This design comes from an exercise in tuning for small area on the open sky130 flow, not from production work.
Where RTL was checked, it was by simulation tests only, not by an equivalence proof against the original.
The series may have gaps, and a smaller design here may also do less where the tests do not look.
Function not checked in run 7: the RTL went through the layout flow alone.
In runs 8 to 10 the design's own scripts or RTL, not TritonCTS, make the clock network.
The clock port is modelled as an ideal driver, which makes a skipped or thinned clock tree look cheaper than it is; a real chip needs a root buffer or a tree.
No activity file was given, so power comes from the tool's default toggle rates.

## flow/design.v

```verilog
module fir4c_fig11_42 #(parameter w=16)(
  input                       clk, 
                              reset,
  input        [w-1:0] a, 		 
  output logic [w+1:0] s);		 
  logic        signed [w-1:0] ar, br, cr, dr;
  logic         [w-1:0] csa4_s;    
  logic         [w  :0] csa4_c;
  logic         [w  :0] csa5_s;    
  logic         [w+1:0] csa5_c;
  logic         [w+1:0] sum;	   
  always_comb begin
    csa4_c[0] = 0;                 
    csa5_c[0] = 0; 
    for(int i=0; i<w; i++)
      {csa4_c[i+1],csa4_s[i]} = ar[i]+br[i]+cr[i];
    for(int i=0; i<w; i++)
      {csa5_c[i+1],csa5_s[i]} = csa4_c[i]+csa4_s[i]+dr[i];
    csa5_s[w] = csa4_c[w];	       
    csa5_c[w+1] = 0;
    sum = csa5_c + csa5_s;         
  end
  always_ff @(posedge clk)			 
    if(reset) begin					 
	  ar <= 'b0;
	  br <= 'b0;
	  cr <= 'b0;
	  dr <= 'b0;
	  s  <= 'b0;
    end
    else begin					     
	  ar <= a;
	  br <= ar;
	  cr <= br;
	  dr <= cr;
	  s  <= sum; 
	end
endmodule
```

## flow/config.mk

```make
export PLATFORM = sky130hd
export DESIGN_NAME = fir4c_fig11_42
export DESIGN_NICKNAME = fir4c_fig11_42
export VERILOG_FILES = /design/flow/design.v
export SDC_FILE = /design/flow/constraint.sdc
export NUM_CORES = 4
export LEC_CHECK = 0
export CAP_MARGIN = 20
export CORE_MARGIN = 2
export CORE_UTILIZATION = 40
export SLEW_MARGIN = 20
```

## flow/constraint.sdc

```tcl
create_clock -name core_clock -period 3.2 [get_ports {clk}]
set_input_delay 0.6400 -clock core_clock [delete_from_list [all_inputs] [get_ports {clk}]]
set_output_delay 0.6400 -clock core_clock [all_outputs]
set_load 0.01 [all_outputs]
```

## flow/run.sh

```bash
#!/bin/bash
# synth_recipe.tcl (not shown) runs the flow's synth.tcl, then flattens the netlist and writes it again
# the make line also repeats each setting of config.mk as NAME=value (left out here)
make -C /OpenROAD-flow-scripts/flow DESIGN_CONFIG=/design/flow/config.mk WORK_HOME=/design/flow/orfs CLKGATE_MAP_FILE= SYNTH_SCRIPT=/design/flow/synth_recipe.tcl finish
```

Run 1, clock tree branches:
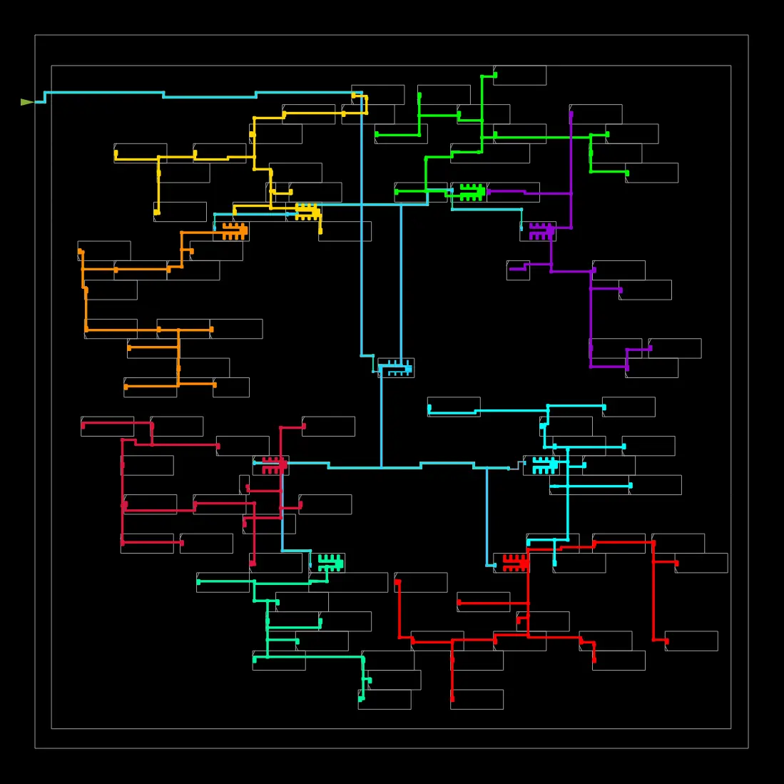
Root Buffer: clkbuf_8
FF+latch count: 82
Num CTS Buffers: 9
clock net sink count: 82

Run 1, placed cells, one colour a class:
Drawn at 4 px/micron.
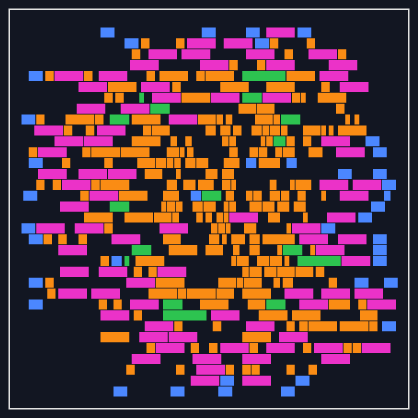
legend:
  combinational and other logic:
    colour: orange
    cells: 218
  clock drivers and dummy loads:
    colour: green
    cells: 16
  flops:
    colour: magenta
    cells: 82
  other buffers and delay cells:
    colour: blue
    cells: 39

==> results.tsv, run 1 <==
metric	value	unit
ys.flop_type	dfxtp_1	
die_h	99.47	microns
cp_max_fo	4	
fin_nets	417	
outcome	finished clean	
num-multi-input-gates	211	
drtPass1Iterations	4	
synth.top_cell.area_share	45.02	%
setup_violations	0	
avgSynthCellArea	11.65	sq um
antenna_left	0	
area.growth.synth_to_final	18.81	%
hold_class	reg2reg	
taps	108	
bufAreaShareNonClock	8.666	%
nNonClkBuffers	39	
rsz0062_at_grt	no	
fin_util	49.43	%
fin_crit_sh	94.10	%
cts_buffer_depth	2	
hold_path_depth	1	
clockNetworkAreaShare	5.633	%
synth-seq-area-share	45.02	%
core.rowCount	34	
power.leakage	1.853	nW
routed_wl	5.685	mm
stdcell_count	463	
core_area	0.008763	sq mm
crit_family	adder cells	
critPathBufInv	0	
rr_startpoint	ar[1]	
ys_ff_latch	82	
ys_warn_count	1	
reg2reg_depth	9	
synth_nets	380	
grt_util_all_layers	12.95	%
dp.cells	445	
seq_share	37.90	%
fin_skew	0.008312	ns
p_per_area	537.6	mW/mm^2
gr-total-overflow	0	
clk_pin_slew	0.08	ns
p_total	2.329	mW
min_from	cr[5]	
path_cells	fa_1 > fa_1 > ha_2 > fa_2 > a21oi_2 > o211a_1 > nor2_1 > a21oi_2 > mux2_2	
finalMaxSlewViolations	0	
antenna_cells	0	
viasPerCell	4.724	
clock_buffers	12	
wl_per_cell	12.28	microns
fin_area	0.004332	sq mm
critPathSlowestCell	fa_1	
synthArstFlopShare	0	%
yosysTopAreaCell	dfxtp_1	
Run 1, register map, names as in the netlist:
Drawn at 4 px/micron. Other sequential cells in the stronger grey, the rest of the logic in the fainter grey.
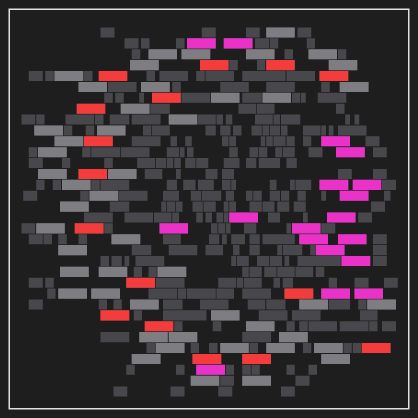
legend:
  `cr`:
    colour: red
    flops: 16
  `s`:
    colour: magenta
    flops: 18

[run 1: flip-flops by register name (all words and copies together) (netlist names)]
signal  flops
br         16
ar         16
s          18
cr         16
dr         16
[run 1: repair_timing]
item,4_1_cts,5_1_grt
endpoints found under the setup margin,1,3
gates cloned,0,0
pin swaps,0,2
resized for setup,1,4
setup buffers,0,2
hold buffers,0,0
[run 1: where the power goes]
group | internal, mW | switching, mW | total (mW) | leakage, nW
clock network | 0.542 | 0.357 | 0.899 | 0.121
logic | 0.166 | 0.165 | 0.331 | 1.06
registers | 1.07 | 0.0260 | 1.10 | 0.673
total | 1.78 | 0.548 | 2.33 | 1.85
[run 1: layout by cell type (no fill, tap or decap), types with 2 or more instances in the layout]
cell              n
bufinv_16         3
ha_1             16
a31o_2            2
buf_4             4
nand3_1           5
nor2b_1          70
clkbuf_1          2
nand4_1           2
dfxtp_1          82
o21a_1            3
clkbuf_8         10
fa_1             31
inv_1             7
a21oi_2           3
o21ai_0           5
a21oi_1          11
xnor2_1           2
nor2_1           10
nand2_1           5
a21o_1            6
mux2_2            3
clkdlybuf4s50_1  34
and3_1            2
nor3_1            7
o211ai_1          2
xor2_1            4
[run 1: kinds of logic after synthesis]
family | share of synthesized area, %
simple gates | 17.12
flops | 45.02
fa+ha+maj | 23.40
compound gates | 8.716
buf+inv | 3.089
xor+xnor | 1.441
mux | 1.201
[run 1: stage by stage]
step	setup WS [ns]	hold slack, ns	setup TNS (ns)
2_1_floorplan	0.2300	0.4583	0
3_3_place_gp	0.09774	0.4635	0
3_5_place_dp	-0.003735	0.4703	-0.003735
4_1_cts	0.03481	0.4764	0
5_1_grt	0.02640	0.4783	0
6_report	0.1889	0.4713	0
[run 1: per-layer routing]
layer / wire, microns / GRT usage (%) / up-vias
met1: 2898 / 17.34 / 1030
met3: 275 / 4.006 / 10
met5: 0 / 0 / -
met2: 2412 / 19.59 / 39
met4: 99 / 5.269 / 0
li1: - / - / 1108
[run 1: worst max-delay path by stage]
| stage | start | to | slack, ns | cells after the start |
|---|---|---|---|---|
| floorplan | ar[1] | s[13] | 0.23 | 9 |
| global placement | ar[1] | s[13] | 0.1 | 9 |
| detailed placement | ar[1] | s[13] | -0.004 | 9 |
| CTS | ar[1] | s[13] | 0.03 | 9 |
| global route | ar[1] | s[13] | 0.03 | 9 |
| finish | ar[1] | s[13] | 0.19 | 9 |
Run 1, signal wires on met2:
Drawn at 6 px/micron.
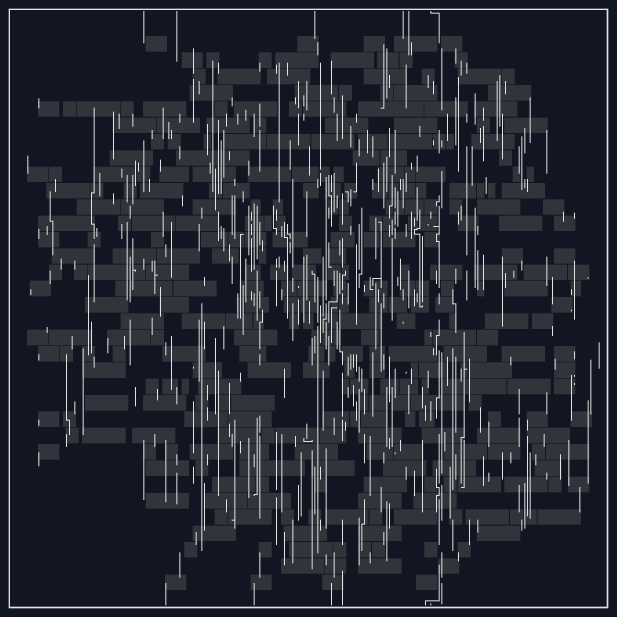

==> run 2: changes to the inputs <==
==> flow/flow/run.sh (new file) <==
#!/bin/bash
# Standard ORFS layout with smaller port buffers and a lighter clock tree.
set -euo pipefail
export BUFFER_PORTS_ARGS="-buffer_cell sky130_fd_sc_hd__buf_1"
export CTS_ARGS="-sink_clustering_enable -repair_clock_nets -dont_use_dummy_load -buf_list {sky130_fd_sc_hd__clkbuf_4 sky130_fd_sc_hd__clkbuf_8} -sink_clustering_size 30 -sink_clustering_max_diameter 60"
export RECOVER_POWER=100
bash standard.sh > flow_make.log 2>&1
==> flow/standard.sh (new file) <==
#!/bin/bash
# synth_recipe.tcl (not shown) runs the flow's synth.tcl, then flattens the netlist and writes it again
# the make line also repeats each setting of config.mk as NAME=value (left out here)
make -C /OpenROAD-flow-scripts/flow DESIGN_CONFIG=/design/flow/config.mk WORK_HOME=/design/flow/orfs CLKGATE_MAP_FILE= SYNTH_SCRIPT=/design/flow/synth_recipe.tcl "${@:-finish}"
--- a/flow/config.mk
+++ b/flow/config.mk
@@ -7,5 +7,6 @@
 export LEC_CHECK = 0
 export CAP_MARGIN = 20
 export CORE_MARGIN = 2
-export CORE_UTILIZATION = 40
+export CORE_UTILIZATION = 60
+export PLACE_DENSITY = 0.7
 export SLEW_MARGIN = 20
removed: flow/run.sh
Run 2, signal wires on met2:
Drawn at 6 px/micron.
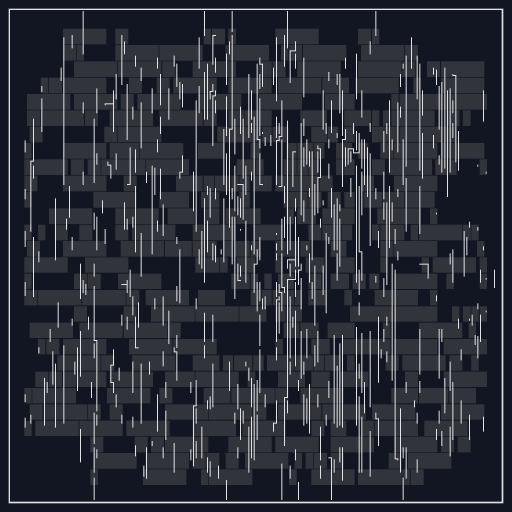
nets with wire on the layer: 339
share of all routed wire: 44%
longest straight run: 31.5 microns
via count: 2,146
met2 usage: 27.56%
DRT Wirelength: 5.302 mm

Run 2, metal layers overlaid:
Drawn at 8 px/micron. Only two layers are drawn.
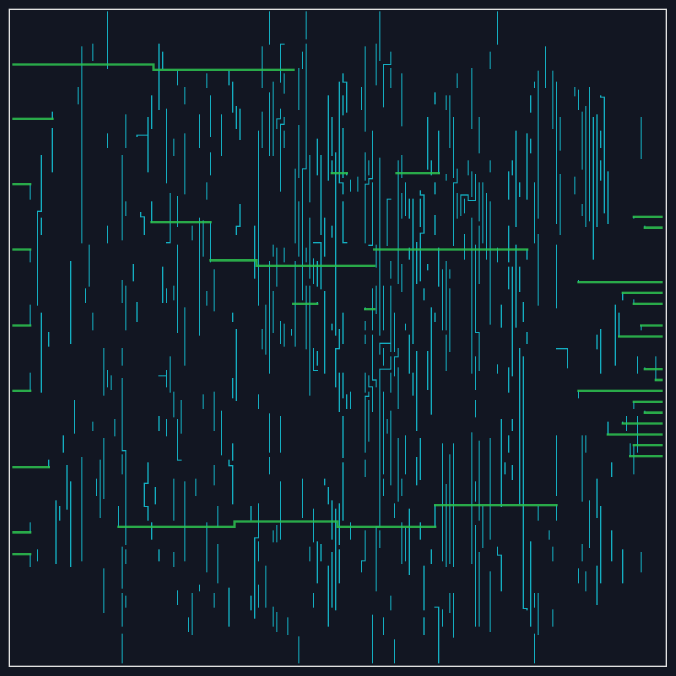
legend:
  metal 2:
    colour: cyan
    wire_length: 2,310 microns
  metal 3:
    colour: green
    wire_length: 242 microns
GRT Total Usage: 18.27%
routed len/inst: 12.59 microns

Run 2, clock tree branches:
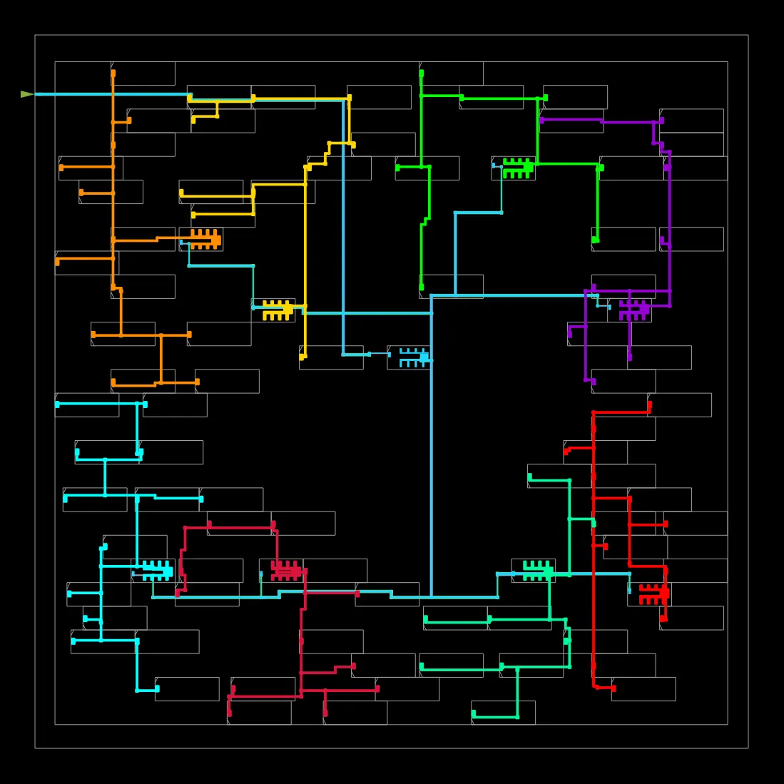
H-tree levels: 3

==> run 2 against run 1 <==
The layout now fails its checks (max-capacitance violations, max-slew violations). Final area decreased by 9.4%. Maximum frequency decreased by 1.0%. Setup slack got worse by 0.031 ns.
==> results.tsv, run 2 <==
metric	value	unit	change
hold_path_depth	1		unchanged
die_w	81.95	microns	
synth_compound_area_share	8.717	%	unchanged
area.growth.synth_to_final	7.584	%	
mostFrequentLayoutCells	dfxtp_1, nor2b_1, buf_1		
reg2reg_to	s[13]		
synth-xor-area-share	1.441	%	unchanged
ys.flop_type	dfxtp_1		
fin_skew	0.01827	ns	+0.009956 ns
worst_slew_pin_slew	1.722	ns	
ys_ff_latch	82		unchanged
first_global_vias	2057		
crit_start	ar[1]		
outcome	finished with violations		
p_per_area	494.3	mW/mm^2	-8.1%
gp_congestion	0.8045		
cp-end-kind	register		
fin_crit_sh	95.07	%	+0.98 points
fin_nets	415		-0.48%
synth.top_cell.area_share	45.02	%	unchanged
largest_register_ffs	18		unchanged
core.rowCount	28		-18%
r2r_slack	0.16	ns	
antenna_cells	0		unchanged
arrival	3.26	ns	
cts_buffer_depth	2		unchanged
synth_fa_ha_area_share	23.40	%	unchanged
synth_nets	380		unchanged
reg2reg_depth	9		unchanged
gr-total-overflow	0		unchanged
drtPass1Iterations	4		unchanged
synthArstFlopShare	0	%	unchanged
min_from	cr[6]		
top_register	s		
check.faults	max-capacitance violations, max-slew violations		
p_total	1.939	mW	-17%
synth_top_family_by_area	adder cells		
rr_startpoint	ar[1]		
grt_max_degree	43		
die_h	81.95	microns	-18%
final.setup.tns	0	ns	unchanged
rsz0062_at_grt	no		
yosysTopAreaCell	dfxtp_1		
root_buffer	clkbuf_8		
antenna_left	0		unchanged
clk_pin_slew	0.07	ns	about the same
power.leakage	1.693	nW	-8.6%
cts_buffers	9		unchanged
cts.sinks	82		unchanged
ys_types	46		
setup_violations	0		unchanged
ys_warn_count	1		unchanged
synth-seq-area-share	45.02	%	unchanged
fill_cells	460		
viasPerCell	5.097		+7.9%
core_area	0.005886	sq mm	-33%
synth_mux_area_share	1.201	%	unchanged
io_pins	36		
hold_class	reg2reg		
cp_max_fo	4		unchanged
avgSynthCellArea	11.65	sq um	unchanged
regArea	0.001642	sq mm	
synth_edf_count	0		
synthSimpleGateAreaFrac	17.12	%	unchanged
finalMaxSlewViolations	43		+43
final_common_cell	dfxtp_1		
cap_viol_max_count	1		
[run 2: cell types whose count changed in the layout (fill, tap and decap cells not counted), sizes merged]
cell and change:
buf +29, clkdlybuf4s50 -34, bufinv -3, clkinv -1
[run 2: per-layer routing]
metal	vias to the layer above	wire [microns]	track usage [%]
li1	1099	-	-
met1	1001	2678	24.32
met2	38	2308	27.56
met3	8	241	6.923
met4	0	73	6.000
met5	-	0	0
[run 2: cell families (layout without fill, tap and decap cells)]
group,Yosys count,in the layout
adders and majority gates,49,49
DFF,82,82
AOI/OAI and AO/OA,45,45
buffers and inverters,20,53
muxes,4,4
and+or+nand+nor,107,107
xor gates and xnor gates,6,6
[run 2: how the worst max path moves through the flow]
stage                 end  slack [ns]
floorplan           s[13]        0.23
global placement    s[13]        0.12
detailed placement  s[13]        0.04
CTS                 s[13]        0.01
global route        s[12]       0.004
finish              s[13]        0.16
[run 2: cell type report]
class | count | share of cell area, %
sequential | 82 | 41.85
timing repair buffer | 37 | 3.541
tap | 75 | 2.392
multi-input combinational | 211 | 48.39
inverter | 7 | 0.6699
clock buffer | 9 | 3.158
[run 2: per-stage QoR]
| stage | setup WS [ns] | util [%] | instances | cell area [sq um] | hold WS, ns |
|---|---|---|---|---|---|
| final | 0.1577 | 66.65 | 421 | 3923 | 0.4802 |
| after global routing | 0.003575 | 66.65 | 421 | 3923 | 0.4766 |
| after CTS | 0.01313 | 66.69 | 421 | 3925 | 0.4697 |
| after detailed placement | 0.04457 | 64.58 | 412 | 3801 | 0.4710 |
| after global placement | 0.1177 | 64.58 | 412 | 3801 | 0.4620 |
| after floorplan | 0.2300 | - | 313 | 3646 | 0.4583 |
[run 2: critical path, stage by stage, from the launching register on]
cell and delay (ns):
dfxtp_1 0.32, fa_1 0.55, fa_1 0.41, ha_1 0.25, fa_2 0.39, a21oi_2 0.17
o211a_1 0.20, nor2_1 0.09, a21oi_2 0.20, mux2_2 0.34
[run 2: power by group]
part | leakage [nW] | switching [mW] | internal (mW)
Clock | 0.0647 | 0.306 | 0.251
Sequential | 0.673 | 0.0256 | 1.07
Combinational | 0.955 | 0.162 | 0.121
Total | 1.69 | 0.493 | 1.45
[run 2: timing repair]
action / in CTS / in global routing
setup endpoints to repair: 0 / 2
buffers inserted: 0 / 0
hold buffers: 0 / 0
resized for setup: 0 / 3
endpoints found under the hold margin: 0 / 0
Run 2, register map, names as in the netlist:
Drawn at 4 px/micron. Other sequential cells in the stronger grey, the rest of the logic in the fainter grey.
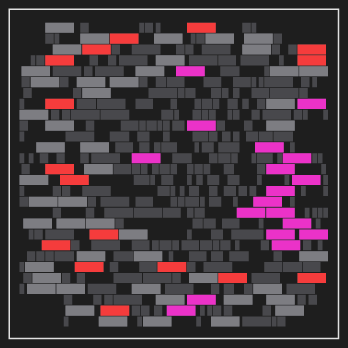

==> run 3: changes to the inputs <==
==> flow/flow/run.sh (replaced) <==
#!/bin/bash
# Standard ORFS layout with smaller port buffers and a lighter clock tree.
set -euo pipefail
export BUFFER_PORTS_ARGS="-buffer_cell sky130_fd_sc_hd__buf_1"
export CTS_ARGS="-sink_clustering_enable -repair_clock_nets -dont_use_dummy_load -buf_list {sky130_fd_sc_hd__clkbuf_2 sky130_fd_sc_hd__clkbuf_4}"
bash standard.sh > flow_make.log 2>&1
Run 3, register map, names as in the netlist:
Drawn at 4 px/micron. Other sequential cells in the stronger grey, the rest of the logic in the fainter grey.
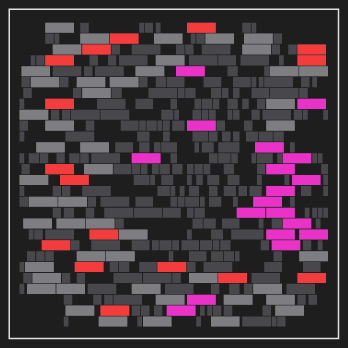
legend:
  `cr`:
    colour: red
    flops: 16
    where: all over the die
  `s`:
    colour: magenta
    flops: 18
Seq area share: 42.32%
Seq. pwr: 1.10 mW

Run 3, worst path highlighted:
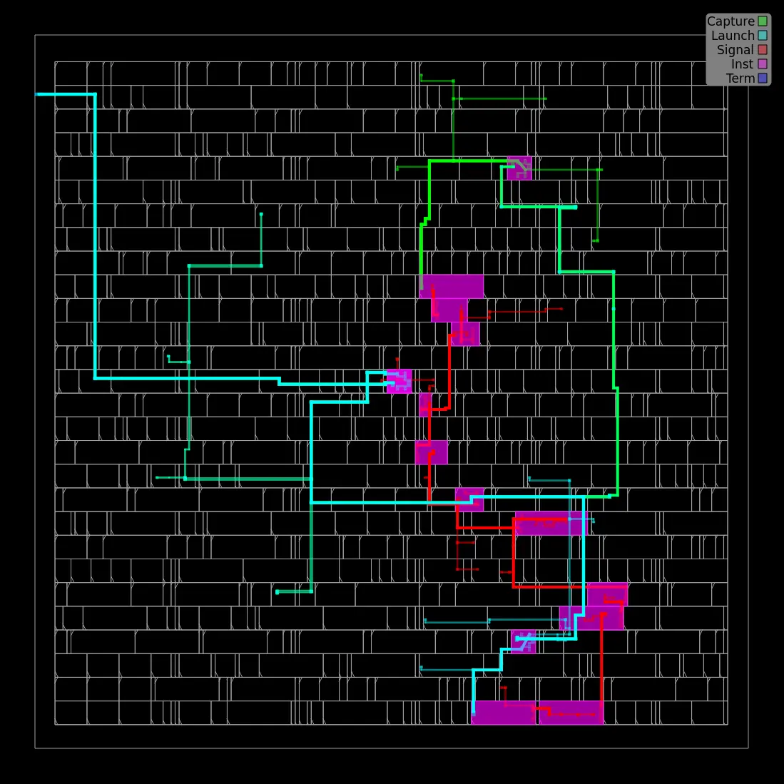
Non-Filler Instances: 421
Tmin final: 3.037 ns
Final Core Density: 65.90%

==> run 3 against run 2 <==
Now clean on timing, DRC and antenna. Combinational power hardly changed. First-iteration DRC count is 17% higher. Non-clock buffer count stayed put. Sequential cell count stayed put. Utilization is 0.74 points lower. Worst hold slack worse by 0.081 ns. Synthesized cell count stayed put. Critical path depth stayed put. Global-route usage is 0.17 points lower. Clock power is 24% lower. Largest cell class unchanged.
==> results.tsv, run 3 <==
metric	value	unit	change
syn_area	0.003646	sq mm	
grt_max_degree	43		unchanged
synth_common_cells	dfxtp_1, nor2b_1, fa_1		
wl_per_cell	12.48	microns	-0.87%
dr.first_iter.drc_count	48		
fin_area	0.003879	sq mm	-1.1%
die_w	81.95	microns	unchanged
ir_drop	0.2953	mV	
final.setup.tns	0	ns	unchanged
cap_viol_max_count	0		-1
fin_crit_sh	94.91	%	-0.16 points
placed_area	0.003801	sq mm	unchanged
clk_pin_slew	0.12	ns	+0.05 ns
initial_core_util	61.95	%	
worst_slew_pin_slew	0.8057	ns	-0.9162 ns
top_register	s		
core.rowCount	28		unchanged
routed_wl	5.256	mm	-0.87%
use_met1	24.00	%	-0.32 points
gr-total-overflow	0		unchanged
clk_latency	0.43	ns	
setup_violations	0		unchanged
cts_buffer_depth	2		unchanged
synth_nets	380		unchanged
grt.busiest_layer	met2		
finalMaxSlewViolations	0		-100%
netlist_instances	313		
final_common_cell	dfxtp_1		
fin_nets	415		unchanged
grt_first_pass_wirelength	9.080	mm	
start_kind	register		
io_pins	36		unchanged
drc	0		
ys.flop_type	dfxtp_1		
antenna_left	0		unchanged
outcome	finished clean		
cts_buffers	9		unchanged
p_per_area	465.0	mW/mm^2	-5.9%
synth-seq-area-share	45.02	%	unchanged
multi_input_area	0.001902	sq mm	
core_area	0.005886	sq mm	unchanged
r2r_slack	0.16	ns	about the same
ys_ff_latch	82		unchanged
synth-xor-area-share	1.441	%	unchanged
combPwrFrac	15.7	%	+1.1 points
synth_compound_area_share	8.717	%	unchanged
drtPass1Iterations	4		unchanged
slew_headroom	46.29	%	
fin_skew	0.02641	ns	+0.008138 ns
rsz0062_at_grt	no		
root_buffer	clkbuf_4		
grt_util_all_layers	18.10	%	-0.17 points
yosysTopAreaCell	dfxtp_1		
dr_total_vias	2154		+0.37%
mostFrequentLayoutCells	dfxtp_1, nor2b_1, buf_1		
synth_fa_ha_area_share	23.40	%	unchanged
viasPerCell	5.116		+0.37%
antenna_cells	0		unchanged
hold_class	in2reg		
regArea	0.001642	sq mm	unchanged
synth_mux_area_share	1.201	%	unchanged
first_global_vias	2058		+0.049%
h-tree-depth	3		unchanged
hold_violations	0		
met3_usage	4.945	%	-2.0 points
power.leakage	1.680	nW	-0.77%
p_switching	477.6	uW	-3.2%
critPathRequiredTime	3.50	ns	
switching_share	26.49	%	+1.0 points
die_h	81.95	microns	unchanged
avgSynthCellArea	11.65	sq um	unchanged
synth_top_family_by_area	adder cells		
area.growth.synth_to_final	6.383	%	
use_met2	27.07	%	-0.49 points
largest_register_ffs	18		unchanged
arrival	3.34	ns	+0.08 ns
seq_power_share	60.9	%	+4.2 points
synth_edf_count	0		unchanged
cts_setup_buffers	0		unchanged
internal-power	1.326	mW	-8.3%
synthArstFlopShare	0	%	unchanged
synth.top_cell.area_share	45.02	%	unchanged
cp-end-kind	register		
cts.sinks	82		unchanged
gp_congestion	0.8045		unchanged
cp_max_fo	4		unchanged
ys_warn_count	1		unchanged
fill_cells	463		+0.65%
drive_gt1_share	8.092	%	
synthSimpleGateAreaFrac	17.12	%	unchanged
ys_types	46		unchanged
clkPwrFrac	23.4	%	-5.3 points
Run 3, placed cells, one colour a class:
Drawn at 4 px/micron.
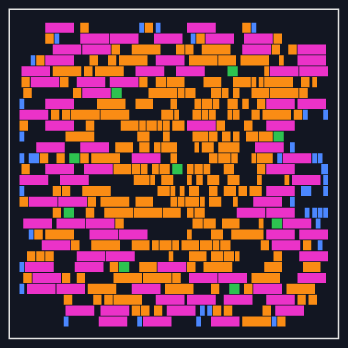
legend:
  flops:
    colour: magenta
    cells: 82
  combinational and other logic:
    colour: orange
    cells: 218
  clock drivers:
    colour: green
    cells: 9
  other buffers and delay cells:
    colour: blue
    cells: 37

-- run 3: cell count changes in the layout (fill, tap and decap cells not counted), sizes merged --
cell	change
buf	+2
clkbuf	-2
-- run 3: critical path, cell delays in order (launching register included) --
cell and delay, ns:
dfxtp_1 0.33, fa_1 0.55, fa_1 0.41, ha_1 0.24, fa_2 0.39, a21oi_2 0.17
o211a_1 0.21, nor2_1 0.09, a21oi_2 0.20, mux2_2 0.34
-- run 3: cells by family (layout without fill, tap and decap cells) --
kind of cell,after synthesis,after routing
and+or+nand+nor,107,107
buffers and inverters,20,53
adders and majority gates,49,49
xor gates and xnor gates,6,6
DFF,82,82
muxes,4,4
AOI/OAI and AO/OA,45,45
-- run 3: layout make-up --
class,instances,area share (%)
sequential,82,42.32
tap,75,2.419
timing repair buffer,37,3.806
multi-input combinational,211,49.03
inverter,7,0.6774
clock buffer,9,1.742
-- run 3: repair_timing --
item,in CTS,in global routing
hold buffers,0,0
gates resized for setup,0,3
setup endpoints to repair,0,2
-- run 3: metal layers --
metal	routed length (microns)	share of wire (%)
met4	84	1.6
met1	2631	50
met2	2298	44
met3	241	4.6
met5	0	0
-- run 3: power by group through the flow --
stage	registers (mW)	logic [mW]	clock network [mW]
final	1.10	0.284	0.421
after global routing	1.11	0.328	0.471
after CTS	1.10	0.285	0.444
after detailed placement	1.12	0.282	0
after global placement	1.12	0.278	0
after floorplan	1.13	0.211	0
-- run 3: through the flow --
step / hold slack (ns) / worst slack, ns / power, mW / utilization, % / cells
finish: 0.3988 / 0.1629 / 1.803 / 65.90 / 421
global route: 0.3826 / 0.01436 / 1.905 / 65.90 / 421
CTS: 0.3686 / 0.01059 / 1.829 / 65.73 / 421
detailed placement: 0.4710 / 0.04457 / 1.406 / 64.58 / 412
global placement: 0.4620 / 0.1177 / 1.400 / 64.58 / 412
floorplan: 0.4583 / 0.2300 / 1.343 / - / 313
-- run 3: final timing paths --
| kind | startpoint | to | cells after the start |
|---|---|---|---|
| hold reg to reg | br[15] | cr[15] | 1 |
| setup reg to reg | ar[1] | s[13] | 9 |
| hold / removal | a[4] | ar[4] | 2 |
| setup / recovery | ar[1] | s[13] | 9 |
==> run 4: changes to the inputs <==
==> flow/flow/run.sh (replaced) <==
#!/bin/bash
# Standard ORFS layout with smaller port buffers and a lighter clock tree.
set -euo pipefail
export BUFFER_PORTS_ARGS="-buffer_cell sky130_fd_sc_hd__buf_1"
export CTS_ARGS="-sink_clustering_enable -repair_clock_nets -dont_use_dummy_load -buf_list sky130_fd_sc_hd__clkbuf_4 -sink_clustering_size 40 -sink_clustering_max_diameter 80"
bash standard.sh > flow_make.log 2>&1
Run 4, clock tree branches:
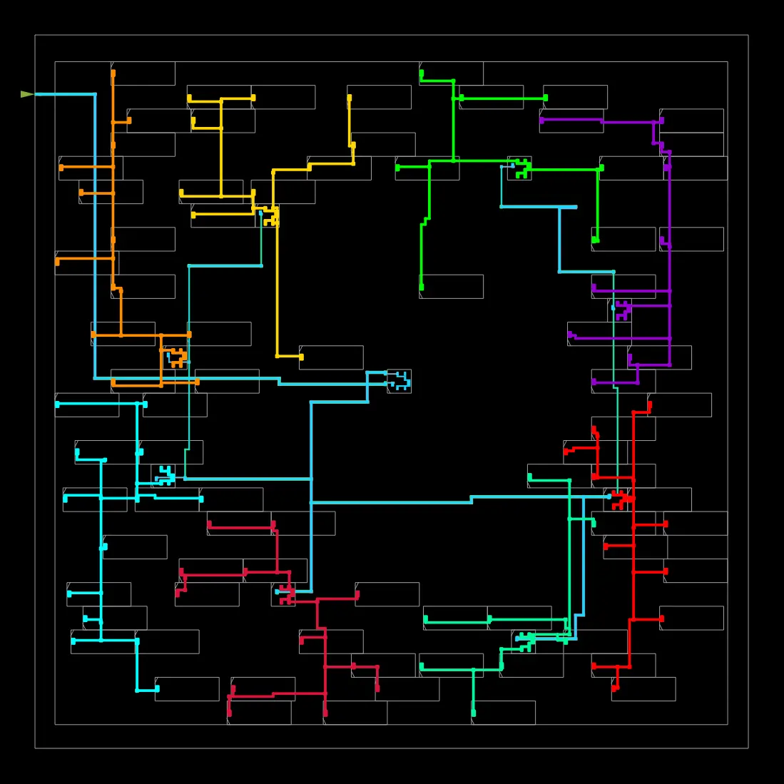
Root Buffer: clkbuf_4

Run 4, signal wires on met2:
Drawn at 6 px/micron.
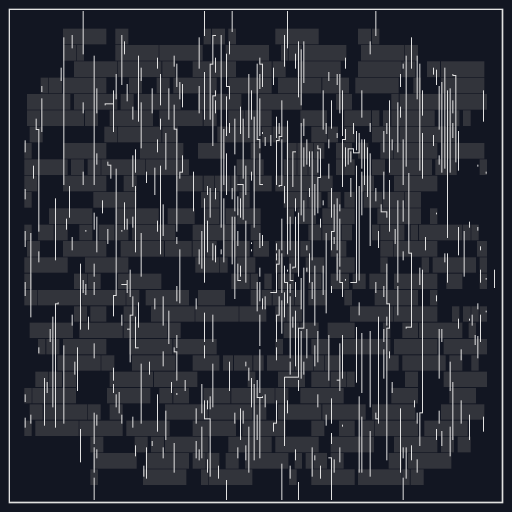
longest straight run: 32.0 microns
share of all routed wire: 44%
main direction: vertical
nets with wire on the layer: 340
wire length on this layer: 2,300 microns
DRT Wirelength: 5.256 mm
met2 usage: 27.07%
via count: 2,154

==> run 4 against run 3 <==
Still clean. Utilization is the same. Clock skew did not move. Die area unchanged. Worst hold slack stayed put. Sequential power barely moved. Area after synthesis unchanged. Critical path type unchanged. Highest routed layer unchanged.
==> results.tsv, run 4 <==
metric	value	unit	change
yosysMostFrequentCell	dfxtp_1		
cap_viol_max_count	0		unchanged
outcome	finished clean		
yosysTopAreaCell	dfxtp_1		
reg2reg_to	s[13]		
worstHoldEndpoint	ar[4]		
syn_area	0.003646	sq mm	unchanged
dr.first_iter.drc_count	48		unchanged
io_pins	36		unchanged
ys_types	46		unchanged
path_cells	fa_1 > fa_1 > ha_1 > fa_2 > a21oi_2 > o211a_1 > nor2_1 > a21oi_2 > mux2_2		
dp.cells	412		unchanged
reg2reg_depth	9		unchanged
mostFrequentLayoutCells	dfxtp_1, nor2b_1, buf_1		
gp_congestion	0.8045		unchanged
start_kind	register		
drive_gt1_share	8.092	%	unchanged
die_area	0.006716	sq mm	
cts_hold_buf	0		unchanged
stdcell_count	421		unchanged
grt_max_degree	43		unchanged
drc	0		unchanged
critPathRequiredTime	3.50	ns	about the same
antenna_found_initial	0		
fin_nets	415		unchanged
core_area	0.005886	sq mm	unchanged
r2r_slack	0.16	ns	about the same
cts_buffer_depth	2		unchanged
power.leakage	1.680	nW	unchanged
largest_register_ffs	18		unchanged
synth.top_cell.area_share	45.02	%	unchanged
area.growth.synth_to_final	6.383	%	unchanged
synthArstFlopShare	0	%	unchanged
cts_tree	yes		
critPathBufInv	0		unchanged
hold_path_depth	2		unchanged
die_h	81.95	microns	unchanged
period_minus_slack	3.037	ns	unchanged
critPathKind	reg2reg		
cts_buffers	9		unchanged
hpwl	3.882	mm	
multi_input_area	0.001902	sq mm	unchanged
fin_crit_sh	94.91	%	unchanged
synth_common_cells	dfxtp_1, nor2b_1, fa_1		
h-tree-depth	3		unchanged
p_total	1.803	mW	unchanged
finalMaxSlewViolations	0		unchanged
drtPass1Iterations	4		unchanged
synth_edf_count	0		unchanged
netlist_instances	313		unchanged
fill_cells	463		unchanged
min_from	a[4]		
synth-seq-area-share	45.02	%	unchanged
viasPerCell	5.116		unchanged
regArea	0.001642	sq mm	unchanged
rr_startpoint	ar[1]		
port-buffer-count	35		
ys_warn_count	1		unchanged
setup_violations	0		unchanged
gr-total-overflow	0		unchanged
critPathSlowestCell	fa_1		
top_register	s		
p_per_area	465.0	mW/mm^2	unchanged
cts.sinks	82		unchanged
antenna_left	0		unchanged
antenna_cells	0		unchanged
clk_latency	0.43	ns	about the same
hold_violations	0		unchanged
die_w	81.95	microns	unchanged
slowest_delay	0.55	ns	about the same
grt_first_pass_wirelength	9.080	mm	unchanged
avgSynthCellArea	11.65	sq um	unchanged
synth_nets	380		unchanged
cp_max_fo	4		unchanged
ir_drop	0.2953	mV	unchanged
hold_slack	0.3988	ns	unchanged
first_global_vias	2058		unchanged
yosys-top-cells-area	dfxtp_1, fa_1, nor2b_1		
hold_class	in2reg		
cp-end-kind	register		
cp.depth	9		unchanged
clk_pin_slew	0.12	ns	about the same
timing.fmax	329.3	MHz	
final.setup.tns	0	ns	unchanged
crit_family	adder cells		
arrival	3.34	ns	about the same
final_common_cell	dfxtp_1		
ys_ff_latch	82		unchanged
slew_headroom	46.29	%	unchanged
initial_core_util	61.95	%	unchanged
fin_util	65.90	%	unchanged
rsz0062_at_grt	no		
worst_slew_pin_slew	0.8057	ns	unchanged
ys.flop_type	dfxtp_1		
core.rowCount	28		unchanged
fin_skew	0.02641	ns	unchanged
Run 4, metal layers overlaid:
Drawn at 8 px/micron. Only two layers are drawn.
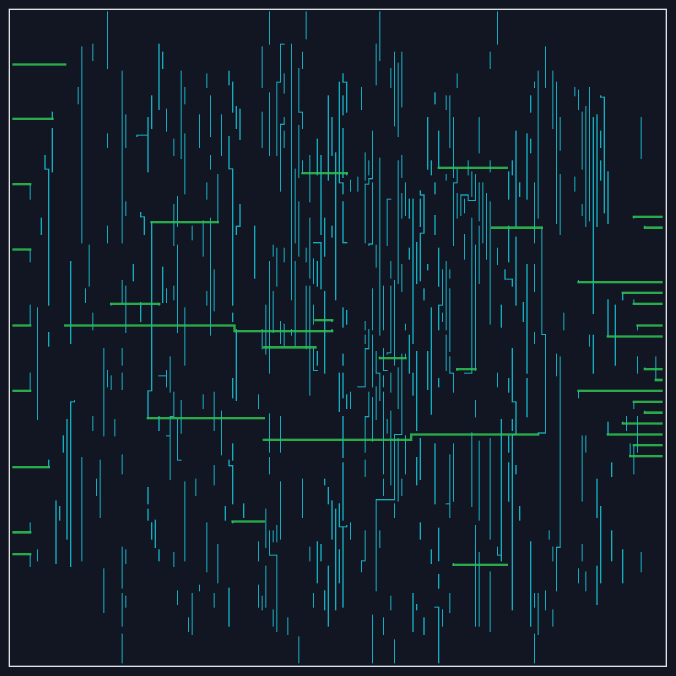
legend:
  metal 2:
    colour: cyan
    wire_length: 2,300 microns
  metal 3:
    colour: green
    wire_length: 242 microns
routed len/inst: 12.48 microns
GRT Total Usage: 18.10%

## run 4: cell counts after synthesis
Identical to the previous run, type by type.
## run 4: routing by layer
layer  up-vias  global-route usage, %  wire, microns
met2        42                  27.07           2298
met1       996                  24.00           2631
met4         0                  9.500             84
met5         -                      0              0
li1       1104                      -              -
met3        12                  4.945            241
## run 4: logic make-up after synthesis
logic type / Yosys count / share of synthesized area, %
muxes: 4 / 1.201
adders and majority gates: 49 / 23.40
AOI/OAI and AO/OA: 45 / 8.716
xor gates and xnor gates: 6 / 1.441
buffers and inverters: 20 / 3.089
DFF: 82 / 45.02
and+or+nand+nor: 107 / 17.12
## run 4: where the power goes
part	leakage, nW	internal, mW	switching [mW]	total, mW
combinational	0.966	0.122	0.162	0.284
clock	0.0414	0.131	0.290	0.421
sequential	0.673	1.07	0.0256	1.10
total	1.68	1.33	0.478	1.80
## run 4: cell type report
type,count,area share (%)
well taps,75,2.419
repair buffers,37,3.806
clock buffers,9,1.742
multi-input cells,211,49.03
flip-flops and latches,82,42.32
inverters,7,0.6774
## run 4: metrics by stage
stage / cell area, sq um / worst slack (ns)
finish: 3879 / 0.1629
global route: 3879 / 0.01436
CTS: 3869 / 0.01059
detailed placement: 3801 / 0.04457
global placement: 3801 / 0.1177
floorplan: 3646 / 0.2300
## run 4: worst max path at each step
stage / startpoint / end / slack, ns
after CTS: ar[1] / s[13] / 0.01
after detailed placement: ar[1] / s[13] / 0.04
after global placement: ar[1] / s[13] / 0.12
after global routing: ar[2] / s[12] / 0.01
after floorplan: ar[1] / s[13] / 0.23
final: ar[1] / s[13] / 0.16
## run 4: what timing repair did
action / CTS / global route
setup buffers: 0 / 0
setup endpoints to repair: 0 / 2
resized for setup: 0 / 3
==> run 5: changes to the inputs <==
==> flow/design.v (replaced) <==
module fir4c_fig11_42 #(parameter w=16)(
  input                clk,
                       reset,
  input        [w-1:0] a,
  output logic [w+1:0] s);
  logic [w-1:0] ar, br, cr, dr;
  logic [w-1:0] s1;            
  logic [w  :0] c1;
  logic [w  :0] s2;            
  logic [w+1:0] c2;
  logic [w+1:0] sum;
  always_comb begin
    c1[0] = 1'b0;
    c2[0] = 1'b0;
    for (int i=0; i<w; i++)
      {c1[i+1], s1[i]} = ar[i] + br[i] + cr[i];
    for (int i=0; i<w; i++)
      {c2[i+1], s2[i]} = s1[i] + c1[i] + dr[i];
    s2[w]   = c1[w];
    c2[w+1] = 1'b0;
  end
  logic [w+1:0] x, y, p, g;
  assign x = {1'b0, s2};
  assign y = c2;
  assign p = x ^ y;
  assign g = x & y;
  wire gg1 = g[1] | (p[1] & g[0]);
  wire pp1 = p[1] & p[0];
  wire gg2 = g[3] | (p[3] & g[2]);
  wire pp2 = p[3] & p[2];
  wire gg3 = g[5] | (p[5] & g[4]);
  wire pp3 = p[5] & p[4];
  wire gg4 = g[7] | (p[7] & g[6]);
  wire pp4 = p[7] & p[6];
  wire gg5 = g[9] | (p[9] & g[8]);
  wire pp5 = p[9] & p[8];
  wire gg6 = g[11] | (p[11] & g[10]);
  wire pp6 = p[11] & p[10];
  wire gg7 = g[13] | (p[13] & g[12]);
  wire pp7 = p[13] & p[12];
  wire gg8 = g[15] | (p[15] & g[14]);
  wire pp8 = p[15] & p[14];
  wire gg9 = g[17] | (p[17] & g[16]);
  wire pp9 = p[17] & p[16];
  wire gg10 = gg2 | (pp2 & gg1);
  wire pp10 = pp2 & pp1;
  wire gg11 = gg4 | (pp4 & gg3);
  wire pp11 = pp4 & pp3;
  wire gg12 = gg6 | (pp6 & gg5);
  wire pp12 = pp6 & pp5;
  wire gg13 = gg8 | (pp8 & gg7);
  wire pp13 = pp8 & pp7;
  wire gg14 = gg11 | (pp11 & gg10);
  wire pp14 = pp11 & pp10;
  wire gg15 = gg13 | (pp13 & gg12);
  wire pp15 = pp13 & pp12;
  wire gg16 = gg15 | (pp15 & gg14);
  wire pp16 = pp15 & pp14;
  wire gg17 = gg12 | (pp12 & gg14);
  wire pp17 = pp12 & pp14;
  wire gg18 = gg3 | (pp3 & gg10);
  wire pp18 = pp3 & pp10;
  wire gg19 = gg5 | (pp5 & gg14);
  wire pp19 = pp5 & pp14;
  wire gg20 = gg7 | (pp7 & gg17);
  wire pp20 = pp7 & pp17;
  wire gg21 = gg9 | (pp9 & gg16);
  wire pp21 = pp9 & pp16;
  wire gg22 = g[2] | (p[2] & gg1);
  wire pp22 = p[2] & pp1;
  wire gg23 = g[4] | (p[4] & gg10);
  wire pp23 = p[4] & pp10;
  wire gg24 = g[6] | (p[6] & gg18);
  wire pp24 = p[6] & pp18;
  wire gg25 = g[8] | (p[8] & gg14);
  wire pp25 = p[8] & pp14;
  wire gg26 = g[10] | (p[10] & gg19);
  wire pp26 = p[10] & pp19;
  wire gg27 = g[12] | (p[12] & gg17);
  wire pp27 = p[12] & pp17;
  wire gg28 = g[14] | (p[14] & gg20);
  wire pp28 = p[14] & pp20;
  wire gg29 = g[16] | (p[16] & gg16);
  wire pp29 = p[16] & pp16;
  assign sum[0] = p[0];
  assign sum[1] = p[1] ^ g[0];
  assign sum[2] = p[2] ^ gg1;
  assign sum[3] = p[3] ^ gg22;
  assign sum[4] = p[4] ^ gg10;
  assign sum[5] = p[5] ^ gg23;
  assign sum[6] = p[6] ^ gg18;
  assign sum[7] = p[7] ^ gg24;
  assign sum[8] = p[8] ^ gg14;
  assign sum[9] = p[9] ^ gg25;
  assign sum[10] = p[10] ^ gg19;
  assign sum[11] = p[11] ^ gg26;
  assign sum[12] = p[12] ^ gg17;
  assign sum[13] = p[13] ^ gg27;
  assign sum[14] = p[14] ^ gg20;
  assign sum[15] = p[15] ^ gg28;
  assign sum[16] = p[16] ^ gg16;
  assign sum[17] = p[17] ^ gg29;
  always_ff @(posedge clk)
    if (reset) begin
      ar <= '0; br <= '0; cr <= '0; dr <= '0; s <= '0;
    end else begin
      ar <= a; br <= ar; cr <= br; dr <= cr; s <= sum;
    end
endmodule
Run 5, clock tree branches:
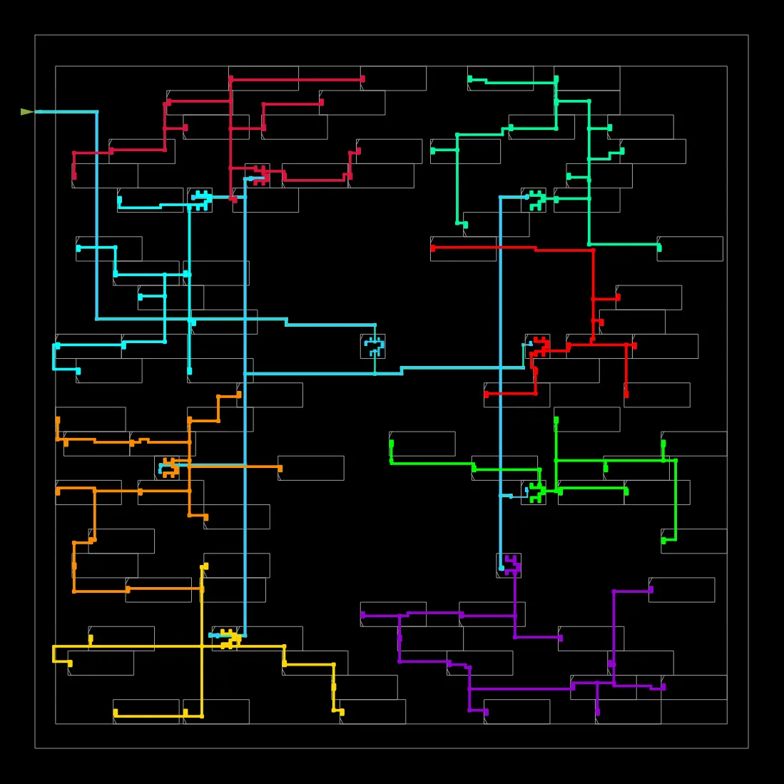

Run 5, worst path highlighted:
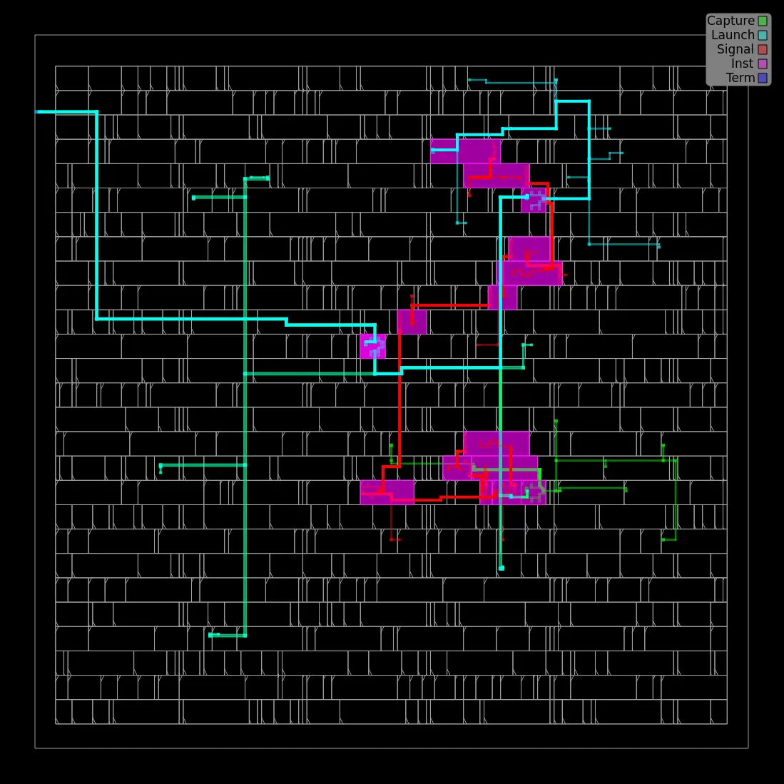
final worst slack: -0.02136 ns
total negative slack: -0.02517 ns
Non-Filler Instances: 388
Tmin final: 3.221 ns
Final Core Density: 68.42%

Run 5, metal layers overlaid:
Drawn at 8 px/micron. Only two layers are drawn.
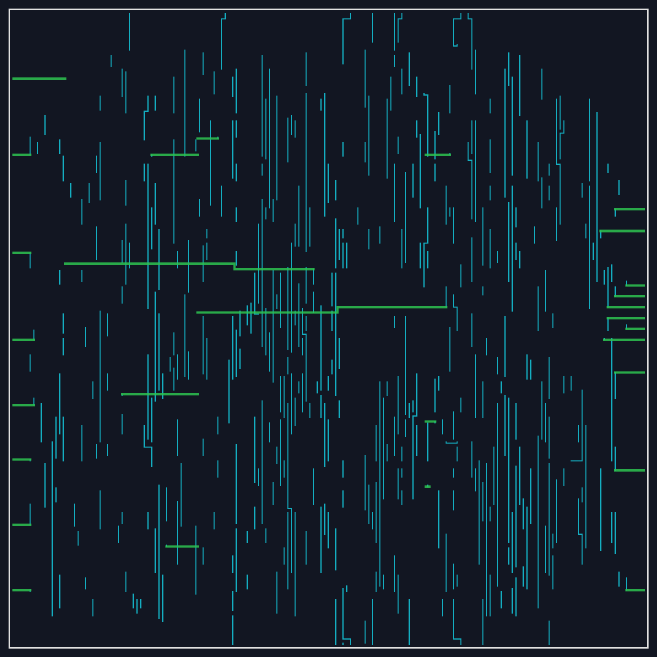
legend:
  metal 2:
    colour: cyan
    wire_length: 2,110 microns
  metal 3:
    colour: green
    wire_length: 152 microns
DRT Wirelength: 4.640 mm
GRT Total Usage: 16.61%

==> run 5 against run 4 <==
The layout now fails its checks (negative setup slack). Register-to-register slack worse by 0.18 ns. Worst hold slack better by 0.019 ns. Combinational power is 8.5% lower. Critical endpoint is now s[15].
==> results.tsv, run 5 <==
metric	value	unit	change
core.rowCount	27		-3.6%
netlist_instances	275		-12%
synthSimpleGateAreaFrac	14.69	%	-2.4 points
arrival	3.50	ns	+0.16 ns
synth-seq-area-share	47.81	%	+2.8 points
drc	0		unchanged
yosysMostFrequentCell	dfxtp_1		
rsz0062_at_grt	yes		
slew_headroom	51.75	%	+5.5 points
cts_tree	yes		
synth_nets	348		-8.4%
antenna_cells	0		unchanged
fin_skew	0.02799	ns	+0.001583 ns
fill_cells	413		-11%
start_kind	register		
cts_hold_buf	0		unchanged
die_w	79.65	microns	-2.8%
h-tree-depth	3		unchanged
p_seq	1.10	mW	about the same
finalWorstSetupSlack	-0.02136	ns	-0.1843 ns
gp_congestion	0.8156		+1.4%
synth_mux_area_share	0	%	-1.2 points
outcome	finished with violations		
synth.top_cell.area_share	47.81	%	+2.8 points
cp_max_fo	3		-1
fin_nets	391		-5.8%
p_switching	444.3	uW	-7.0%
ir_drop	0.3059	mV	+3.6%
critPathRequiredTime	3.48	ns	-0.02 ns
ys_warn_count	1		unchanged
power-top-group	registers		
synth_fa_ha_area_share	28.57	%	+5.2 points
mostFrequentLayoutCells	dfxtp_1, nor2b_1, fa_1		
seq_power_share	62.0	%	+1.1 points
ys_ff_latch	82		unchanged
switching_share	25.04	%	-1.4 points
grt_first_pass_wirelength	7.838	mm	-14%
reg2reg_depth	10		+1
avgSynthCellArea	12.48	sq um	+7.2%
synth_common_cells	dfxtp_1, nor2b_1, fa_1		
setup_violations	2		+2
first_global_vias	1819		-12%
largest_register_ffs	18		unchanged
slowest_delay	0.56	ns	about the same
fin_crit_sh	100.7	%	+5.8 points
drtPass1Iterations	4		unchanged
syn_area	0.003433	sq mm	-5.8%
check.faults	negative setup slack		
p_total	1.774	mW	-1.6%
==> run 5: changes by cell type in the layout (fill, tap and decap cells not counted), moves of 3 or more <==
cell     before  now
a21oi_1      11    3
fa_1         31   39
nor2_1       10   16
nor3_1        7    1
inv_1         7   12
nand3_1       5    0
buf_4         2    5
dfxtp_1      82   79
dfxtp_2       0    3
mux2_2        3    0
nand2_1       5    2
o21ai_0       5    2
==> run 5: cells by family (layout without fill, tap and decap cells) <==
family | count (synthesis) | count (layout)
AOI/OAI and AO/OA | 22 | 22
xor gates and xnor gates | 7 | 7
adders and majority gates | 55 | 55
buffers and inverters | 21 | 62
DFF | 82 | 82
and+or+nand+nor | 88 | 88
==> run 5: timing repair <==
item / 4_1_cts / 5_1_grt
pin swaps: 7 / 6
resized for setup: 3 / 2
setup buffers: 1 / 1
endpoints found under the setup margin: 5 / 5
==> run 5: area by class of cell <==
type	count	area (sq um)	area share (%)
inverters	12	45.04	1.196
multi-input cells	172	1729	45.90
clock buffers	9	67.56	1.793
flip-flops and latches	82	1645	43.67
repair buffers	41	190.2	5.048
well taps	72	90.09	2.391
==> run 5: worst max-delay path: cells and delay by family, from the launching register on <==
family | cells | cell delay [ns]
adder cells (fa/ha/maj) | 4 | 1.68
flip-flops | 1 | 0.34
AO/OA/AOI/OAI | 4 | 0.89
XOR/XNOR | 1 | 0.14
AND/OR/NAND/NOR | 1 | 0.05
==> run 5: path summary, 6_finish.rpt <==
kind | slack [ns] | startpoint | endpoint
max | -0.02 | ar[2] | s[15]
min | 0.42 | a[10] | ar[10]
max reg2reg | -0.02 | ar[2] | s[15]
min reg2reg | 0.46 | br[10] | cr[10]
==> run 5: stage by stage <==
stage / utilization [%] / cells / cell area, sq um
floorplan: - / 275 / 3433
global placement: 66.55 / 377 / 3665
detailed placement: 66.55 / 377 / 3665
CTS: 68.03 / 387 / 3746
global route: 68.42 / 388 / 3767
finish: 68.42 / 388 / 3767
==> run 5: per-layer routing <==
| layer | vias to the layer above | track usage, % | part of all wire [%] | wire length [microns] |
|---|---|---|---|---|
| met4 | 0 | 9.310 | 2.5 | 115 |
| met5 | - | 0 | 0 | 0 |
| met2 | 28 | 24.87 | 45 | 2107 |
| li1 | 941 | - | - | - |
| met1 | 914 | 21.93 | 49 | 2266 |
| met3 | 11 | 4.412 | 3.3 | 151 |
Run 5, register map, names as in the netlist:
Drawn at 4 px/micron. Other sequential cells in the stronger grey, the rest of the logic in the fainter grey.
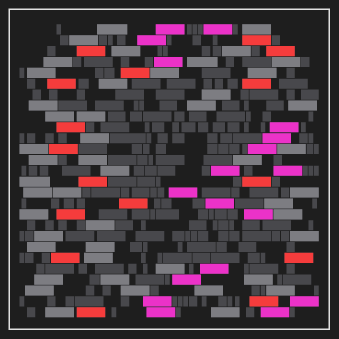

==> run 6: changes to the inputs <==
--- a/flow/config.mk
+++ b/flow/config.mk
@@ -9,4 +9,5 @@
 export CORE_MARGIN = 2
 export CORE_UTILIZATION = 60
 export PLACE_DENSITY = 0.7
+export SETUP_SLACK_MARGIN = 0.1
 export SLEW_MARGIN = 20
Run 6, register map, names as in the netlist:
Drawn at 4 px/micron. Other sequential cells in the stronger grey, the rest of the logic in the fainter grey.
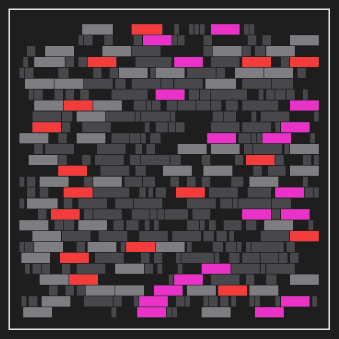
legend:
  `cr`:
    colour: red
    flops: 16
    where: all over the die
  `s`:
    colour: magenta
    flops: 18
Reg area: 0.001648 sq mm
Seq area share: 42.94%
Final Core Density: 69.69%

Run 6, worst path highlighted:
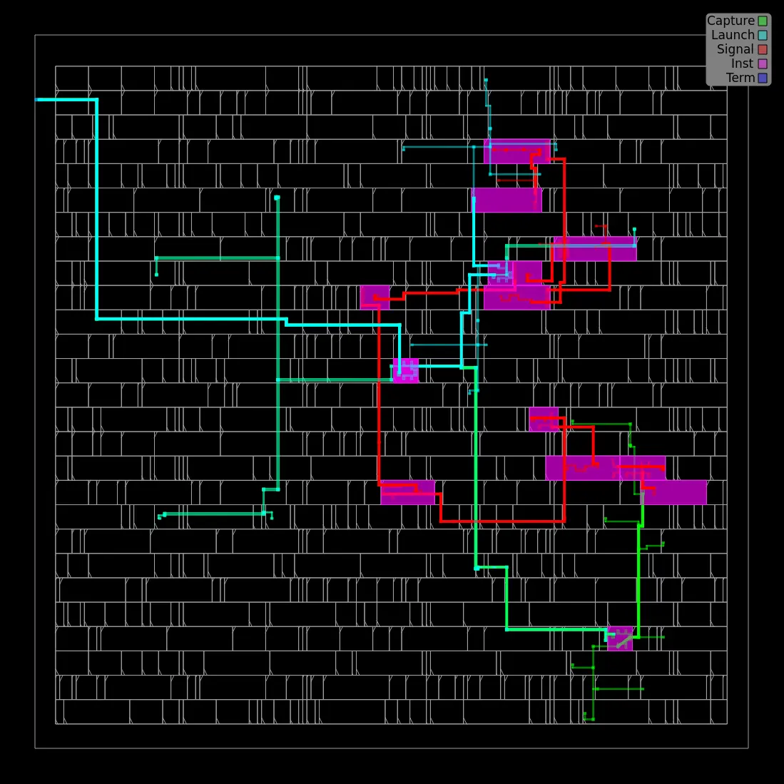
total negative slack: -0.3043 ns
final worst slack: -0.09714 ns
Tmin final: 3.297 ns

==> run 6 against run 5 <==
The layout still fails its checks (negative setup slack). Clock skew rose by 0.0053 ns. Synthesized cell count did not move. Maximum frequency fell by 2.3%. Largest cell class unchanged.
==> results.tsv, run 6 <==
metric	value	unit	change
drtPass1Iterations	4		unchanged
hold_class	in2reg		
drc	0		unchanged
grt_util_all_layers	17.07	%	+0.46 points
yosysMostFrequentCell	dfxtp_1		
fin_skew	0.03325	ns	+0.005262 ns
root_buffer	clkbuf_4		
cp-end-kind	register		
finalWorstSetupSlack	-0.09714	ns	-0.07578 ns
antenna_cells	0		unchanged
first_global_vias	1882		+3.5%
cts_buffer_depth	2		
mostFrequentLayoutCells	dfxtp_1, nor2b_1, fa_1		
wl_per_cell	12.65	microns	
fin_crit_sh	103.0	%	+2.4 points
synth_edf_count	0		
synthSimpleGateAreaFrac	14.69	%	unchanged
cap_viol_max_count	0		
final_common_cell	dfxtp_1		
ys_ff_latch	82		unchanged
check.faults	negative setup slack		
critPathKind	reg2reg		
synth_top_family_by_area	adder cells		
synth-seq-area-share	47.81	%	unchanged
grt_first_pass_wirelength	8.045	mm	+2.6%
cp_max_fo	3		unchanged
yosysTopAreaCell	dfxtp_1		
rsz0062_at_grt	yes		
initial_core_util	62.35	%	
synthArstFlopShare	0	%	
io_pins	36		
antenna_left	0		
hpwl	3.425	mm	
die_h	79.65	microns	
rr_startpoint	ar[2]		
stdcell_count	388		unchanged
worstSetupEndpoint	s[14]		
die_w	79.65	microns	unchanged
setup_violations	5		+3
grt_max_degree	42		
cts_buffers	9		
start_kind	register		
slew_headroom	42.39	%	-9.4 points
synth_mux_area_share	0	%	unchanged
arrival	3.63	ns	+0.13 ns
viasPerCell	4.851		
synth_fa_ha_area_share	28.57	%	unchanged
synth-xor-area-share	1.786	%	
critPathRequiredTime	3.53	ns	+0.05 ns
largest_register_ffs	18		unchanged
reg2reg_depth	9		-1
fin_nets	391		unchanged
syn_area	0.003433	sq mm	unchanged
crit_start	ar[2]		
netlist_instances	275		unchanged
r2r_slack	-0.1	ns	-0.08 ns
outcome	finished with violations		
finalMaxSlewViolations	0		
die_area	0.006343	sq mm	
dp.cells	378		+0.27%
power.leakage	1.634	nW	
clk_latency	0.41	ns	
avgSynthCellArea	12.48	sq um	unchanged
worst_slew_pin_slew	0.8642	ns	
gr-total-overflow	0		
hold_violations	0		
cts.sinks	82		
ys_types	25		
reg2reg_to	s[14]		
routed_wl	4.910	mm	+5.8%
area.growth.synth_to_final	11.77	%	
drive_gt1_share	11.71	%	
port-buffer-count	35		
dr_total_vias	1882		
pre_cts_ws	-0.05234	ns	
gp_congestion	0.7458		-8.6%
ys.flop_type	dfxtp_1		
fill_cells	427		+3.4%
ys_warn_count	1		unchanged
yosys-top-cells-area	dfxtp_1, fa_1, nor2b_1		
cts_hold_buf	0		unchanged
cts_tree	yes		
p_per_area	467.8	mW/mm^2	
dr.first_iter.drc_count	58		
synth_nets	348		unchanged
synth.top_cell.area_share	47.81	%	unchanged
timing.fmax	303.3	MHz	
synth_common_cells	dfxtp_1, nor2b_1, fa_1		
antenna_found_initial	0		
synth_compound_area_share	4.847	%	
clk_pin_slew	0.12	ns	
ir_drop	0.3509	mV	+15%
h-tree-depth	3		unchanged
top_register	s		
Run 6, placed cells, one colour a class:
Drawn at 4 px/micron.
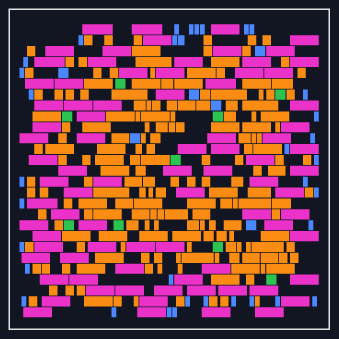
legend:
  combinational and other logic:
    colour: orange
    cells: 184
  flops:
    colour: magenta
    cells: 82
  clock drivers:
    colour: green
    cells: 9
  other buffers and delay cells:
    colour: blue
    cells: 41
Design Area, Final: 0.003837 sq mm
row count: 27
CORE AREA: 0.005507 sq mm

-- run 6: cell types whose count changed in the layout (fill, tap and decap cells not counted), moves of 3 or more --
cell,change
ha_1,-5
fa_2,+3
ha_4,+4
fa_1,-3
-- run 6: per-stage QoR --
step                      total power, mW  area, sq um  hold WS, ns
after floorplan                     1.303         3440       0.4583
after global placement              1.370         3666       0.4629
after detailed placement            1.377         3666       0.4690
after CTS                           1.793         3735       0.3759
after global routing                1.919         3837       0.3865
final                               1.795         3837       0.4123
-- run 6: layer usage --
layer / routed length, microns / vias up / global-route usage, %
met2: 2455 / 35 / 26.30
met5: 0 / - / 0
met4: 79 / 0 / 8.448
met1: 2200 / 896 / 21.63
met3: 175 / 8 / 5.656
li1: - / 943 / -
-- run 6: repair_timing --
action	in CTS	in global routing
gates resized for setup	1	16
setup buffers	0	1
pin swaps	1	14
endpoints found under the setup margin	6	9
-- run 6: kinds of logic after synthesis --
kind of cell | Yosys count
buffers and inverters | 21
DFF | 82
xor gates and xnor gates | 7
AOI/OAI and AO/OA | 22
adders and majority gates | 55
and+or+nand+nor | 88
-- run 6: how the worst min path moves through the flow --
stage               depth (start not counted)  slack (ns)     end    from
floorplan                                   1        0.46   dr[0]   cr[0]
global placement                            1        0.46   dr[5]   cr[5]
detailed placement                          1        0.47  dr[15]  cr[15]
CTS                                         2        0.38   ar[9]    a[9]
global route                                2        0.39   ar[7]    a[7]
finish                                      2        0.41   ar[9]    a[9]
-- run 6: cell type report --
cell class / instances / area, sq um / share of cell area [%]
Tap cell: 72 / 90.09 / 2.348
Clock buffer: 9 / 67.56 / 1.761
Multi-Input combinational cell: 172 / 1809 / 47.15
Inverter: 12 / 45.04 / 1.174
Timing Repair Buffer: 41 / 177.7 / 4.630
Sequential cell: 82 / 1648 / 42.94
-- run 6: report_power, final --
| part | internal (mW) | switching [mW] | leakage [nW] |
|---|---|---|---|
| Combinational | 0.136 | 0.145 | 0.918 |
| Clock | 0.131 | 0.284 | 0.0414 |
| Sequential | 1.07 | 0.0257 | 0.675 |
-- run 6: worst max-delay path, cell delays in order, from the launching register on --
cell and delay [ns]:
dfxtp_2 0.34, fa_1 0.50, fa_1 0.57, ha_4 0.22
a211o_1 0.28, a211o_1 0.30, a41oi_2 0.28, a21oi_2 0.10
fa_2 0.52, nor2b_4 0.12
Run 6, signal wires on met2:
Drawn at 8 px/micron.
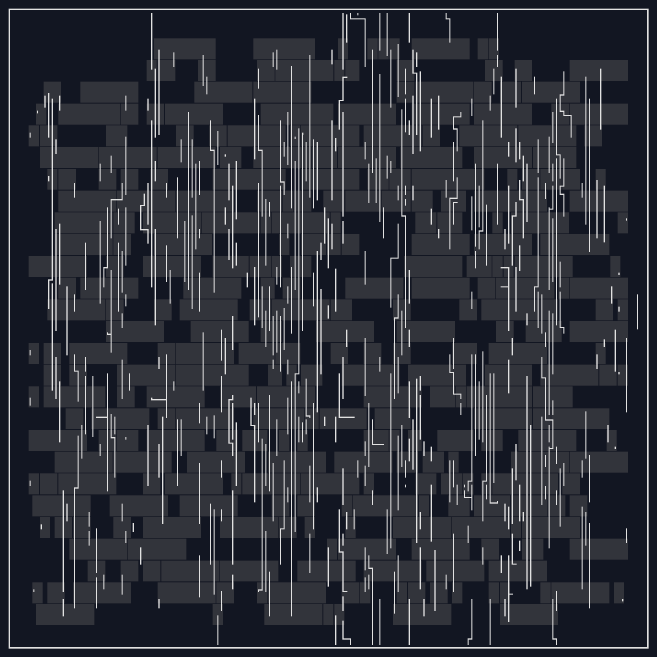

==> run 7: changes to the inputs <==
==> flow/design.v (replaced) <==
module fir4c_fig11_42 #(parameter w=16)(
  input                clk,
                       reset,
  input        [w-1:0] a,
  output logic [w+1:0] s);
  logic [w-1:0] ar, br, cr, dr;
  logic [w-1:0] s1;            
  logic [w  :0] c1;
  logic [w  :0] s2;            
  logic [w+1:0] c2;
  logic [w+1:0] sum;
  always_comb begin
    c1[0] = 1'b0;
    c2[0] = 1'b0;
    for (int i=0; i<w; i++)
      {c1[i+1], s1[i]} = ar[i] + br[i] + cr[i];
    for (int i=0; i<w; i++)
      {c2[i+1], s2[i]} = s1[i] + c1[i] + dr[i];
    s2[w]   = c1[w];
    c2[w+1] = 1'b0;
  end
  logic [w+1:0] x, y, p, g;
  assign x = {1'b0, s2};
  assign y = c2;
  assign p = x ^ y;
  assign g = x & y;
  wire gg1 = g[1] | (p[1] & g[0]);
  wire pp1 = p[1] & p[0];
  wire gg2 = g[3] | (p[3] & g[2]);
  wire pp2 = p[3] & p[2];
  wire gg3 = g[5] | (p[5] & g[4]);
  wire pp3 = p[5] & p[4];
  wire gg4 = g[7] | (p[7] & g[6]);
  wire pp4 = p[7] & p[6];
  wire gg5 = g[9] | (p[9] & g[8]);
  wire pp5 = p[9] & p[8];
  wire gg6 = g[11] | (p[11] & g[10]);
  wire pp6 = p[11] & p[10];
  wire gg7 = g[13] | (p[13] & g[12]);
  wire pp7 = p[13] & p[12];
  wire gg8 = g[15] | (p[15] & g[14]);
  wire pp8 = p[15] & p[14];
  wire gg9 = g[17] | (p[17] & g[16]);
  wire pp9 = p[17] & p[16];
  wire gg10 = g[2] | (p[2] & gg1);
  wire pp10 = p[2] & pp1;
  wire gg11 = gg2 | (pp2 & gg1);
  wire pp11 = pp2 & pp1;
  wire gg12 = g[6] | (p[6] & gg3);
  wire pp12 = p[6] & pp3;
  wire gg13 = gg4 | (pp4 & gg3);
  wire pp13 = pp4 & pp3;
  wire gg14 = g[10] | (p[10] & gg5);
  wire pp14 = p[10] & pp5;
  wire gg15 = gg6 | (pp6 & gg5);
  wire pp15 = pp6 & pp5;
  wire gg16 = g[14] | (p[14] & gg7);
  wire pp16 = p[14] & pp7;
  wire gg17 = gg8 | (pp8 & gg7);
  wire pp17 = pp8 & pp7;
  wire gg18 = g[4] | (p[4] & gg11);
  wire pp18 = p[4] & pp11;
  wire gg19 = gg3 | (pp3 & gg11);
  wire pp19 = pp3 & pp11;
  wire gg20 = gg12 | (pp12 & gg11);
  wire pp20 = pp12 & pp11;
  wire gg21 = gg13 | (pp13 & gg11);
  wire pp21 = pp13 & pp11;
  wire gg22 = g[12] | (p[12] & gg15);
  wire pp22 = p[12] & pp15;
  wire gg23 = gg7 | (pp7 & gg15);
  wire pp23 = pp7 & pp15;
  wire gg24 = gg16 | (pp16 & gg15);
  wire pp24 = pp16 & pp15;
  wire gg25 = gg17 | (pp17 & gg15);
  wire pp25 = pp17 & pp15;
  wire gg26 = g[8] | (p[8] & gg21);
  wire pp26 = p[8] & pp21;
  wire gg27 = gg5 | (pp5 & gg21);
  wire pp27 = pp5 & pp21;
  wire gg28 = gg14 | (pp14 & gg21);
  wire pp28 = pp14 & pp21;
  wire gg29 = gg15 | (pp15 & gg21);
  wire pp29 = pp15 & pp21;
  wire gg30 = gg22 | (pp22 & gg21);
  wire pp30 = pp22 & pp21;
  wire gg31 = gg23 | (pp23 & gg21);
  wire pp31 = pp23 & pp21;
  wire gg32 = gg24 | (pp24 & gg21);
  wire pp32 = pp24 & pp21;
  wire gg33 = gg25 | (pp25 & gg21);
  wire pp33 = pp25 & pp21;
  wire gg34 = g[16] | (p[16] & gg33);
  wire pp34 = p[16] & pp33;
  wire gg35 = gg9 | (pp9 & gg33);
  wire pp35 = pp9 & pp33;
  assign sum[0] = p[0];
  assign sum[1] = p[1] ^ g[0];
  assign sum[2] = p[2] ^ gg1;
  assign sum[3] = p[3] ^ gg10;
  assign sum[4] = p[4] ^ gg11;
  assign sum[5] = p[5] ^ gg18;
  assign sum[6] = p[6] ^ gg19;
  assign sum[7] = p[7] ^ gg20;
  assign sum[8] = p[8] ^ gg21;
  assign sum[9] = p[9] ^ gg26;
  assign sum[10] = p[10] ^ gg27;
  assign sum[11] = p[11] ^ gg28;
  assign sum[12] = p[12] ^ gg29;
  assign sum[13] = p[13] ^ gg30;
  assign sum[14] = p[14] ^ gg31;
  assign sum[15] = p[15] ^ gg32;
  assign sum[16] = p[16] ^ gg33;
  assign sum[17] = p[17] ^ gg34;
  always_ff @(posedge clk)
    if (reset) begin
      ar <= '0; br <= '0; cr <= '0; dr <= '0; s <= '0;
    end else begin
      ar <= a; br <= ar; cr <= br; dr <= cr; s <= sum;
    end
endmodule
Run 7, signal wires on met2:
Drawn at 8 px/micron.
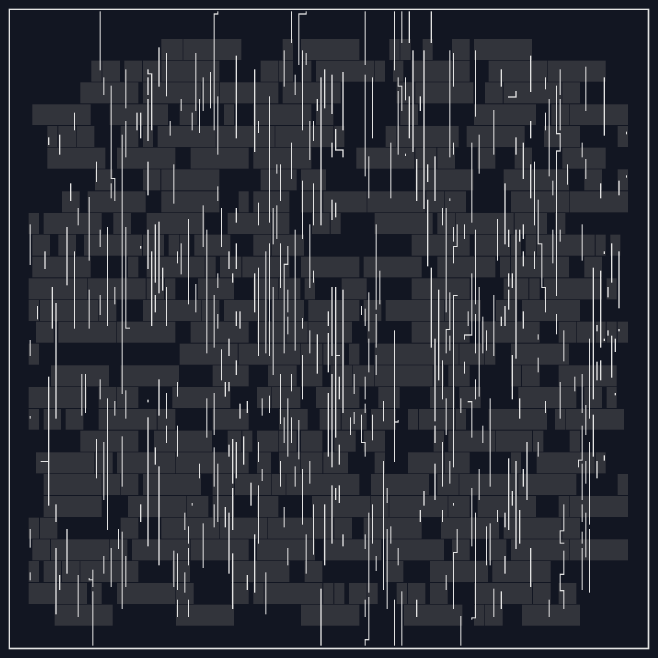
wire length on this layer: 2,050 microns
main direction: vertical
share of all routed wire: 44%
longest straight run: 32.3 microns

Run 7, register map, names as in the netlist:
Drawn at 4 px/micron. Other sequential cells in the stronger grey, the rest of the logic in the fainter grey.
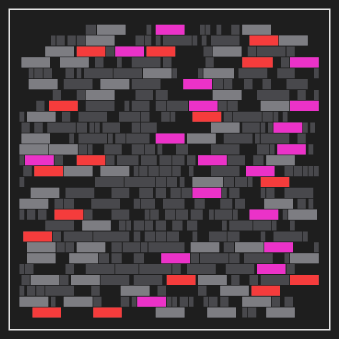
legend:
  `cr`:
    colour: red
    flops: 16
    where: all over the die
  `s`:
    colour: magenta
    flops: 18

==> run 7 against run 6 <==
The layout still fails its checks (negative setup slack). Maximum frequency decreased by 2.7%. Final area increased by 3.4%. Count of clock-buffer cells in the layout unchanged. Setup slack got worse by 0.091 ns. Global-route usage decreased by 0.43 points. Synthesized cell count increased by 2.5%. Final cell count increased by 5.9%.
==> results.tsv, run 7 <==
metric	value	unit	change
die_area	0.006356	sq mm	+0.20%
grt_util_all_layers	16.64	%	-0.43 points
antenna_cells	0		unchanged
clk_latency	0.41	ns	about the same
area.growth.synth_to_final	15.27	%	
viasPerCell	4.715		-2.8%
synthSimpleGateAreaFrac	15.89	%	+1.2 points
rr_startpoint	ar[2]		
final_common_cell	dfxtp_1		
period_minus_slack	3.388	ns	+0.09050 ns
routed_wl	4.690	mm	-4.5%
avgSynthCellArea	12.20	sq um	-2.3%
drtPass1Iterations	4		unchanged
critPathRequiredTime	3.56	ns	+0.03 ns
synth_edf_count	0		unchanged
drive_gt1_share	16.22	%	+4.5 points
wl_per_cell	11.41	microns	-9.8%
power.leakage	1.743	nW	+6.7%
pre_cts_ws	-0.3471	ns	-0.2948 ns
worstSetupEndpoint	s[16]		
die_w	79.73	microns	+0.10%
reg2reg_depth	11		+2
yosys-top-cells-area	dfxtp_1, fa_1, nor2b_1		
grt_first_pass_wirelength	7.969	mm	-0.94%
use_met2	25.29	%	-1.0 points
ys_ff_latch	82		unchanged
port-buffer-count	35		unchanged
synth_fa_ha_area_share	26.18	%	-2.4 points
antenna_found_initial	0		unchanged
ys_types	34		+36%
dr.first_iter.drc_count	33		-43%
ir_drop	0.2718	mV	-23%
worst_slew_pin_slew	0.6839	ns	-0.1803 ns
ys.flop_type	dfxtp_1		
largest_register_ffs	18		unchanged
hpwl	3.452	mm	+0.76%
start_kind	register		
synth_compound_area_share	4.618	%	-0.23 points
fin_nets	410		+4.9%
multi_input_area	0.001789	sq mm	-1.1%
top_register	s		
p_per_area	458.9	mW/mm^2	-1.9%
finalWorstSetupSlack	-0.1876	ns	-0.09050 ns
hold_slack	0.4147	ns	+0.002345 ns
cap_viol_max_count	0		unchanged
arrival	3.74	ns	+0.11 ns
finalMaxSlewViolations	0		unchanged
setup_violations	1		-4
outcome	finished with violations		
first_global_vias	1907		+1.3%
critPathKind	reg2reg		
grt.busiest_layer	met2		
synthArstFlopShare	0	%	unchanged
core.rowCount	27		unchanged
syn_area	0.003441	sq mm	+0.22%
ys_warn_count	1		unchanged
dr_total_vias	1938		+3.0%
final.setup.tns	-0.1876	ns	+0.1167 ns
yosysMostFrequentCell	dfxtp_1		
r2r_slack	-0.19	ns	-0.09 ns
synth_common_cells	dfxtp_1, nor2b_1, fa_1		
hold_class	in2reg		
h-tree-depth	3		unchanged
cts_buffer_depth	2		unchanged
gp_congestion	0.7333		-1.7%
crit_start	ar[2]		
antenna_left	0		unchanged
timing.fmax	295.2	MHz	-2.7%
cp-end-kind	register		
root_buffer	clkbuf_4		
slew_headroom	54.40	%	+12 points
synth.top_cell.area_share	47.71	%	-0.10 points
met3_usage	3.846	%	-1.8 points
io_pins	36		unchanged
synth_nets	351		+0.86%
grt_max_degree	56		+33%
regArea	0.001645	sq mm	-0.15%
use_met1	21.54	%	-0.088 points
fin_crit_sh	105.9	%	+2.8 points
drc	0		unchanged
check.faults	negative setup slack		
gr-total-overflow	0		unchanged
synth-seq-area-share	47.71	%	-0.10 points
hold_violations	0		unchanged
die_h	79.73	microns	+0.10%
cts_buffers	9		unchanged
mostFrequentLayoutCells	dfxtp_1, nor2b_1, buf_1		
synth_mux_area_share	1.091	%	+1.1 points
netlist_instances	282		+2.5%
rsz0062_at_grt	yes		
fin_skew	0.03325	ns	-0.0000008000 ns
reg2reg_to	s[16]		
cts.sinks	82		unchanged
synth_top_family_by_area	adder cells		
cp_max_fo	2		-1
core_area	0.005507	sq mm	unchanged
Run 7, clock tree branches:
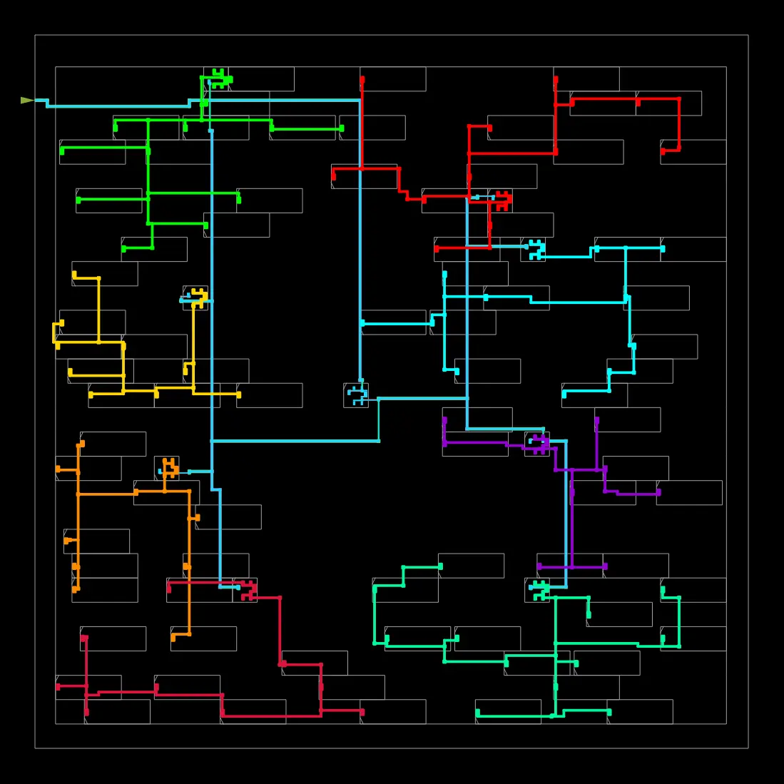

-- run 7: cell types whose count changed after synthesis, moves of 2 or more --
| cell | change |
|---|---|
| a211o_1 | -2 |
| and3_1 | +2 |
| fa_1 | -4 |
| inv_1 | +4 |
| o21a_1 | -2 |
| xnor2_1 | +2 |
| xor2_1 | -2 |
-- run 7: worst min path at each step --
stage                start      to  slack, ns  cells after the start
floorplan            cr[0]   dr[0]       0.46                      1
global placement    cr[10]  dr[10]       0.46                      1
detailed placement  cr[13]  dr[13]       0.47                      1
CTS                   a[5]   ar[5]       0.39                      2
global route          a[4]   ar[4]       0.41                      2
finish                a[5]   ar[5]       0.41                      2
-- run 7: through the flow --
stage | power [mW] | utilization, % | cells | cell area [sq um]
after global placement | 1.406 | 68.89 | 398 | 3794
after floorplan | 1.315 | - | 282 | 3457
after detailed placement | 1.415 | 68.89 | 398 | 3794
after global routing | 1.927 | 72.03 | 411 | 3966
after CTS | 1.846 | 71.44 | 410 | 3934
final | 1.820 | 72.03 | 411 | 3966
-- run 7: routing by layer --
layer	share of wire, %	wire length (microns)
met1	50	2327
met2	44	2045
met3	4.1	191
met4	2.7	125
met5	0	0
-- run 7: what timing repair did --
item / in CTS / in global routing
pin swaps: 12 / 10
endpoints found under the setup margin: 7 / 8
gates resized for setup: 9 / 7
hold buffers: 0 / 0
buffers inserted: 3 / 1
-- run 7: worst max-delay path, cell delays in order, from the launching register on --
cell	delay, ns
dfxtp_2	0.34
fa_1	0.55
fa_1	0.43
ha_1	0.29
a21o_1	0.18
a21oi_2	0.16
o21ai_2	0.08
a211o_2	0.31
a221o_2	0.35
a21oi_2	0.16
fa_1	0.42
nor2_1	0.09
-- run 7: cell type report --
class	count	share of cell area, %
clock buffers	9	1.703
well taps	72	2.271
flip-flops and latches	82	41.48
inverters	16	1.514
repair buffers	57	7.918
multi-input cells	175	45.11
-- run 7: power breakdown --
group	switching, mW	internal (mW)
Combinational	0.149	0.154
Clock	0.286	0.131
Sequential	0.0263	1.07
Total	0.461	1.36
-- run 7: cells by family after synthesis --
| group | Yosys count |
|---|---|
| buf+inv | 25 |
| xor+xnor | 7 |
| compound gates | 20 |
| fa+ha+maj | 51 |
| mux | 3 |
| flops | 82 |
| simple gates | 94 |
Run 7, placed cells, one colour a class:
Drawn at 4 px/micron.
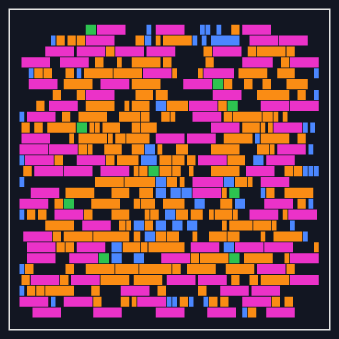

==> run 8: a larger rewrite; changed files in full <==
==> flow/design.v <==
module fir4c_fig11_42 #(parameter w=16)(
  input                clk,
                       reset,
  input        [w-1:0] a,
  output logic [w+1:0] s);
  logic [w-1:0] ar, br, cr, dr;
  logic [w-1:0] s1;            
  logic [w  :0] c1;
  logic [w  :0] s2;            
  logic [w+1:0] c2;
  logic [w+1:0] sum;
  always_comb begin
    c1[0] = 1'b0;
    c2[0] = 1'b0;
    for (int i=0; i<w; i++)
      {c1[i+1], s1[i]} = ar[i] + br[i] + cr[i];
    for (int i=0; i<w; i++)
      {c2[i+1], s2[i]} = s1[i] + c1[i] + dr[i];
    s2[w]   = c1[w];
    c2[w+1] = 1'b0;
  end
  logic [w+1:0] x, y, p, g;
  assign x = {1'b0, s2};
  assign y = c2;
  assign p = x ^ y;
  assign g = x & y;
  wire gg1 = g[1] | (p[1] & g[0]);
  wire pp1 = p[1] & p[0];
  wire gg2 = g[3] | (p[3] & g[2]);
  wire pp2 = p[3] & p[2];
  wire gg3 = g[5] | (p[5] & g[4]);
  wire pp3 = p[5] & p[4];
  wire gg4 = g[7] | (p[7] & g[6]);
  wire pp4 = p[7] & p[6];
  wire gg5 = g[9] | (p[9] & g[8]);
  wire pp5 = p[9] & p[8];
  wire gg6 = g[11] | (p[11] & g[10]);
  wire pp6 = p[11] & p[10];
  wire gg7 = g[13] | (p[13] & g[12]);
  wire pp7 = p[13] & p[12];
  wire gg8 = g[15] | (p[15] & g[14]);
  wire pp8 = p[15] & p[14];
  wire gg9 = g[17] | (p[17] & g[16]);
  wire pp9 = p[17] & p[16];
  wire gg10 = gg2 | (pp2 & gg1);
  wire pp10 = pp2 & pp1;
  wire gg11 = gg4 | (pp4 & gg3);
  wire pp11 = pp4 & pp3;
  wire gg12 = gg6 | (pp6 & gg5);
  wire pp12 = pp6 & pp5;
  wire gg13 = gg8 | (pp8 & gg7);
  wire pp13 = pp8 & pp7;
  wire gg14 = gg11 | (pp11 & gg10);
  wire pp14 = pp11 & pp10;
  wire gg15 = gg13 | (pp13 & gg12);
  wire pp15 = pp13 & pp12;
  wire gg16 = gg15 | (pp15 & gg14);
  wire pp16 = pp15 & pp14;
  wire gg17 = gg12 | (pp12 & gg14);
  wire pp17 = pp12 & pp14;
  wire gg18 = gg3 | (pp3 & gg10);
  wire pp18 = pp3 & pp10;
  wire gg19 = gg5 | (pp5 & gg14);
  wire pp19 = pp5 & pp14;
  wire gg20 = gg7 | (pp7 & gg17);
  wire pp20 = pp7 & pp17;
  wire gg21 = gg9 | (pp9 & gg16);
  wire pp21 = pp9 & pp16;
  wire gg22 = g[2] | (p[2] & gg1);
  wire pp22 = p[2] & pp1;
  wire gg23 = g[4] | (p[4] & gg10);
  wire pp23 = p[4] & pp10;
  wire gg24 = g[6] | (p[6] & gg18);
  wire pp24 = p[6] & pp18;
  wire gg25 = g[8] | (p[8] & gg14);
  wire pp25 = p[8] & pp14;
  wire gg26 = g[10] | (p[10] & gg19);
  wire pp26 = p[10] & pp19;
  wire gg27 = g[12] | (p[12] & gg17);
  wire pp27 = p[12] & pp17;
  wire gg28 = g[14] | (p[14] & gg20);
  wire pp28 = p[14] & pp20;
  wire gg29 = g[16] | (p[16] & gg16);
  wire pp29 = p[16] & pp16;
  assign sum[0] = p[0];
  assign sum[1] = p[1] ^ g[0];
  assign sum[2] = p[2] ^ gg1;
  assign sum[3] = p[3] ^ gg22;
  assign sum[4] = p[4] ^ gg10;
  assign sum[5] = p[5] ^ gg23;
  assign sum[6] = p[6] ^ gg18;
  assign sum[7] = p[7] ^ gg24;
  assign sum[8] = p[8] ^ gg14;
  assign sum[9] = p[9] ^ gg25;
  assign sum[10] = p[10] ^ gg19;
  assign sum[11] = p[11] ^ gg26;
  assign sum[12] = p[12] ^ gg17;
  assign sum[13] = p[13] ^ gg27;
  assign sum[14] = p[14] ^ gg20;
  assign sum[15] = p[15] ^ gg28;
  assign sum[16] = p[16] ^ gg16;
  assign sum[17] = p[17] ^ gg29;
  always_ff @(posedge clk)
    if (reset) begin
      ar <= '0; br <= '0; cr <= '0; dr <= '0; s <= '0;
    end else begin
      ar <= a; br <= ar; cr <= br; dr <= cr; s <= sum;
    end
endmodule
==> flow/flow/run.sh <==
#!/bin/bash
# Standard ORFS layout with buf_1 port buffers and a hand-built clock tree
# (flow/cts_hook.tcl) in place of TritonCTS.
set -euo pipefail
here=$(pwd)
export BUFFER_PORTS_ARGS="-buffer_cell sky130_fd_sc_hd__buf_1"
export PRE_CTS_TCL=$here/flow/cts_hook.tcl
export CLK_ROOT_BUF=sky130_fd_sc_hd__clkbuf_4
export CLK_LEAF_BUF=sky130_fd_sc_hd__clkbuf_8
export CLK_NLEAF=3
export CLK_SKEW_CHAIN="sky130_fd_sc_hd__clkbuf_1"
export CLK_S_LEAF_BUF=sky130_fd_sc_hd__clkbuf_8
bash standard.sh > flow_make.log 2>&1
==> flow/flow/cts_hook.tcl <==
# Sourced before CTS. Replaces TritonCTS with a small hand-built clock tree.
# A root buffer on the clock port drives CLK_NLEAF leaf buffers, one per
# cluster of delay-line registers (clustered by place), and a chain of
# CLK_SKEW_CHAIN buffers that ends in one leaf buffer for the output-sum
# registers s[*]. The chain's delay gives the adder between the delay line
# and s more time; the s -> output paths have slack to spare.
rename clock_tree_synthesis my_tritoncts

proc my_center {iterms} {
  set sx 0.0; set sy 0.0
  foreach it $iterms {
    set b [[$it getInst] getBBox]
    set sx [expr {$sx + ([$b xMin] + [$b xMax]) / 2.0}]
    set sy [expr {$sy + ([$b yMin] + [$b yMax]) / 2.0}]
  }
  set n [llength $iterms]
  return [list [expr {$sx / $n}] [expr {$sy / $n}]]
}

proc my_xy {it} {
  set b [[$it getInst] getBBox]
  return [list [expr {([$b xMin] + [$b xMax]) / 2.0}] [expr {([$b yMin] + [$b yMax]) / 2.0}]]
}

# k-means on sink positions; returns a list of k lists of iterms
proc my_cluster {iterms k} {
  set pts {}
  foreach it $iterms { lappend pts [my_xy $it] }
  set n [llength $iterms]
  set sorted [lsort -real -index 0 [lmap p $pts i [lsearch -all $pts *] {list [lindex $p 0] $i}]]
  set cent {}
  for {set c 0} {$c < $k} {incr c} {
    set i [lindex $sorted [expr {int(($c + 0.5) * $n / $k)}] 1]
    lappend cent [lindex $pts $i]
  }
  for {set iter 0} {$iter < 50} {incr iter} {
    set asg {}
    foreach p $pts {
      set best 0; set bd 1e30
      for {set c 0} {$c < $k} {incr c} {
        set d [expr {abs([lindex $p 0] - [lindex $cent $c 0]) + abs([lindex $p 1] - [lindex $cent $c 1])}]
        if {$d < $bd} { set bd $d; set best $c }
      }
      lappend asg $best
    }
    set new {}
    for {set c 0} {$c < $k} {incr c} {
      set sx 0.0; set sy 0.0; set m 0
      foreach p $pts a $asg { if {$a == $c} { set sx [expr {$sx + [lindex $p 0]}]; set sy [expr {$sy + [lindex $p 1]}]; incr m } }
      if {$m > 0} { lappend new [list [expr {$sx / $m}] [expr {$sy / $m}]] } else { lappend new [lindex $cent $c] }
    }
    set cent $new
  }
  set groups {}
  for {set c 0} {$c < $k} {incr c} {
    set g {}
    foreach it $iterms a $asg { if {$a == $c} { lappend g $it } }
    if {[llength $g]} { lappend groups $g }
  }
  return $groups
}

proc my_buf {master name in_net loc} {
  set db [ord::get_db]
  set block [ord::get_db_block]
  set inst [odb::dbInst_create $block [$db findMaster $master] $name]
  set out [odb::dbNet_create $block ${name}_net]
  $out setSigType CLOCK
  [$inst findITerm A] connect $in_net
  [$inst findITerm X] connect $out
  $inst setLocation [expr {int([lindex $loc 0])}] [expr {int([lindex $loc 1])}]
  $inst setPlacementStatus PLACED
  return $out
}

proc clock_tree_synthesis {args} {
  set block [ord::get_db_block]
  set clk [$block findNet clk]
  set rs {}
  set ss {}
  foreach it [$clk getITerms] {
    if {[regexp {^s\\?\[} [[$it getInst] getName]]} { lappend ss $it } else { lappend rs $it }
  }
  set groups [my_cluster $rs $::env(CLK_NLEAF)]
  puts "clock tree: [llength $rs] delay-line sinks in [llength $groups] clusters, [llength $ss] skewed sinks"
  set all [concat $rs $ss]
  foreach it $all { $it disconnect }
  set root_net [my_buf $::env(CLK_ROOT_BUF) clkroot $clk [my_center $all]]
  set i 0
  foreach g $groups {
    set n [my_buf $::env(CLK_LEAF_BUF) clkleaf$i $root_net [my_center $g]]
    foreach it $g { $it connect $n }
    incr i
  }
  set n $root_net
  set sc [my_center $ss]
  set j 0
  foreach m $::env(CLK_SKEW_CHAIN) {
    set n [my_buf $m clkskew$j $n $sc]
    incr j
  }
  set n [my_buf $::env(CLK_S_LEAF_BUF) clksleaf $n $sc]
  foreach it $ss { $it connect $n }
  set_propagated_clock [all_clocks]
}
==> flow/config.mk <==
export PLATFORM = sky130hd
export DESIGN_NAME = fir4c_fig11_42
export DESIGN_NICKNAME = fir4c_fig11_42
export VERILOG_FILES = /design/flow/design.v
export SDC_FILE = /design/flow/constraint.sdc
export NUM_CORES = 4
export LEC_CHECK = 0
export CAP_MARGIN = 20
export CORE_MARGIN = 2
export CORE_UTILIZATION = 60
export PLACE_DENSITY = 0.7
export SLEW_MARGIN = 20
Run 8, placed cells, one colour a class:
Drawn at 4 px/micron.
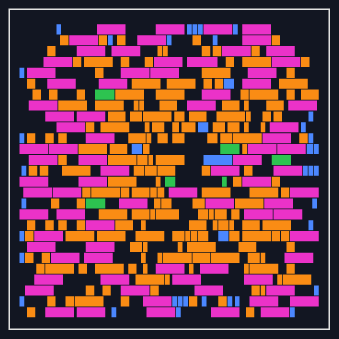
legend:
  combinational and other logic:
    colour: orange
    cells: 184
  flops:
    colour: magenta
    cells: 82
  clock drivers:
    colour: green
    cells: 6
  other buffers and delay cells:
    colour: blue
    cells: 40
Design Area, Final: 0.003744 sq mm
Seq area share: 43.88%

Run 8, register map, names as in the netlist:
Drawn at 4 px/micron. Other sequential cells in the stronger grey, the rest of the logic in the fainter grey.
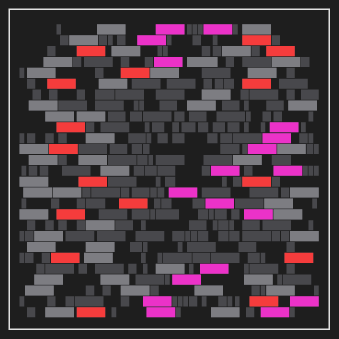
legend:
  `cr`:
    colour: red
    flops: 16
    where: all over the die
  `s`:
    colour: magenta
    flops: 18
not coloured: 48

Run 8, metal layers overlaid:
Drawn at 8 px/micron. Only two layers are drawn.
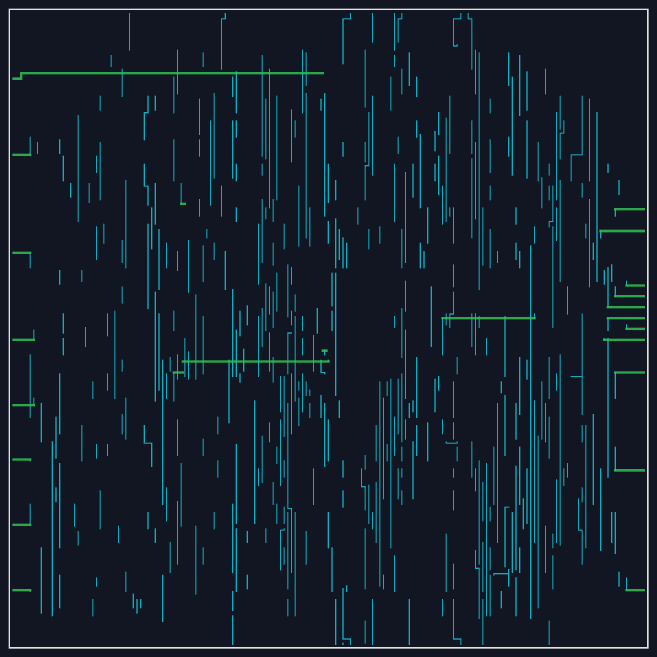
legend:
  metal 2:
    colour: cyan
    wire_length: 2,200 microns
  metal 3:
    colour: green
    wire_length: 126 microns

==> run 8 against run 7 <==
The run now finishes clean. Highest routed layer unchanged. Synthesized cell count down 2.5%. Area after synthesis down 0.22%. Clock power up 1%. First-iteration DRC count up 42%. Sequential share of layout area up 2.4 points. Utilization down 4.0 points. Clock skew up 0.074 ns. Sequential power about the same. Final area down 5.6%. Critical endpoint is now s[15]. Maximum frequency up 9.3%. Die area down 0.20%.
==> results.tsv, run 8 <==
metric	value	unit	change
first_global_vias	1811		-5.0%
hold_slack	0.4690	ns	+0.05436 ns
dr_total_vias	1878		-3.1%
critPathKind	reg2reg		
dp.cells	377		-5.3%
synth_nets	348		-0.85%
slew_headroom	51.60	%	-2.8 points
dr.first_iter.drc_count	47		+42%
mostFrequentLayoutCells	dfxtp_1, nor2b_1, fa_1		
finalMaxSlewViolations	0		unchanged
placed_area	0.003665	sq mm	-3.4%
fin_crit_sh	96.82	%	-9.0 points
ys_warn_count	1		unchanged
final_common_cell	dfxtp_1		
critPathBufInv	0		unchanged
viasPerCell	4.891		+3.7%
power.leakage	1.630	nW	-6.5%
timing.fmax	322.8	MHz	+9.3%
die_area	0.006343	sq mm	-0.20%
slowest_delay	0.56	ns	about the same
finalWorstSetupSlack	0.1017	ns	+0.2893 ns
die_w	79.65	microns	-0.10%
hold_class	in2reg		
rsz0062_at_grt	yes		
synth.top_cell.area_share	47.81	%	+0.10 points
drive_gt1_share	4.808	%	-11 points
cp_max_fo	3		+1
antenna_found_initial	0		unchanged
path_common_cell	fa_1		
antenna_cells	0		unchanged
ir_drop	0.5031	mV	+85%
cap_viol_max_count	0		unchanged
die_h	79.65	microns	-0.10%
yosys-top-cells-area	dfxtp_1, fa_1, nor2b_1		
cp-end-kind	register		
outcome	finished clean		
io_pins	36		unchanged
pre_cts_ws	-0.09140	ns	+0.2557 ns
grt_first_pass_wirelength	7.893	mm	-0.95%
top_register	s		
fin_util	67.98	%	-4.0 points
gp_congestion	0.8156		+11%
clk_latency	0.46	ns	+0.05 ns
synth-seq-area-share	47.81	%	+0.10 points
synthArstFlopShare	0	%	unchanged
grt_util_all_layers	15.24	%	-1.4 points
port-buffer-count	35		unchanged
hold_violations	0		unchanged
yosysMostFrequentCell	dfxtp_1		
ys_types	25		-26%
p_total	1.773	mW	-2.6%
period_minus_slack	3.098	ns	-0.2893 ns
ys_ff_latch	82		unchanged
start_kind	register		
syn_area	0.003433	sq mm	-0.22%
critPathRequiredTime	3.57	ns	about the same
final.setup.tns	0	ns	+0.1876 ns
grt_max_degree	47		-16%
crit_family	adder cells		
## run 8: cell count changes in the layout (fill, tap and decap cells not counted), moves of 3 or more
| cell | delta |
|---|---|
| fa_1 | +6 |
| buf_4 | -16 |
| clkbuf_4 | -8 |
| ha_1 | +3 |
| inv_1 | -4 |
| clkbuf_8 | +4 |
| mux2_4 | -3 |
## run 8: what timing repair did
item | 4_1_cts | 5_1_grt
buffers inserted | 0 | 1
pin swaps | 3 | 3
endpoints found under the setup margin | 1 | 4
endpoints found under the hold margin | 0 | 0
hold buffers | 0 | 0
resized for setup | 2 | 0
## run 8: worst paths after layout
kind	start	endpoint	slack [ns]	cells after the start
worst max-delay path	ar[2]	s[15]	0.10	10
worst min-delay path	a[5]	ar[5]	0.47	2
worst max register to register	ar[2]	s[15]	0.10	10
worst min register to register	cr[4]	dr[4]	0.48	1
## run 8: metal layers
layer | track usage (%) | share of wire [%] | up-vias
met5 | 0 | 0 | -
met4 | 1.897 | 1.2 | 0
met3 | 1.357 | 2.7 | 5
met2 | 26.47 | 48 | 24
met1 | 21.55 | 48 | 917
li1 | - | - | 932
## run 8: kinds of logic after synthesis
kind of cell	Yosys count	share of synthesized area [%]
xor gates and xnor gates	7	1.786
and+or+nand+nor	88	14.69
adders and majority gates	55	28.57
DFF	82	47.81
AOI/OAI and AO/OA	22	4.848
buffers and inverters	21	2.296
## run 8: power by group
| group | internal, mW | leakage [nW] | switching (mW) |
|---|---|---|---|
| Combinational | 0.120 | 0.922 | 0.132 |
| Clock | 0.135 | 0.0345 | 0.286 |
| Sequential | 1.07 | 0.673 | 0.0263 |
## run 8: worst register-to-register path, cell delays in order (launching register included)
cell and delay (ns):
dfxtp_2 0.35, fa_1 0.56, fa_1 0.44, ha_1 0.31
a211o_1 0.28, a211o_1 0.29, a41oi_2 0.22, a21oi_2 0.10
fa_1 0.38, xnor2_1 0.14, nor2_1 0.05
## run 8: final cells by class
type                            count  area (sq um)
Sequential cell                    82          1643
Buffer                              6         66.31
Multi-Input combinational cell    172          1717
Timing Repair Buffer               40         182.7
Fill cell                         421          1763
Tap cell                           72         90.09
Inverter                           12         45.04
Run 8, signal wires on met2:
Drawn at 8 px/micron.
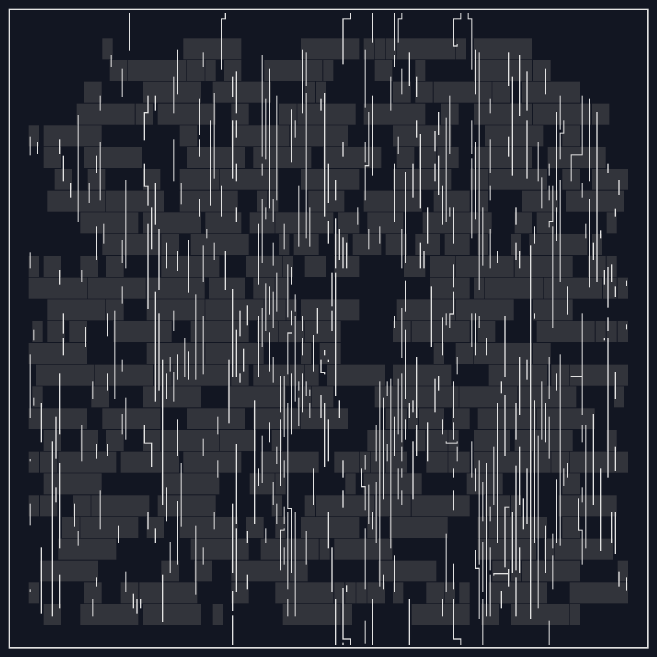

==> run 9: changes to the inputs <==
--- a/flow/flow/run.sh
+++ b/flow/flow/run.sh
@@ -8,6 +8,6 @@
 export CLK_ROOT_BUF=sky130_fd_sc_hd__clkbuf_4
 export CLK_LEAF_BUF=sky130_fd_sc_hd__clkbuf_8
 export CLK_NLEAF=3
-export CLK_SKEW_CHAIN="sky130_fd_sc_hd__clkbuf_1"
+export CLK_SKEW_CHAIN="sky130_fd_sc_hd__clkdlybuf4s50_1"
 export CLK_S_LEAF_BUF=sky130_fd_sc_hd__clkbuf_8
 bash standard.sh > flow_make.log 2>&1
--- a/flow/config.mk
+++ b/flow/config.mk
@@ -5,6 +5,7 @@
 export SDC_FILE = /design/flow/constraint.sdc
 export NUM_CORES = 4
 export LEC_CHECK = 0
+export ABC_CLOCK_PERIOD_IN_PS = 3700
 export CAP_MARGIN = 20
 export CORE_MARGIN = 2
 export CORE_UTILIZATION = 60
Run 9, signal wires on met2:
Drawn at 8 px/micron.
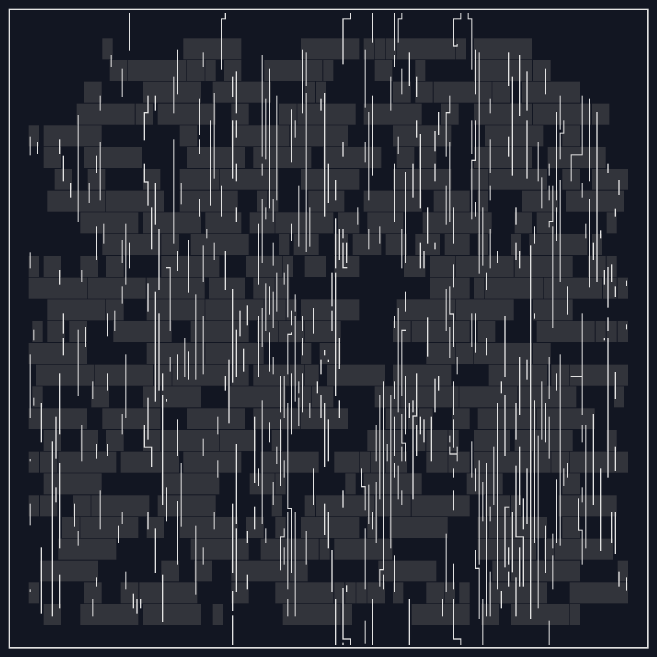
main direction: vertical
share of all routed wire: 48%
wire length on this layer: 2,190 microns
DRT Wirelength: 4.601 mm
met2 usage: 26.64%
via count: 1,870

Run 9, register map, names as in the netlist:
Drawn at 4 px/micron. Other sequential cells in the stronger grey, the rest of the logic in the fainter grey.
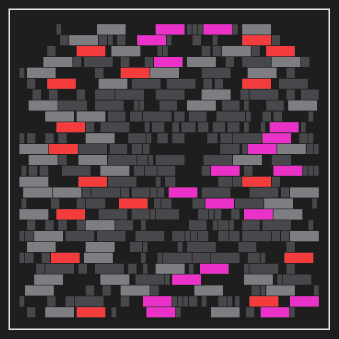
legend:
  `cr`:
    colour: red
    flops: 16
    where: all over the die
  `s`:
    colour: magenta
    flops: 18
Reg area: 0.001642 sq mm
Seq area share: 43.92%
Final Core Density: 67.87%

Run 9, worst path highlighted:
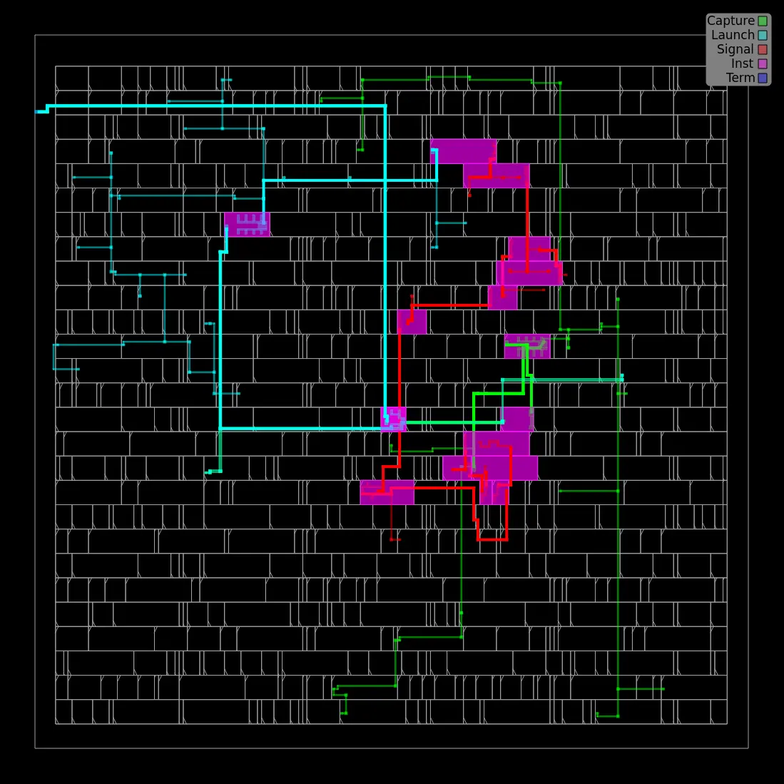
Tmin final: 2.805 ns
Non-Filler Instances: 383

==> run 9 against run 8 <==
Highest routed layer unchanged. Global-route usage up 0.073 points. Largest power group unchanged. Final cell count down 0.26%. Final area down 0.17%. Clock skew up 0.39 ns. Largest cell class unchanged.
==> results.tsv, run 9 <==
metric	value	unit	change
die_w	79.65	microns	unchanged
gr-total-overflow	0		
final_common_cell	dfxtp_1		
synth-seq-area-share	47.81	%	unchanged
ys_types	25		unchanged
clk_pin_slew	0.12	ns	
wl_per_cell	12.01	microns	
critPathKind	reg2reg		
cts_setup_buffers	0		unchanged
fin_nets	386		
cp_max_fo	3		unchanged
grt_first_pass_wirelength	7.935	mm	+0.53%
worstSetupEndpoint	s[15]		
rr_startpoint	ar[2]		
viasPerCell	4.883		-0.17%
avgSynthCellArea	12.48	sq um	
yosys-top-cells-area	dfxtp_1, fa_1, nor2b_1		
synth_edf_count	0		
hpwl	3.521	mm	
synth_nets	348		unchanged
start_kind	register		
io_pins	36		unchanged
top_register	s		
cp-end-kind	register		
syn_area	0.003433	sq mm	unchanged
drive_gt1_share	3.859	%	-0.95 points
final.setup.tns	0	ns	unchanged
grt_util_all_layers	15.31	%	+0.073 points
hold_violations	0		unchanged
hold_slack	0.1211	ns	-0.3479 ns
gp_congestion	0.8156		unchanged
drtPass1Iterations	4		
fin_skew	0.5009	ns	
crit_start	ar[2]		
netlist_instances	275		
p_total	1.786	mW	+0.70%
fin_crit_sh	87.65	%	-9.2 points
mostFrequentLayoutCells	dfxtp_1, nor2b_1, fa_1		
cts_hold_buf	0		unchanged
first_global_vias	1820		+0.50%
synthArstFlopShare	0	%	unchanged
critPathRequiredTime	3.96	ns	+0.39 ns
yosysTopAreaCell	dfxtp_1		
dr.first_iter.drc_count	38		-19%
ys_ff_latch	82		unchanged
ys_warn_count	1		unchanged
drc	0		
reg2reg_depth	10		unchanged
clk_latency	0.85	ns	+0.39 ns
core.rowCount	27		
worst_slew_pin_slew	0.7163	ns	
arrival	3.56	ns	
ctsResizeCount	0		-2
largest_register_ffs	18		
outcome	finished clean		
synth.top_cell.area_share	47.81	%	unchanged
area.growth.synth_to_final	8.856	%	
cap_viol_max_count	0		unchanged
ys.flop_type	dfxtp_1		
synth_common_cells	dfxtp_1, nor2b_1, fa_1		
rsz0062_at_grt	no		
grt_max_degree	47		unchanged
power.leakage	1.627	nW	-0.14%
antenna_cells	0		unchanged
finalMaxSlewViolations	0		unchanged
die_h	79.65	microns	unchanged
setup_violations	0		
port-buffer-count	35		unchanged
ir_drop	0.5034	mV	about the same
hold_class	reg2reg		
timing.fmax	356.5	MHz	+10%
antenna_left	0		
r2r_slack	0.40	ns	+0.29 ns
initial_core_util	62.35	%	
antenna_found_initial	0		unchanged
slew_headroom	52.25	%	+0.65 points
core_area	0.005507	sq mm	
die_area	0.006343	sq mm	unchanged
yosysMostFrequentCell	dfxtp_1		
p_per_area	477.8	mW/mm^2	
reg2reg_to	s[15]		
==> run 9: cell counts after synthesis <==
Identical to the previous run, type by type.
==> run 9: worst max-delay path: stages (launching register included) <==
cell	delay (ns)
dfxtp_1	0.34
fa_1	0.56
fa_1	0.44
ha_1	0.33
a211o_1	0.28
a211o_1	0.33
a41oi_2	0.21
a21oi_1	0.12
fa_1	0.38
xnor2_1	0.16
nor2_1	0.05
==> run 9: cell families after synthesis <==
logic type               after synthesis  synth area share, %
buffers and inverters                 21                2.296
XOR/XNOR                               7                1.786
AND/OR/NAND/NOR                       88                14.69
AO/OA/AOI/OAI                         22                4.848
adder cells (fa/ha/maj)               55                28.57
flip-flops                            82                47.81
==> run 9: power by group <==
part	total [mW]	switching, mW	internal [mW]
clock network	0.437	0.286	0.151
logic	0.249	0.131	0.118
registers	1.10	0.0262	1.07
total	1.79	0.444	1.34
==> run 9: final cells by class <==
| cell class | count | area, sq um |
|---|---|---|
| inverters | 12 | 45.04 |
| repair buffers | 39 | 175.2 |
| multi-input cells | 172 | 1713 |
| flip-flops and latches | 82 | 1642 |
| plain buffers | 6 | 72.57 |
| fillers | 420 | 1769 |
| well taps | 72 | 90.09 |
==> run 9: how the worst min path moves through the flow <==
stage,from,endpoint,slack [ns],cells past startpoint
3_5_place_dp,cr[9],dr[9],0.47,1
4_1_cts,dr[0],s[0],0.12,2
6_report,dr[0],s[0],0.12,2
3_3_place_gp,cr[5],dr[5],0.46,1
5_1_grt,dr[0],s[0],0.15,2
2_1_floorplan,cr[0],dr[0],0.46,1
==> run 9: metal layers <==
layer	wire length (microns)	GRT usage (%)
met4	59	1.897
met1	2207	21.55
met5	0	0
met2	2191	26.64
met3	142	1.471
==> run 9: per-stage QoR <==
stage	util (%)	instance area, sq um	instances	setup slack, ns
after floorplan	-	3433	275	0.04143
after global placement	66.55	3665	377	-0.03633
after detailed placement	66.55	3665	377	-0.09140
after CTS	67.87	3737	383	0.3844
after global routing	67.87	3737	383	0.2913
final	67.87	3737	383	0.3953
==> run 10: changes to the inputs <==
--- a/flow/config.mk
+++ b/flow/config.mk
@@ -5,7 +5,6 @@
 export SDC_FILE = /design/flow/constraint.sdc
 export NUM_CORES = 4
 export LEC_CHECK = 0
-export ABC_CLOCK_PERIOD_IN_PS = 3700
 export CAP_MARGIN = 20
 export CORE_MARGIN = 2
 export CORE_UTILIZATION = 60
Run 10, placed cells, one colour a class:
Drawn at 4 px/micron.
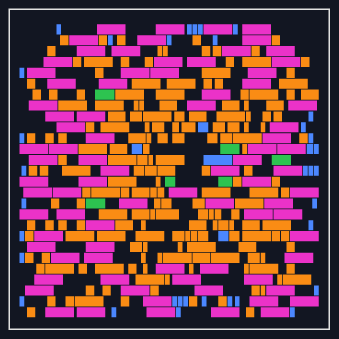
legend:
  flops:
    colour: magenta
    cells: 82
  combinational and other logic:
    colour: orange
    cells: 184
  clock drivers:
    colour: green
    cells: 6
  other buffers and delay cells:
    colour: blue
    cells: 39
Design Area, Final: 0.003737 sq mm

==> run 10 against run 9 <==
Still clean on timing, DRC and antenna. Combinational power is essentially flat. Final cell count did not move. Utilization stayed put. Sequential share of layout area did not move. Critical endpoint unchanged. Largest power group unchanged.
==> results.tsv, run 10 <==
metric	value	unit	change
internal-power	1.342	mW	unchanged
synth-seq-area-share	47.81	%	unchanged
cap_viol_max_count	0		unchanged
io_pins	36		unchanged
fin_util	67.87	%	unchanged
first_global_vias	1820		unchanged
area.growth.synth_to_final	8.856	%	unchanged
critPathBufInv	0		unchanged
finalMaxSlewViolations	0		unchanged
final_common_cell	dfxtp_1		
avgSynthCellArea	12.48	sq um	unchanged
slew_headroom	52.25	%	unchanged
antenna_cells	0		unchanged
cts_hold_buf	0		unchanged
start_kind	register		
drtPass1Iterations	4		unchanged
die_h	79.65	microns	unchanged
reg2reg_depth	10		unchanged
core.rowCount	27		unchanged
viasPerCell	4.883		unchanged
yosysTopAreaCell	dfxtp_1		
finalWorstSetupSlack	0.3953	ns	unchanged
antenna_left	0		unchanged
antenna_found_initial	0		unchanged
seq_power_share	61.6	%	about the same
dp.cells	377		unchanged
path_common_cell	fa_1		
drive_gt1_share	3.859	%	unchanged
hold_slack	0.1211	ns	unchanged
cp-end-kind	register		
timing.fmax	356.5	MHz	unchanged
cp_max_fo	3		unchanged
synthArstFlopShare	0	%	unchanged
fin_nets	386		unchanged
critPathRequiredTime	3.96	ns	about the same
fin_skew	0.5009	ns	unchanged
syn_area	0.003433	sq mm	unchanged
die_area	0.006343	sq mm	unchanged
ys_types	25		unchanged
switching_share	24.84	%	unchanged
slowest_delay	0.56	ns	about the same
hpwl	3.521	mm	unchanged
ys_ff_latch	82		unchanged
fin_crit_sh	87.65	%	unchanged
power.leakage	1.627	nW	unchanged
min_from	dr[0]		
port-buffer-count	35		unchanged
gp_congestion	0.8156		unchanged
grt_first_pass_wirelength	7.935	mm	unchanged
ir_drop	0.5034	mV	unchanged
synth_common_cells	dfxtp_1, nor2b_1, fa_1		
clk_latency	0.85	ns	about the same
core_area	0.005507	sq mm	unchanged
ys_warn_count	1		unchanged
initial_core_util	62.35	%	unchanged
rr_startpoint	ar[2]		
mostFrequentLayoutCells	dfxtp_1, nor2b_1, fa_1		
cts_setup_buffers	0		unchanged
path_cells	fa_1 > fa_1 > ha_1 > a211o_1 > a211o_1 > a41oi_2 > a21oi_1 > fa_1 > xnor2_1 > nor2_1		
r2r_slack	0.40	ns	about the same
outcome	finished clean		
grt_util_all_layers	15.31	%	unchanged
period_minus_slack	2.805	ns	unchanged
crit_family	adder cells		
worst_slew_pin_slew	0.7163	ns	unchanged
netlist_instances	275		unchanged
synth_edf_count	0		unchanged
wl_per_cell	12.01	microns	unchanged
setup_violations	0		unchanged
synth.top_cell.area_share	47.81	%	unchanged
hold_path_depth	2		unchanged
yosys-top-cells-area	dfxtp_1, fa_1, nor2b_1		
rsz0062_at_grt	no		
clkPwrFrac	24.5	%	about the same
p_per_area	477.8	mW/mm^2	unchanged
grt_max_degree	47		unchanged
yosysMostFrequentCell	dfxtp_1		
crit_start	ar[2]		
drc	0		unchanged
die_w	79.65	microns	unchanged
Run 10, metal layers overlaid:
Drawn at 8 px/micron. Only two layers are drawn.
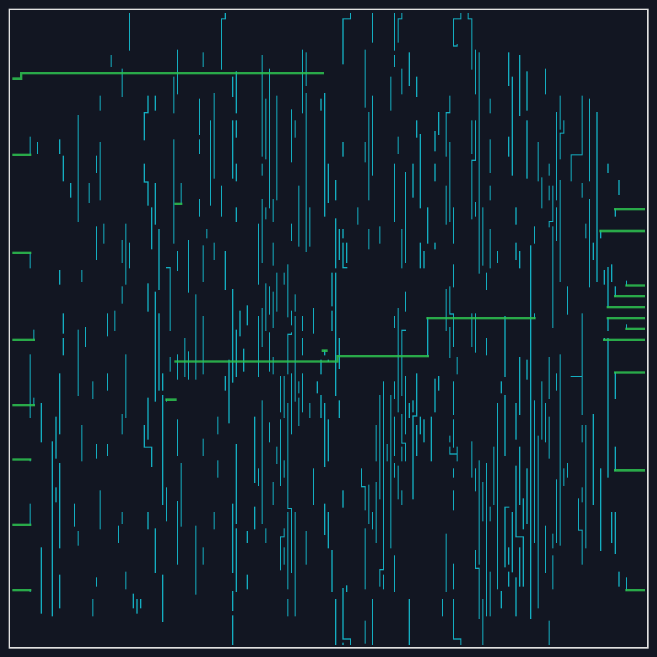
legend:
  metal 3:
    colour: green
    wire_length: 143 microns
  metal 2:
    colour: cyan
    wire_length: 2,190 microns

==> run 10: cell type report <==
type	count	area [sq um]
fill	420	1769
sequential	82	1642
multi-input combinational	172	1713
buffer	6	72.57
inverter	12	45.04
tap	72	90.09
timing repair buffer	39	175.2
==> run 10: worst max path at each step <==
stage	cells past startpoint	endpoint
after floorplan	10	s[15]
after global placement	10	s[15]
after detailed placement	10	s[15]
after CTS	10	s[15]
after global routing	10	s[15]
final	10	s[15]
==> run 10: power groups by stage <==
stage                     registers [mW]  clock network, mW  logic [mW]
after floorplan                     1.13                  0       0.171
after global placement              1.12                  0       0.249
after detailed placement            1.12                  0       0.255
after CTS                           1.10              0.459       0.256
after global routing                1.11              0.497       0.288
final                               1.10              0.437       0.249
==> run 10: stage by stage <==
stage	setup TNS, ns	total power, mW	area (sq um)
after global placement	-0.03633	1.372	3665
final	0	1.786	3737
after global routing	0	1.892	3737
after floorplan	0	1.303	3433
after detailed placement	-0.1528	1.379	3665
after CTS	0	1.815	3737
==> run 10: kinds of logic after synthesis <==
logic type      count (synthesis)  synth area share, %
xor+xnor                        7                1.786
buf+inv                        21                2.296
fa+ha+maj                      55                28.57
compound gates                 22                4.848
simple gates                   88                14.69
flops                          82                47.81
==> run 10: worst min-delay path, stage by stage (launching register included) <==
cell	delay [ns]
dfxtp_1	0.33
ha_1	0.13
nor2b_1	0.13
==> run 10: metal layers <==
layer | routed length (microns) | part of all wire, % | track usage [%] | vias to the layer above
li1 | - | - | - | 928
met1 | 2207 | 48 | 21.55 | 912
met2 | 2191 | 48 | 26.64 | 25
met3 | 142 | 3.1 | 1.471 | 5
met4 | 59 | 1.3 | 1.897 | 0
met5 | 0 | 0 | 0 | -

==> layout pictures side by side <==
Metal layers overlaid.
(a)
Drawn at 6 px/micron. Only two layers are drawn.
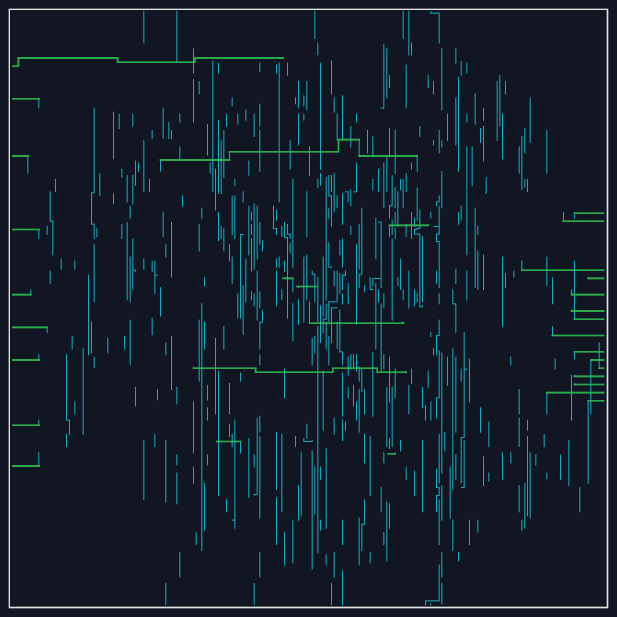
(b)
Drawn at 8 px/micron. Only two layers are drawn.
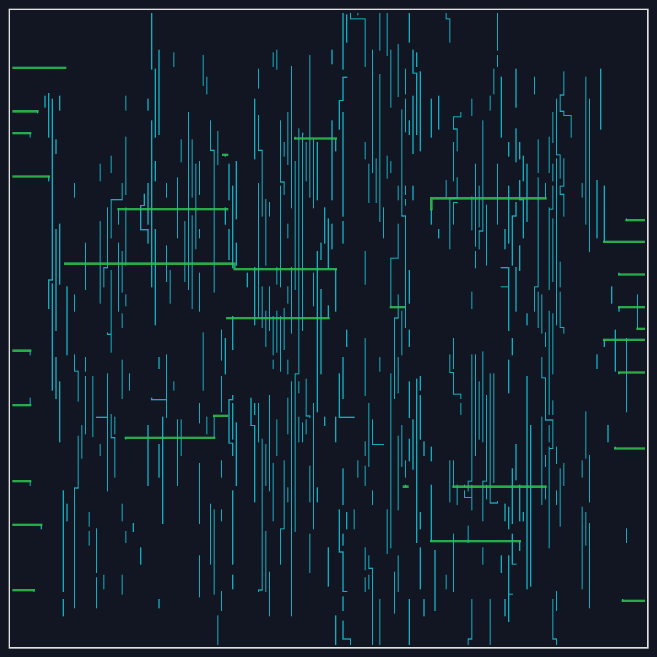
(c)
Drawn at 8 px/micron. Only two layers are drawn.
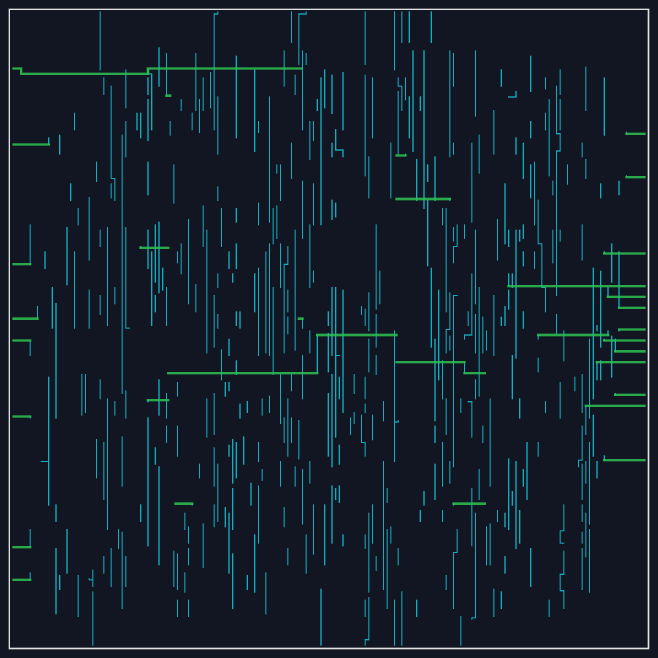
- run 7 = (c)
- run 6 = (b)
- run 1 = (a)
Of these, largest die: (a)
Of these, most wire: (a)

Key to (a):
legend:
  metal 2:
    colour: cyan
    wire_length: 2,410 microns
  metal 3:
    colour: green
    wire_length: 276 microns


==> notes/layouts.md <==
Pictures saved along the way, in no particular order.

Worst path highlighted.
image #1
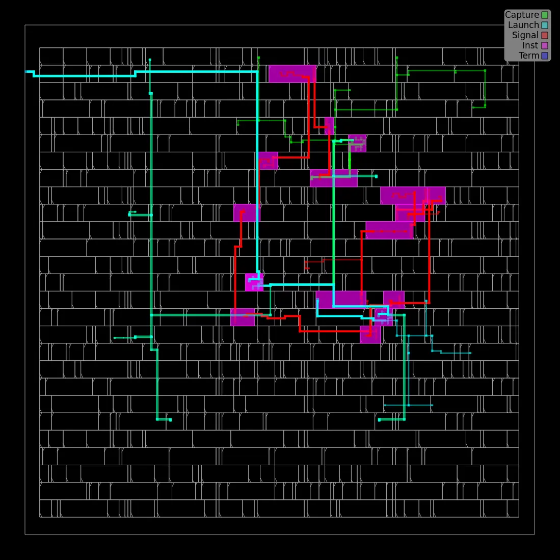
image #2
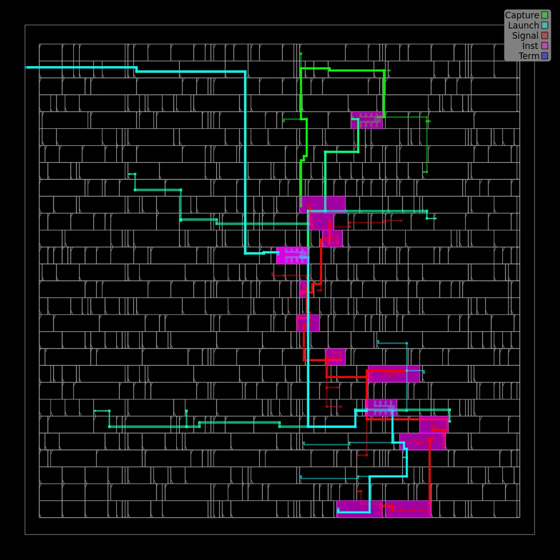
For run 2, see image #2.
For run 7, see image #1.

[what the ideal ports hide]
In the flow no input, the clock included, has a driving cell. The finished layouts below were timed again as built, in two steps.
Step 1: set_driving_cell puts a clkbuf_16 on clk and a buf_2 on each other input, an assumption about the parent block.
Step 2, shift: input delay + t, output delay - t, t = (earliest + latest rising clock arrival at the registers) / 2. This alone moves slack from input paths to output paths.
a / b / c = ideal / step 1 / step 2; a / b = the first two.
run	t (ns)	slack for setup (ns)	latest minus earliest clock arrival (ns)
run 1	0.374	0.189 / 0.189 / 0.189	0.009 / 0.008
run 2	0.368	0.158 / 0.158 / 0.158	0.019 / 0.019
run 3	0.441	0.163 / 0.163 / 0.163	0.027 / 0.027
run 4	0.441	0.163 / 0.163 / 0.163	0.027 / 0.027
run 5	0.417	-0.021 / -0.021 / -0.021	0.028 / 0.029
run 6	0.423	-0.097 / -0.097 / -0.097	0.033 / 0.033
run 7	0.423	-0.188 / -0.188 / -0.188	0.033 / 0.033
run 8	0.433	0.102 / 0.102 / 0.102	0.107 / 0.108
run 9	0.630	0.395 / 0.395 / 0.395	0.501 / 0.502
run 10	0.630	0.395 / 0.395 / 0.395	0.501 / 0.502
Clock arrivals are far apart in run 9 and run 10, so t is only a midpoint there and step 2 fits no single register.
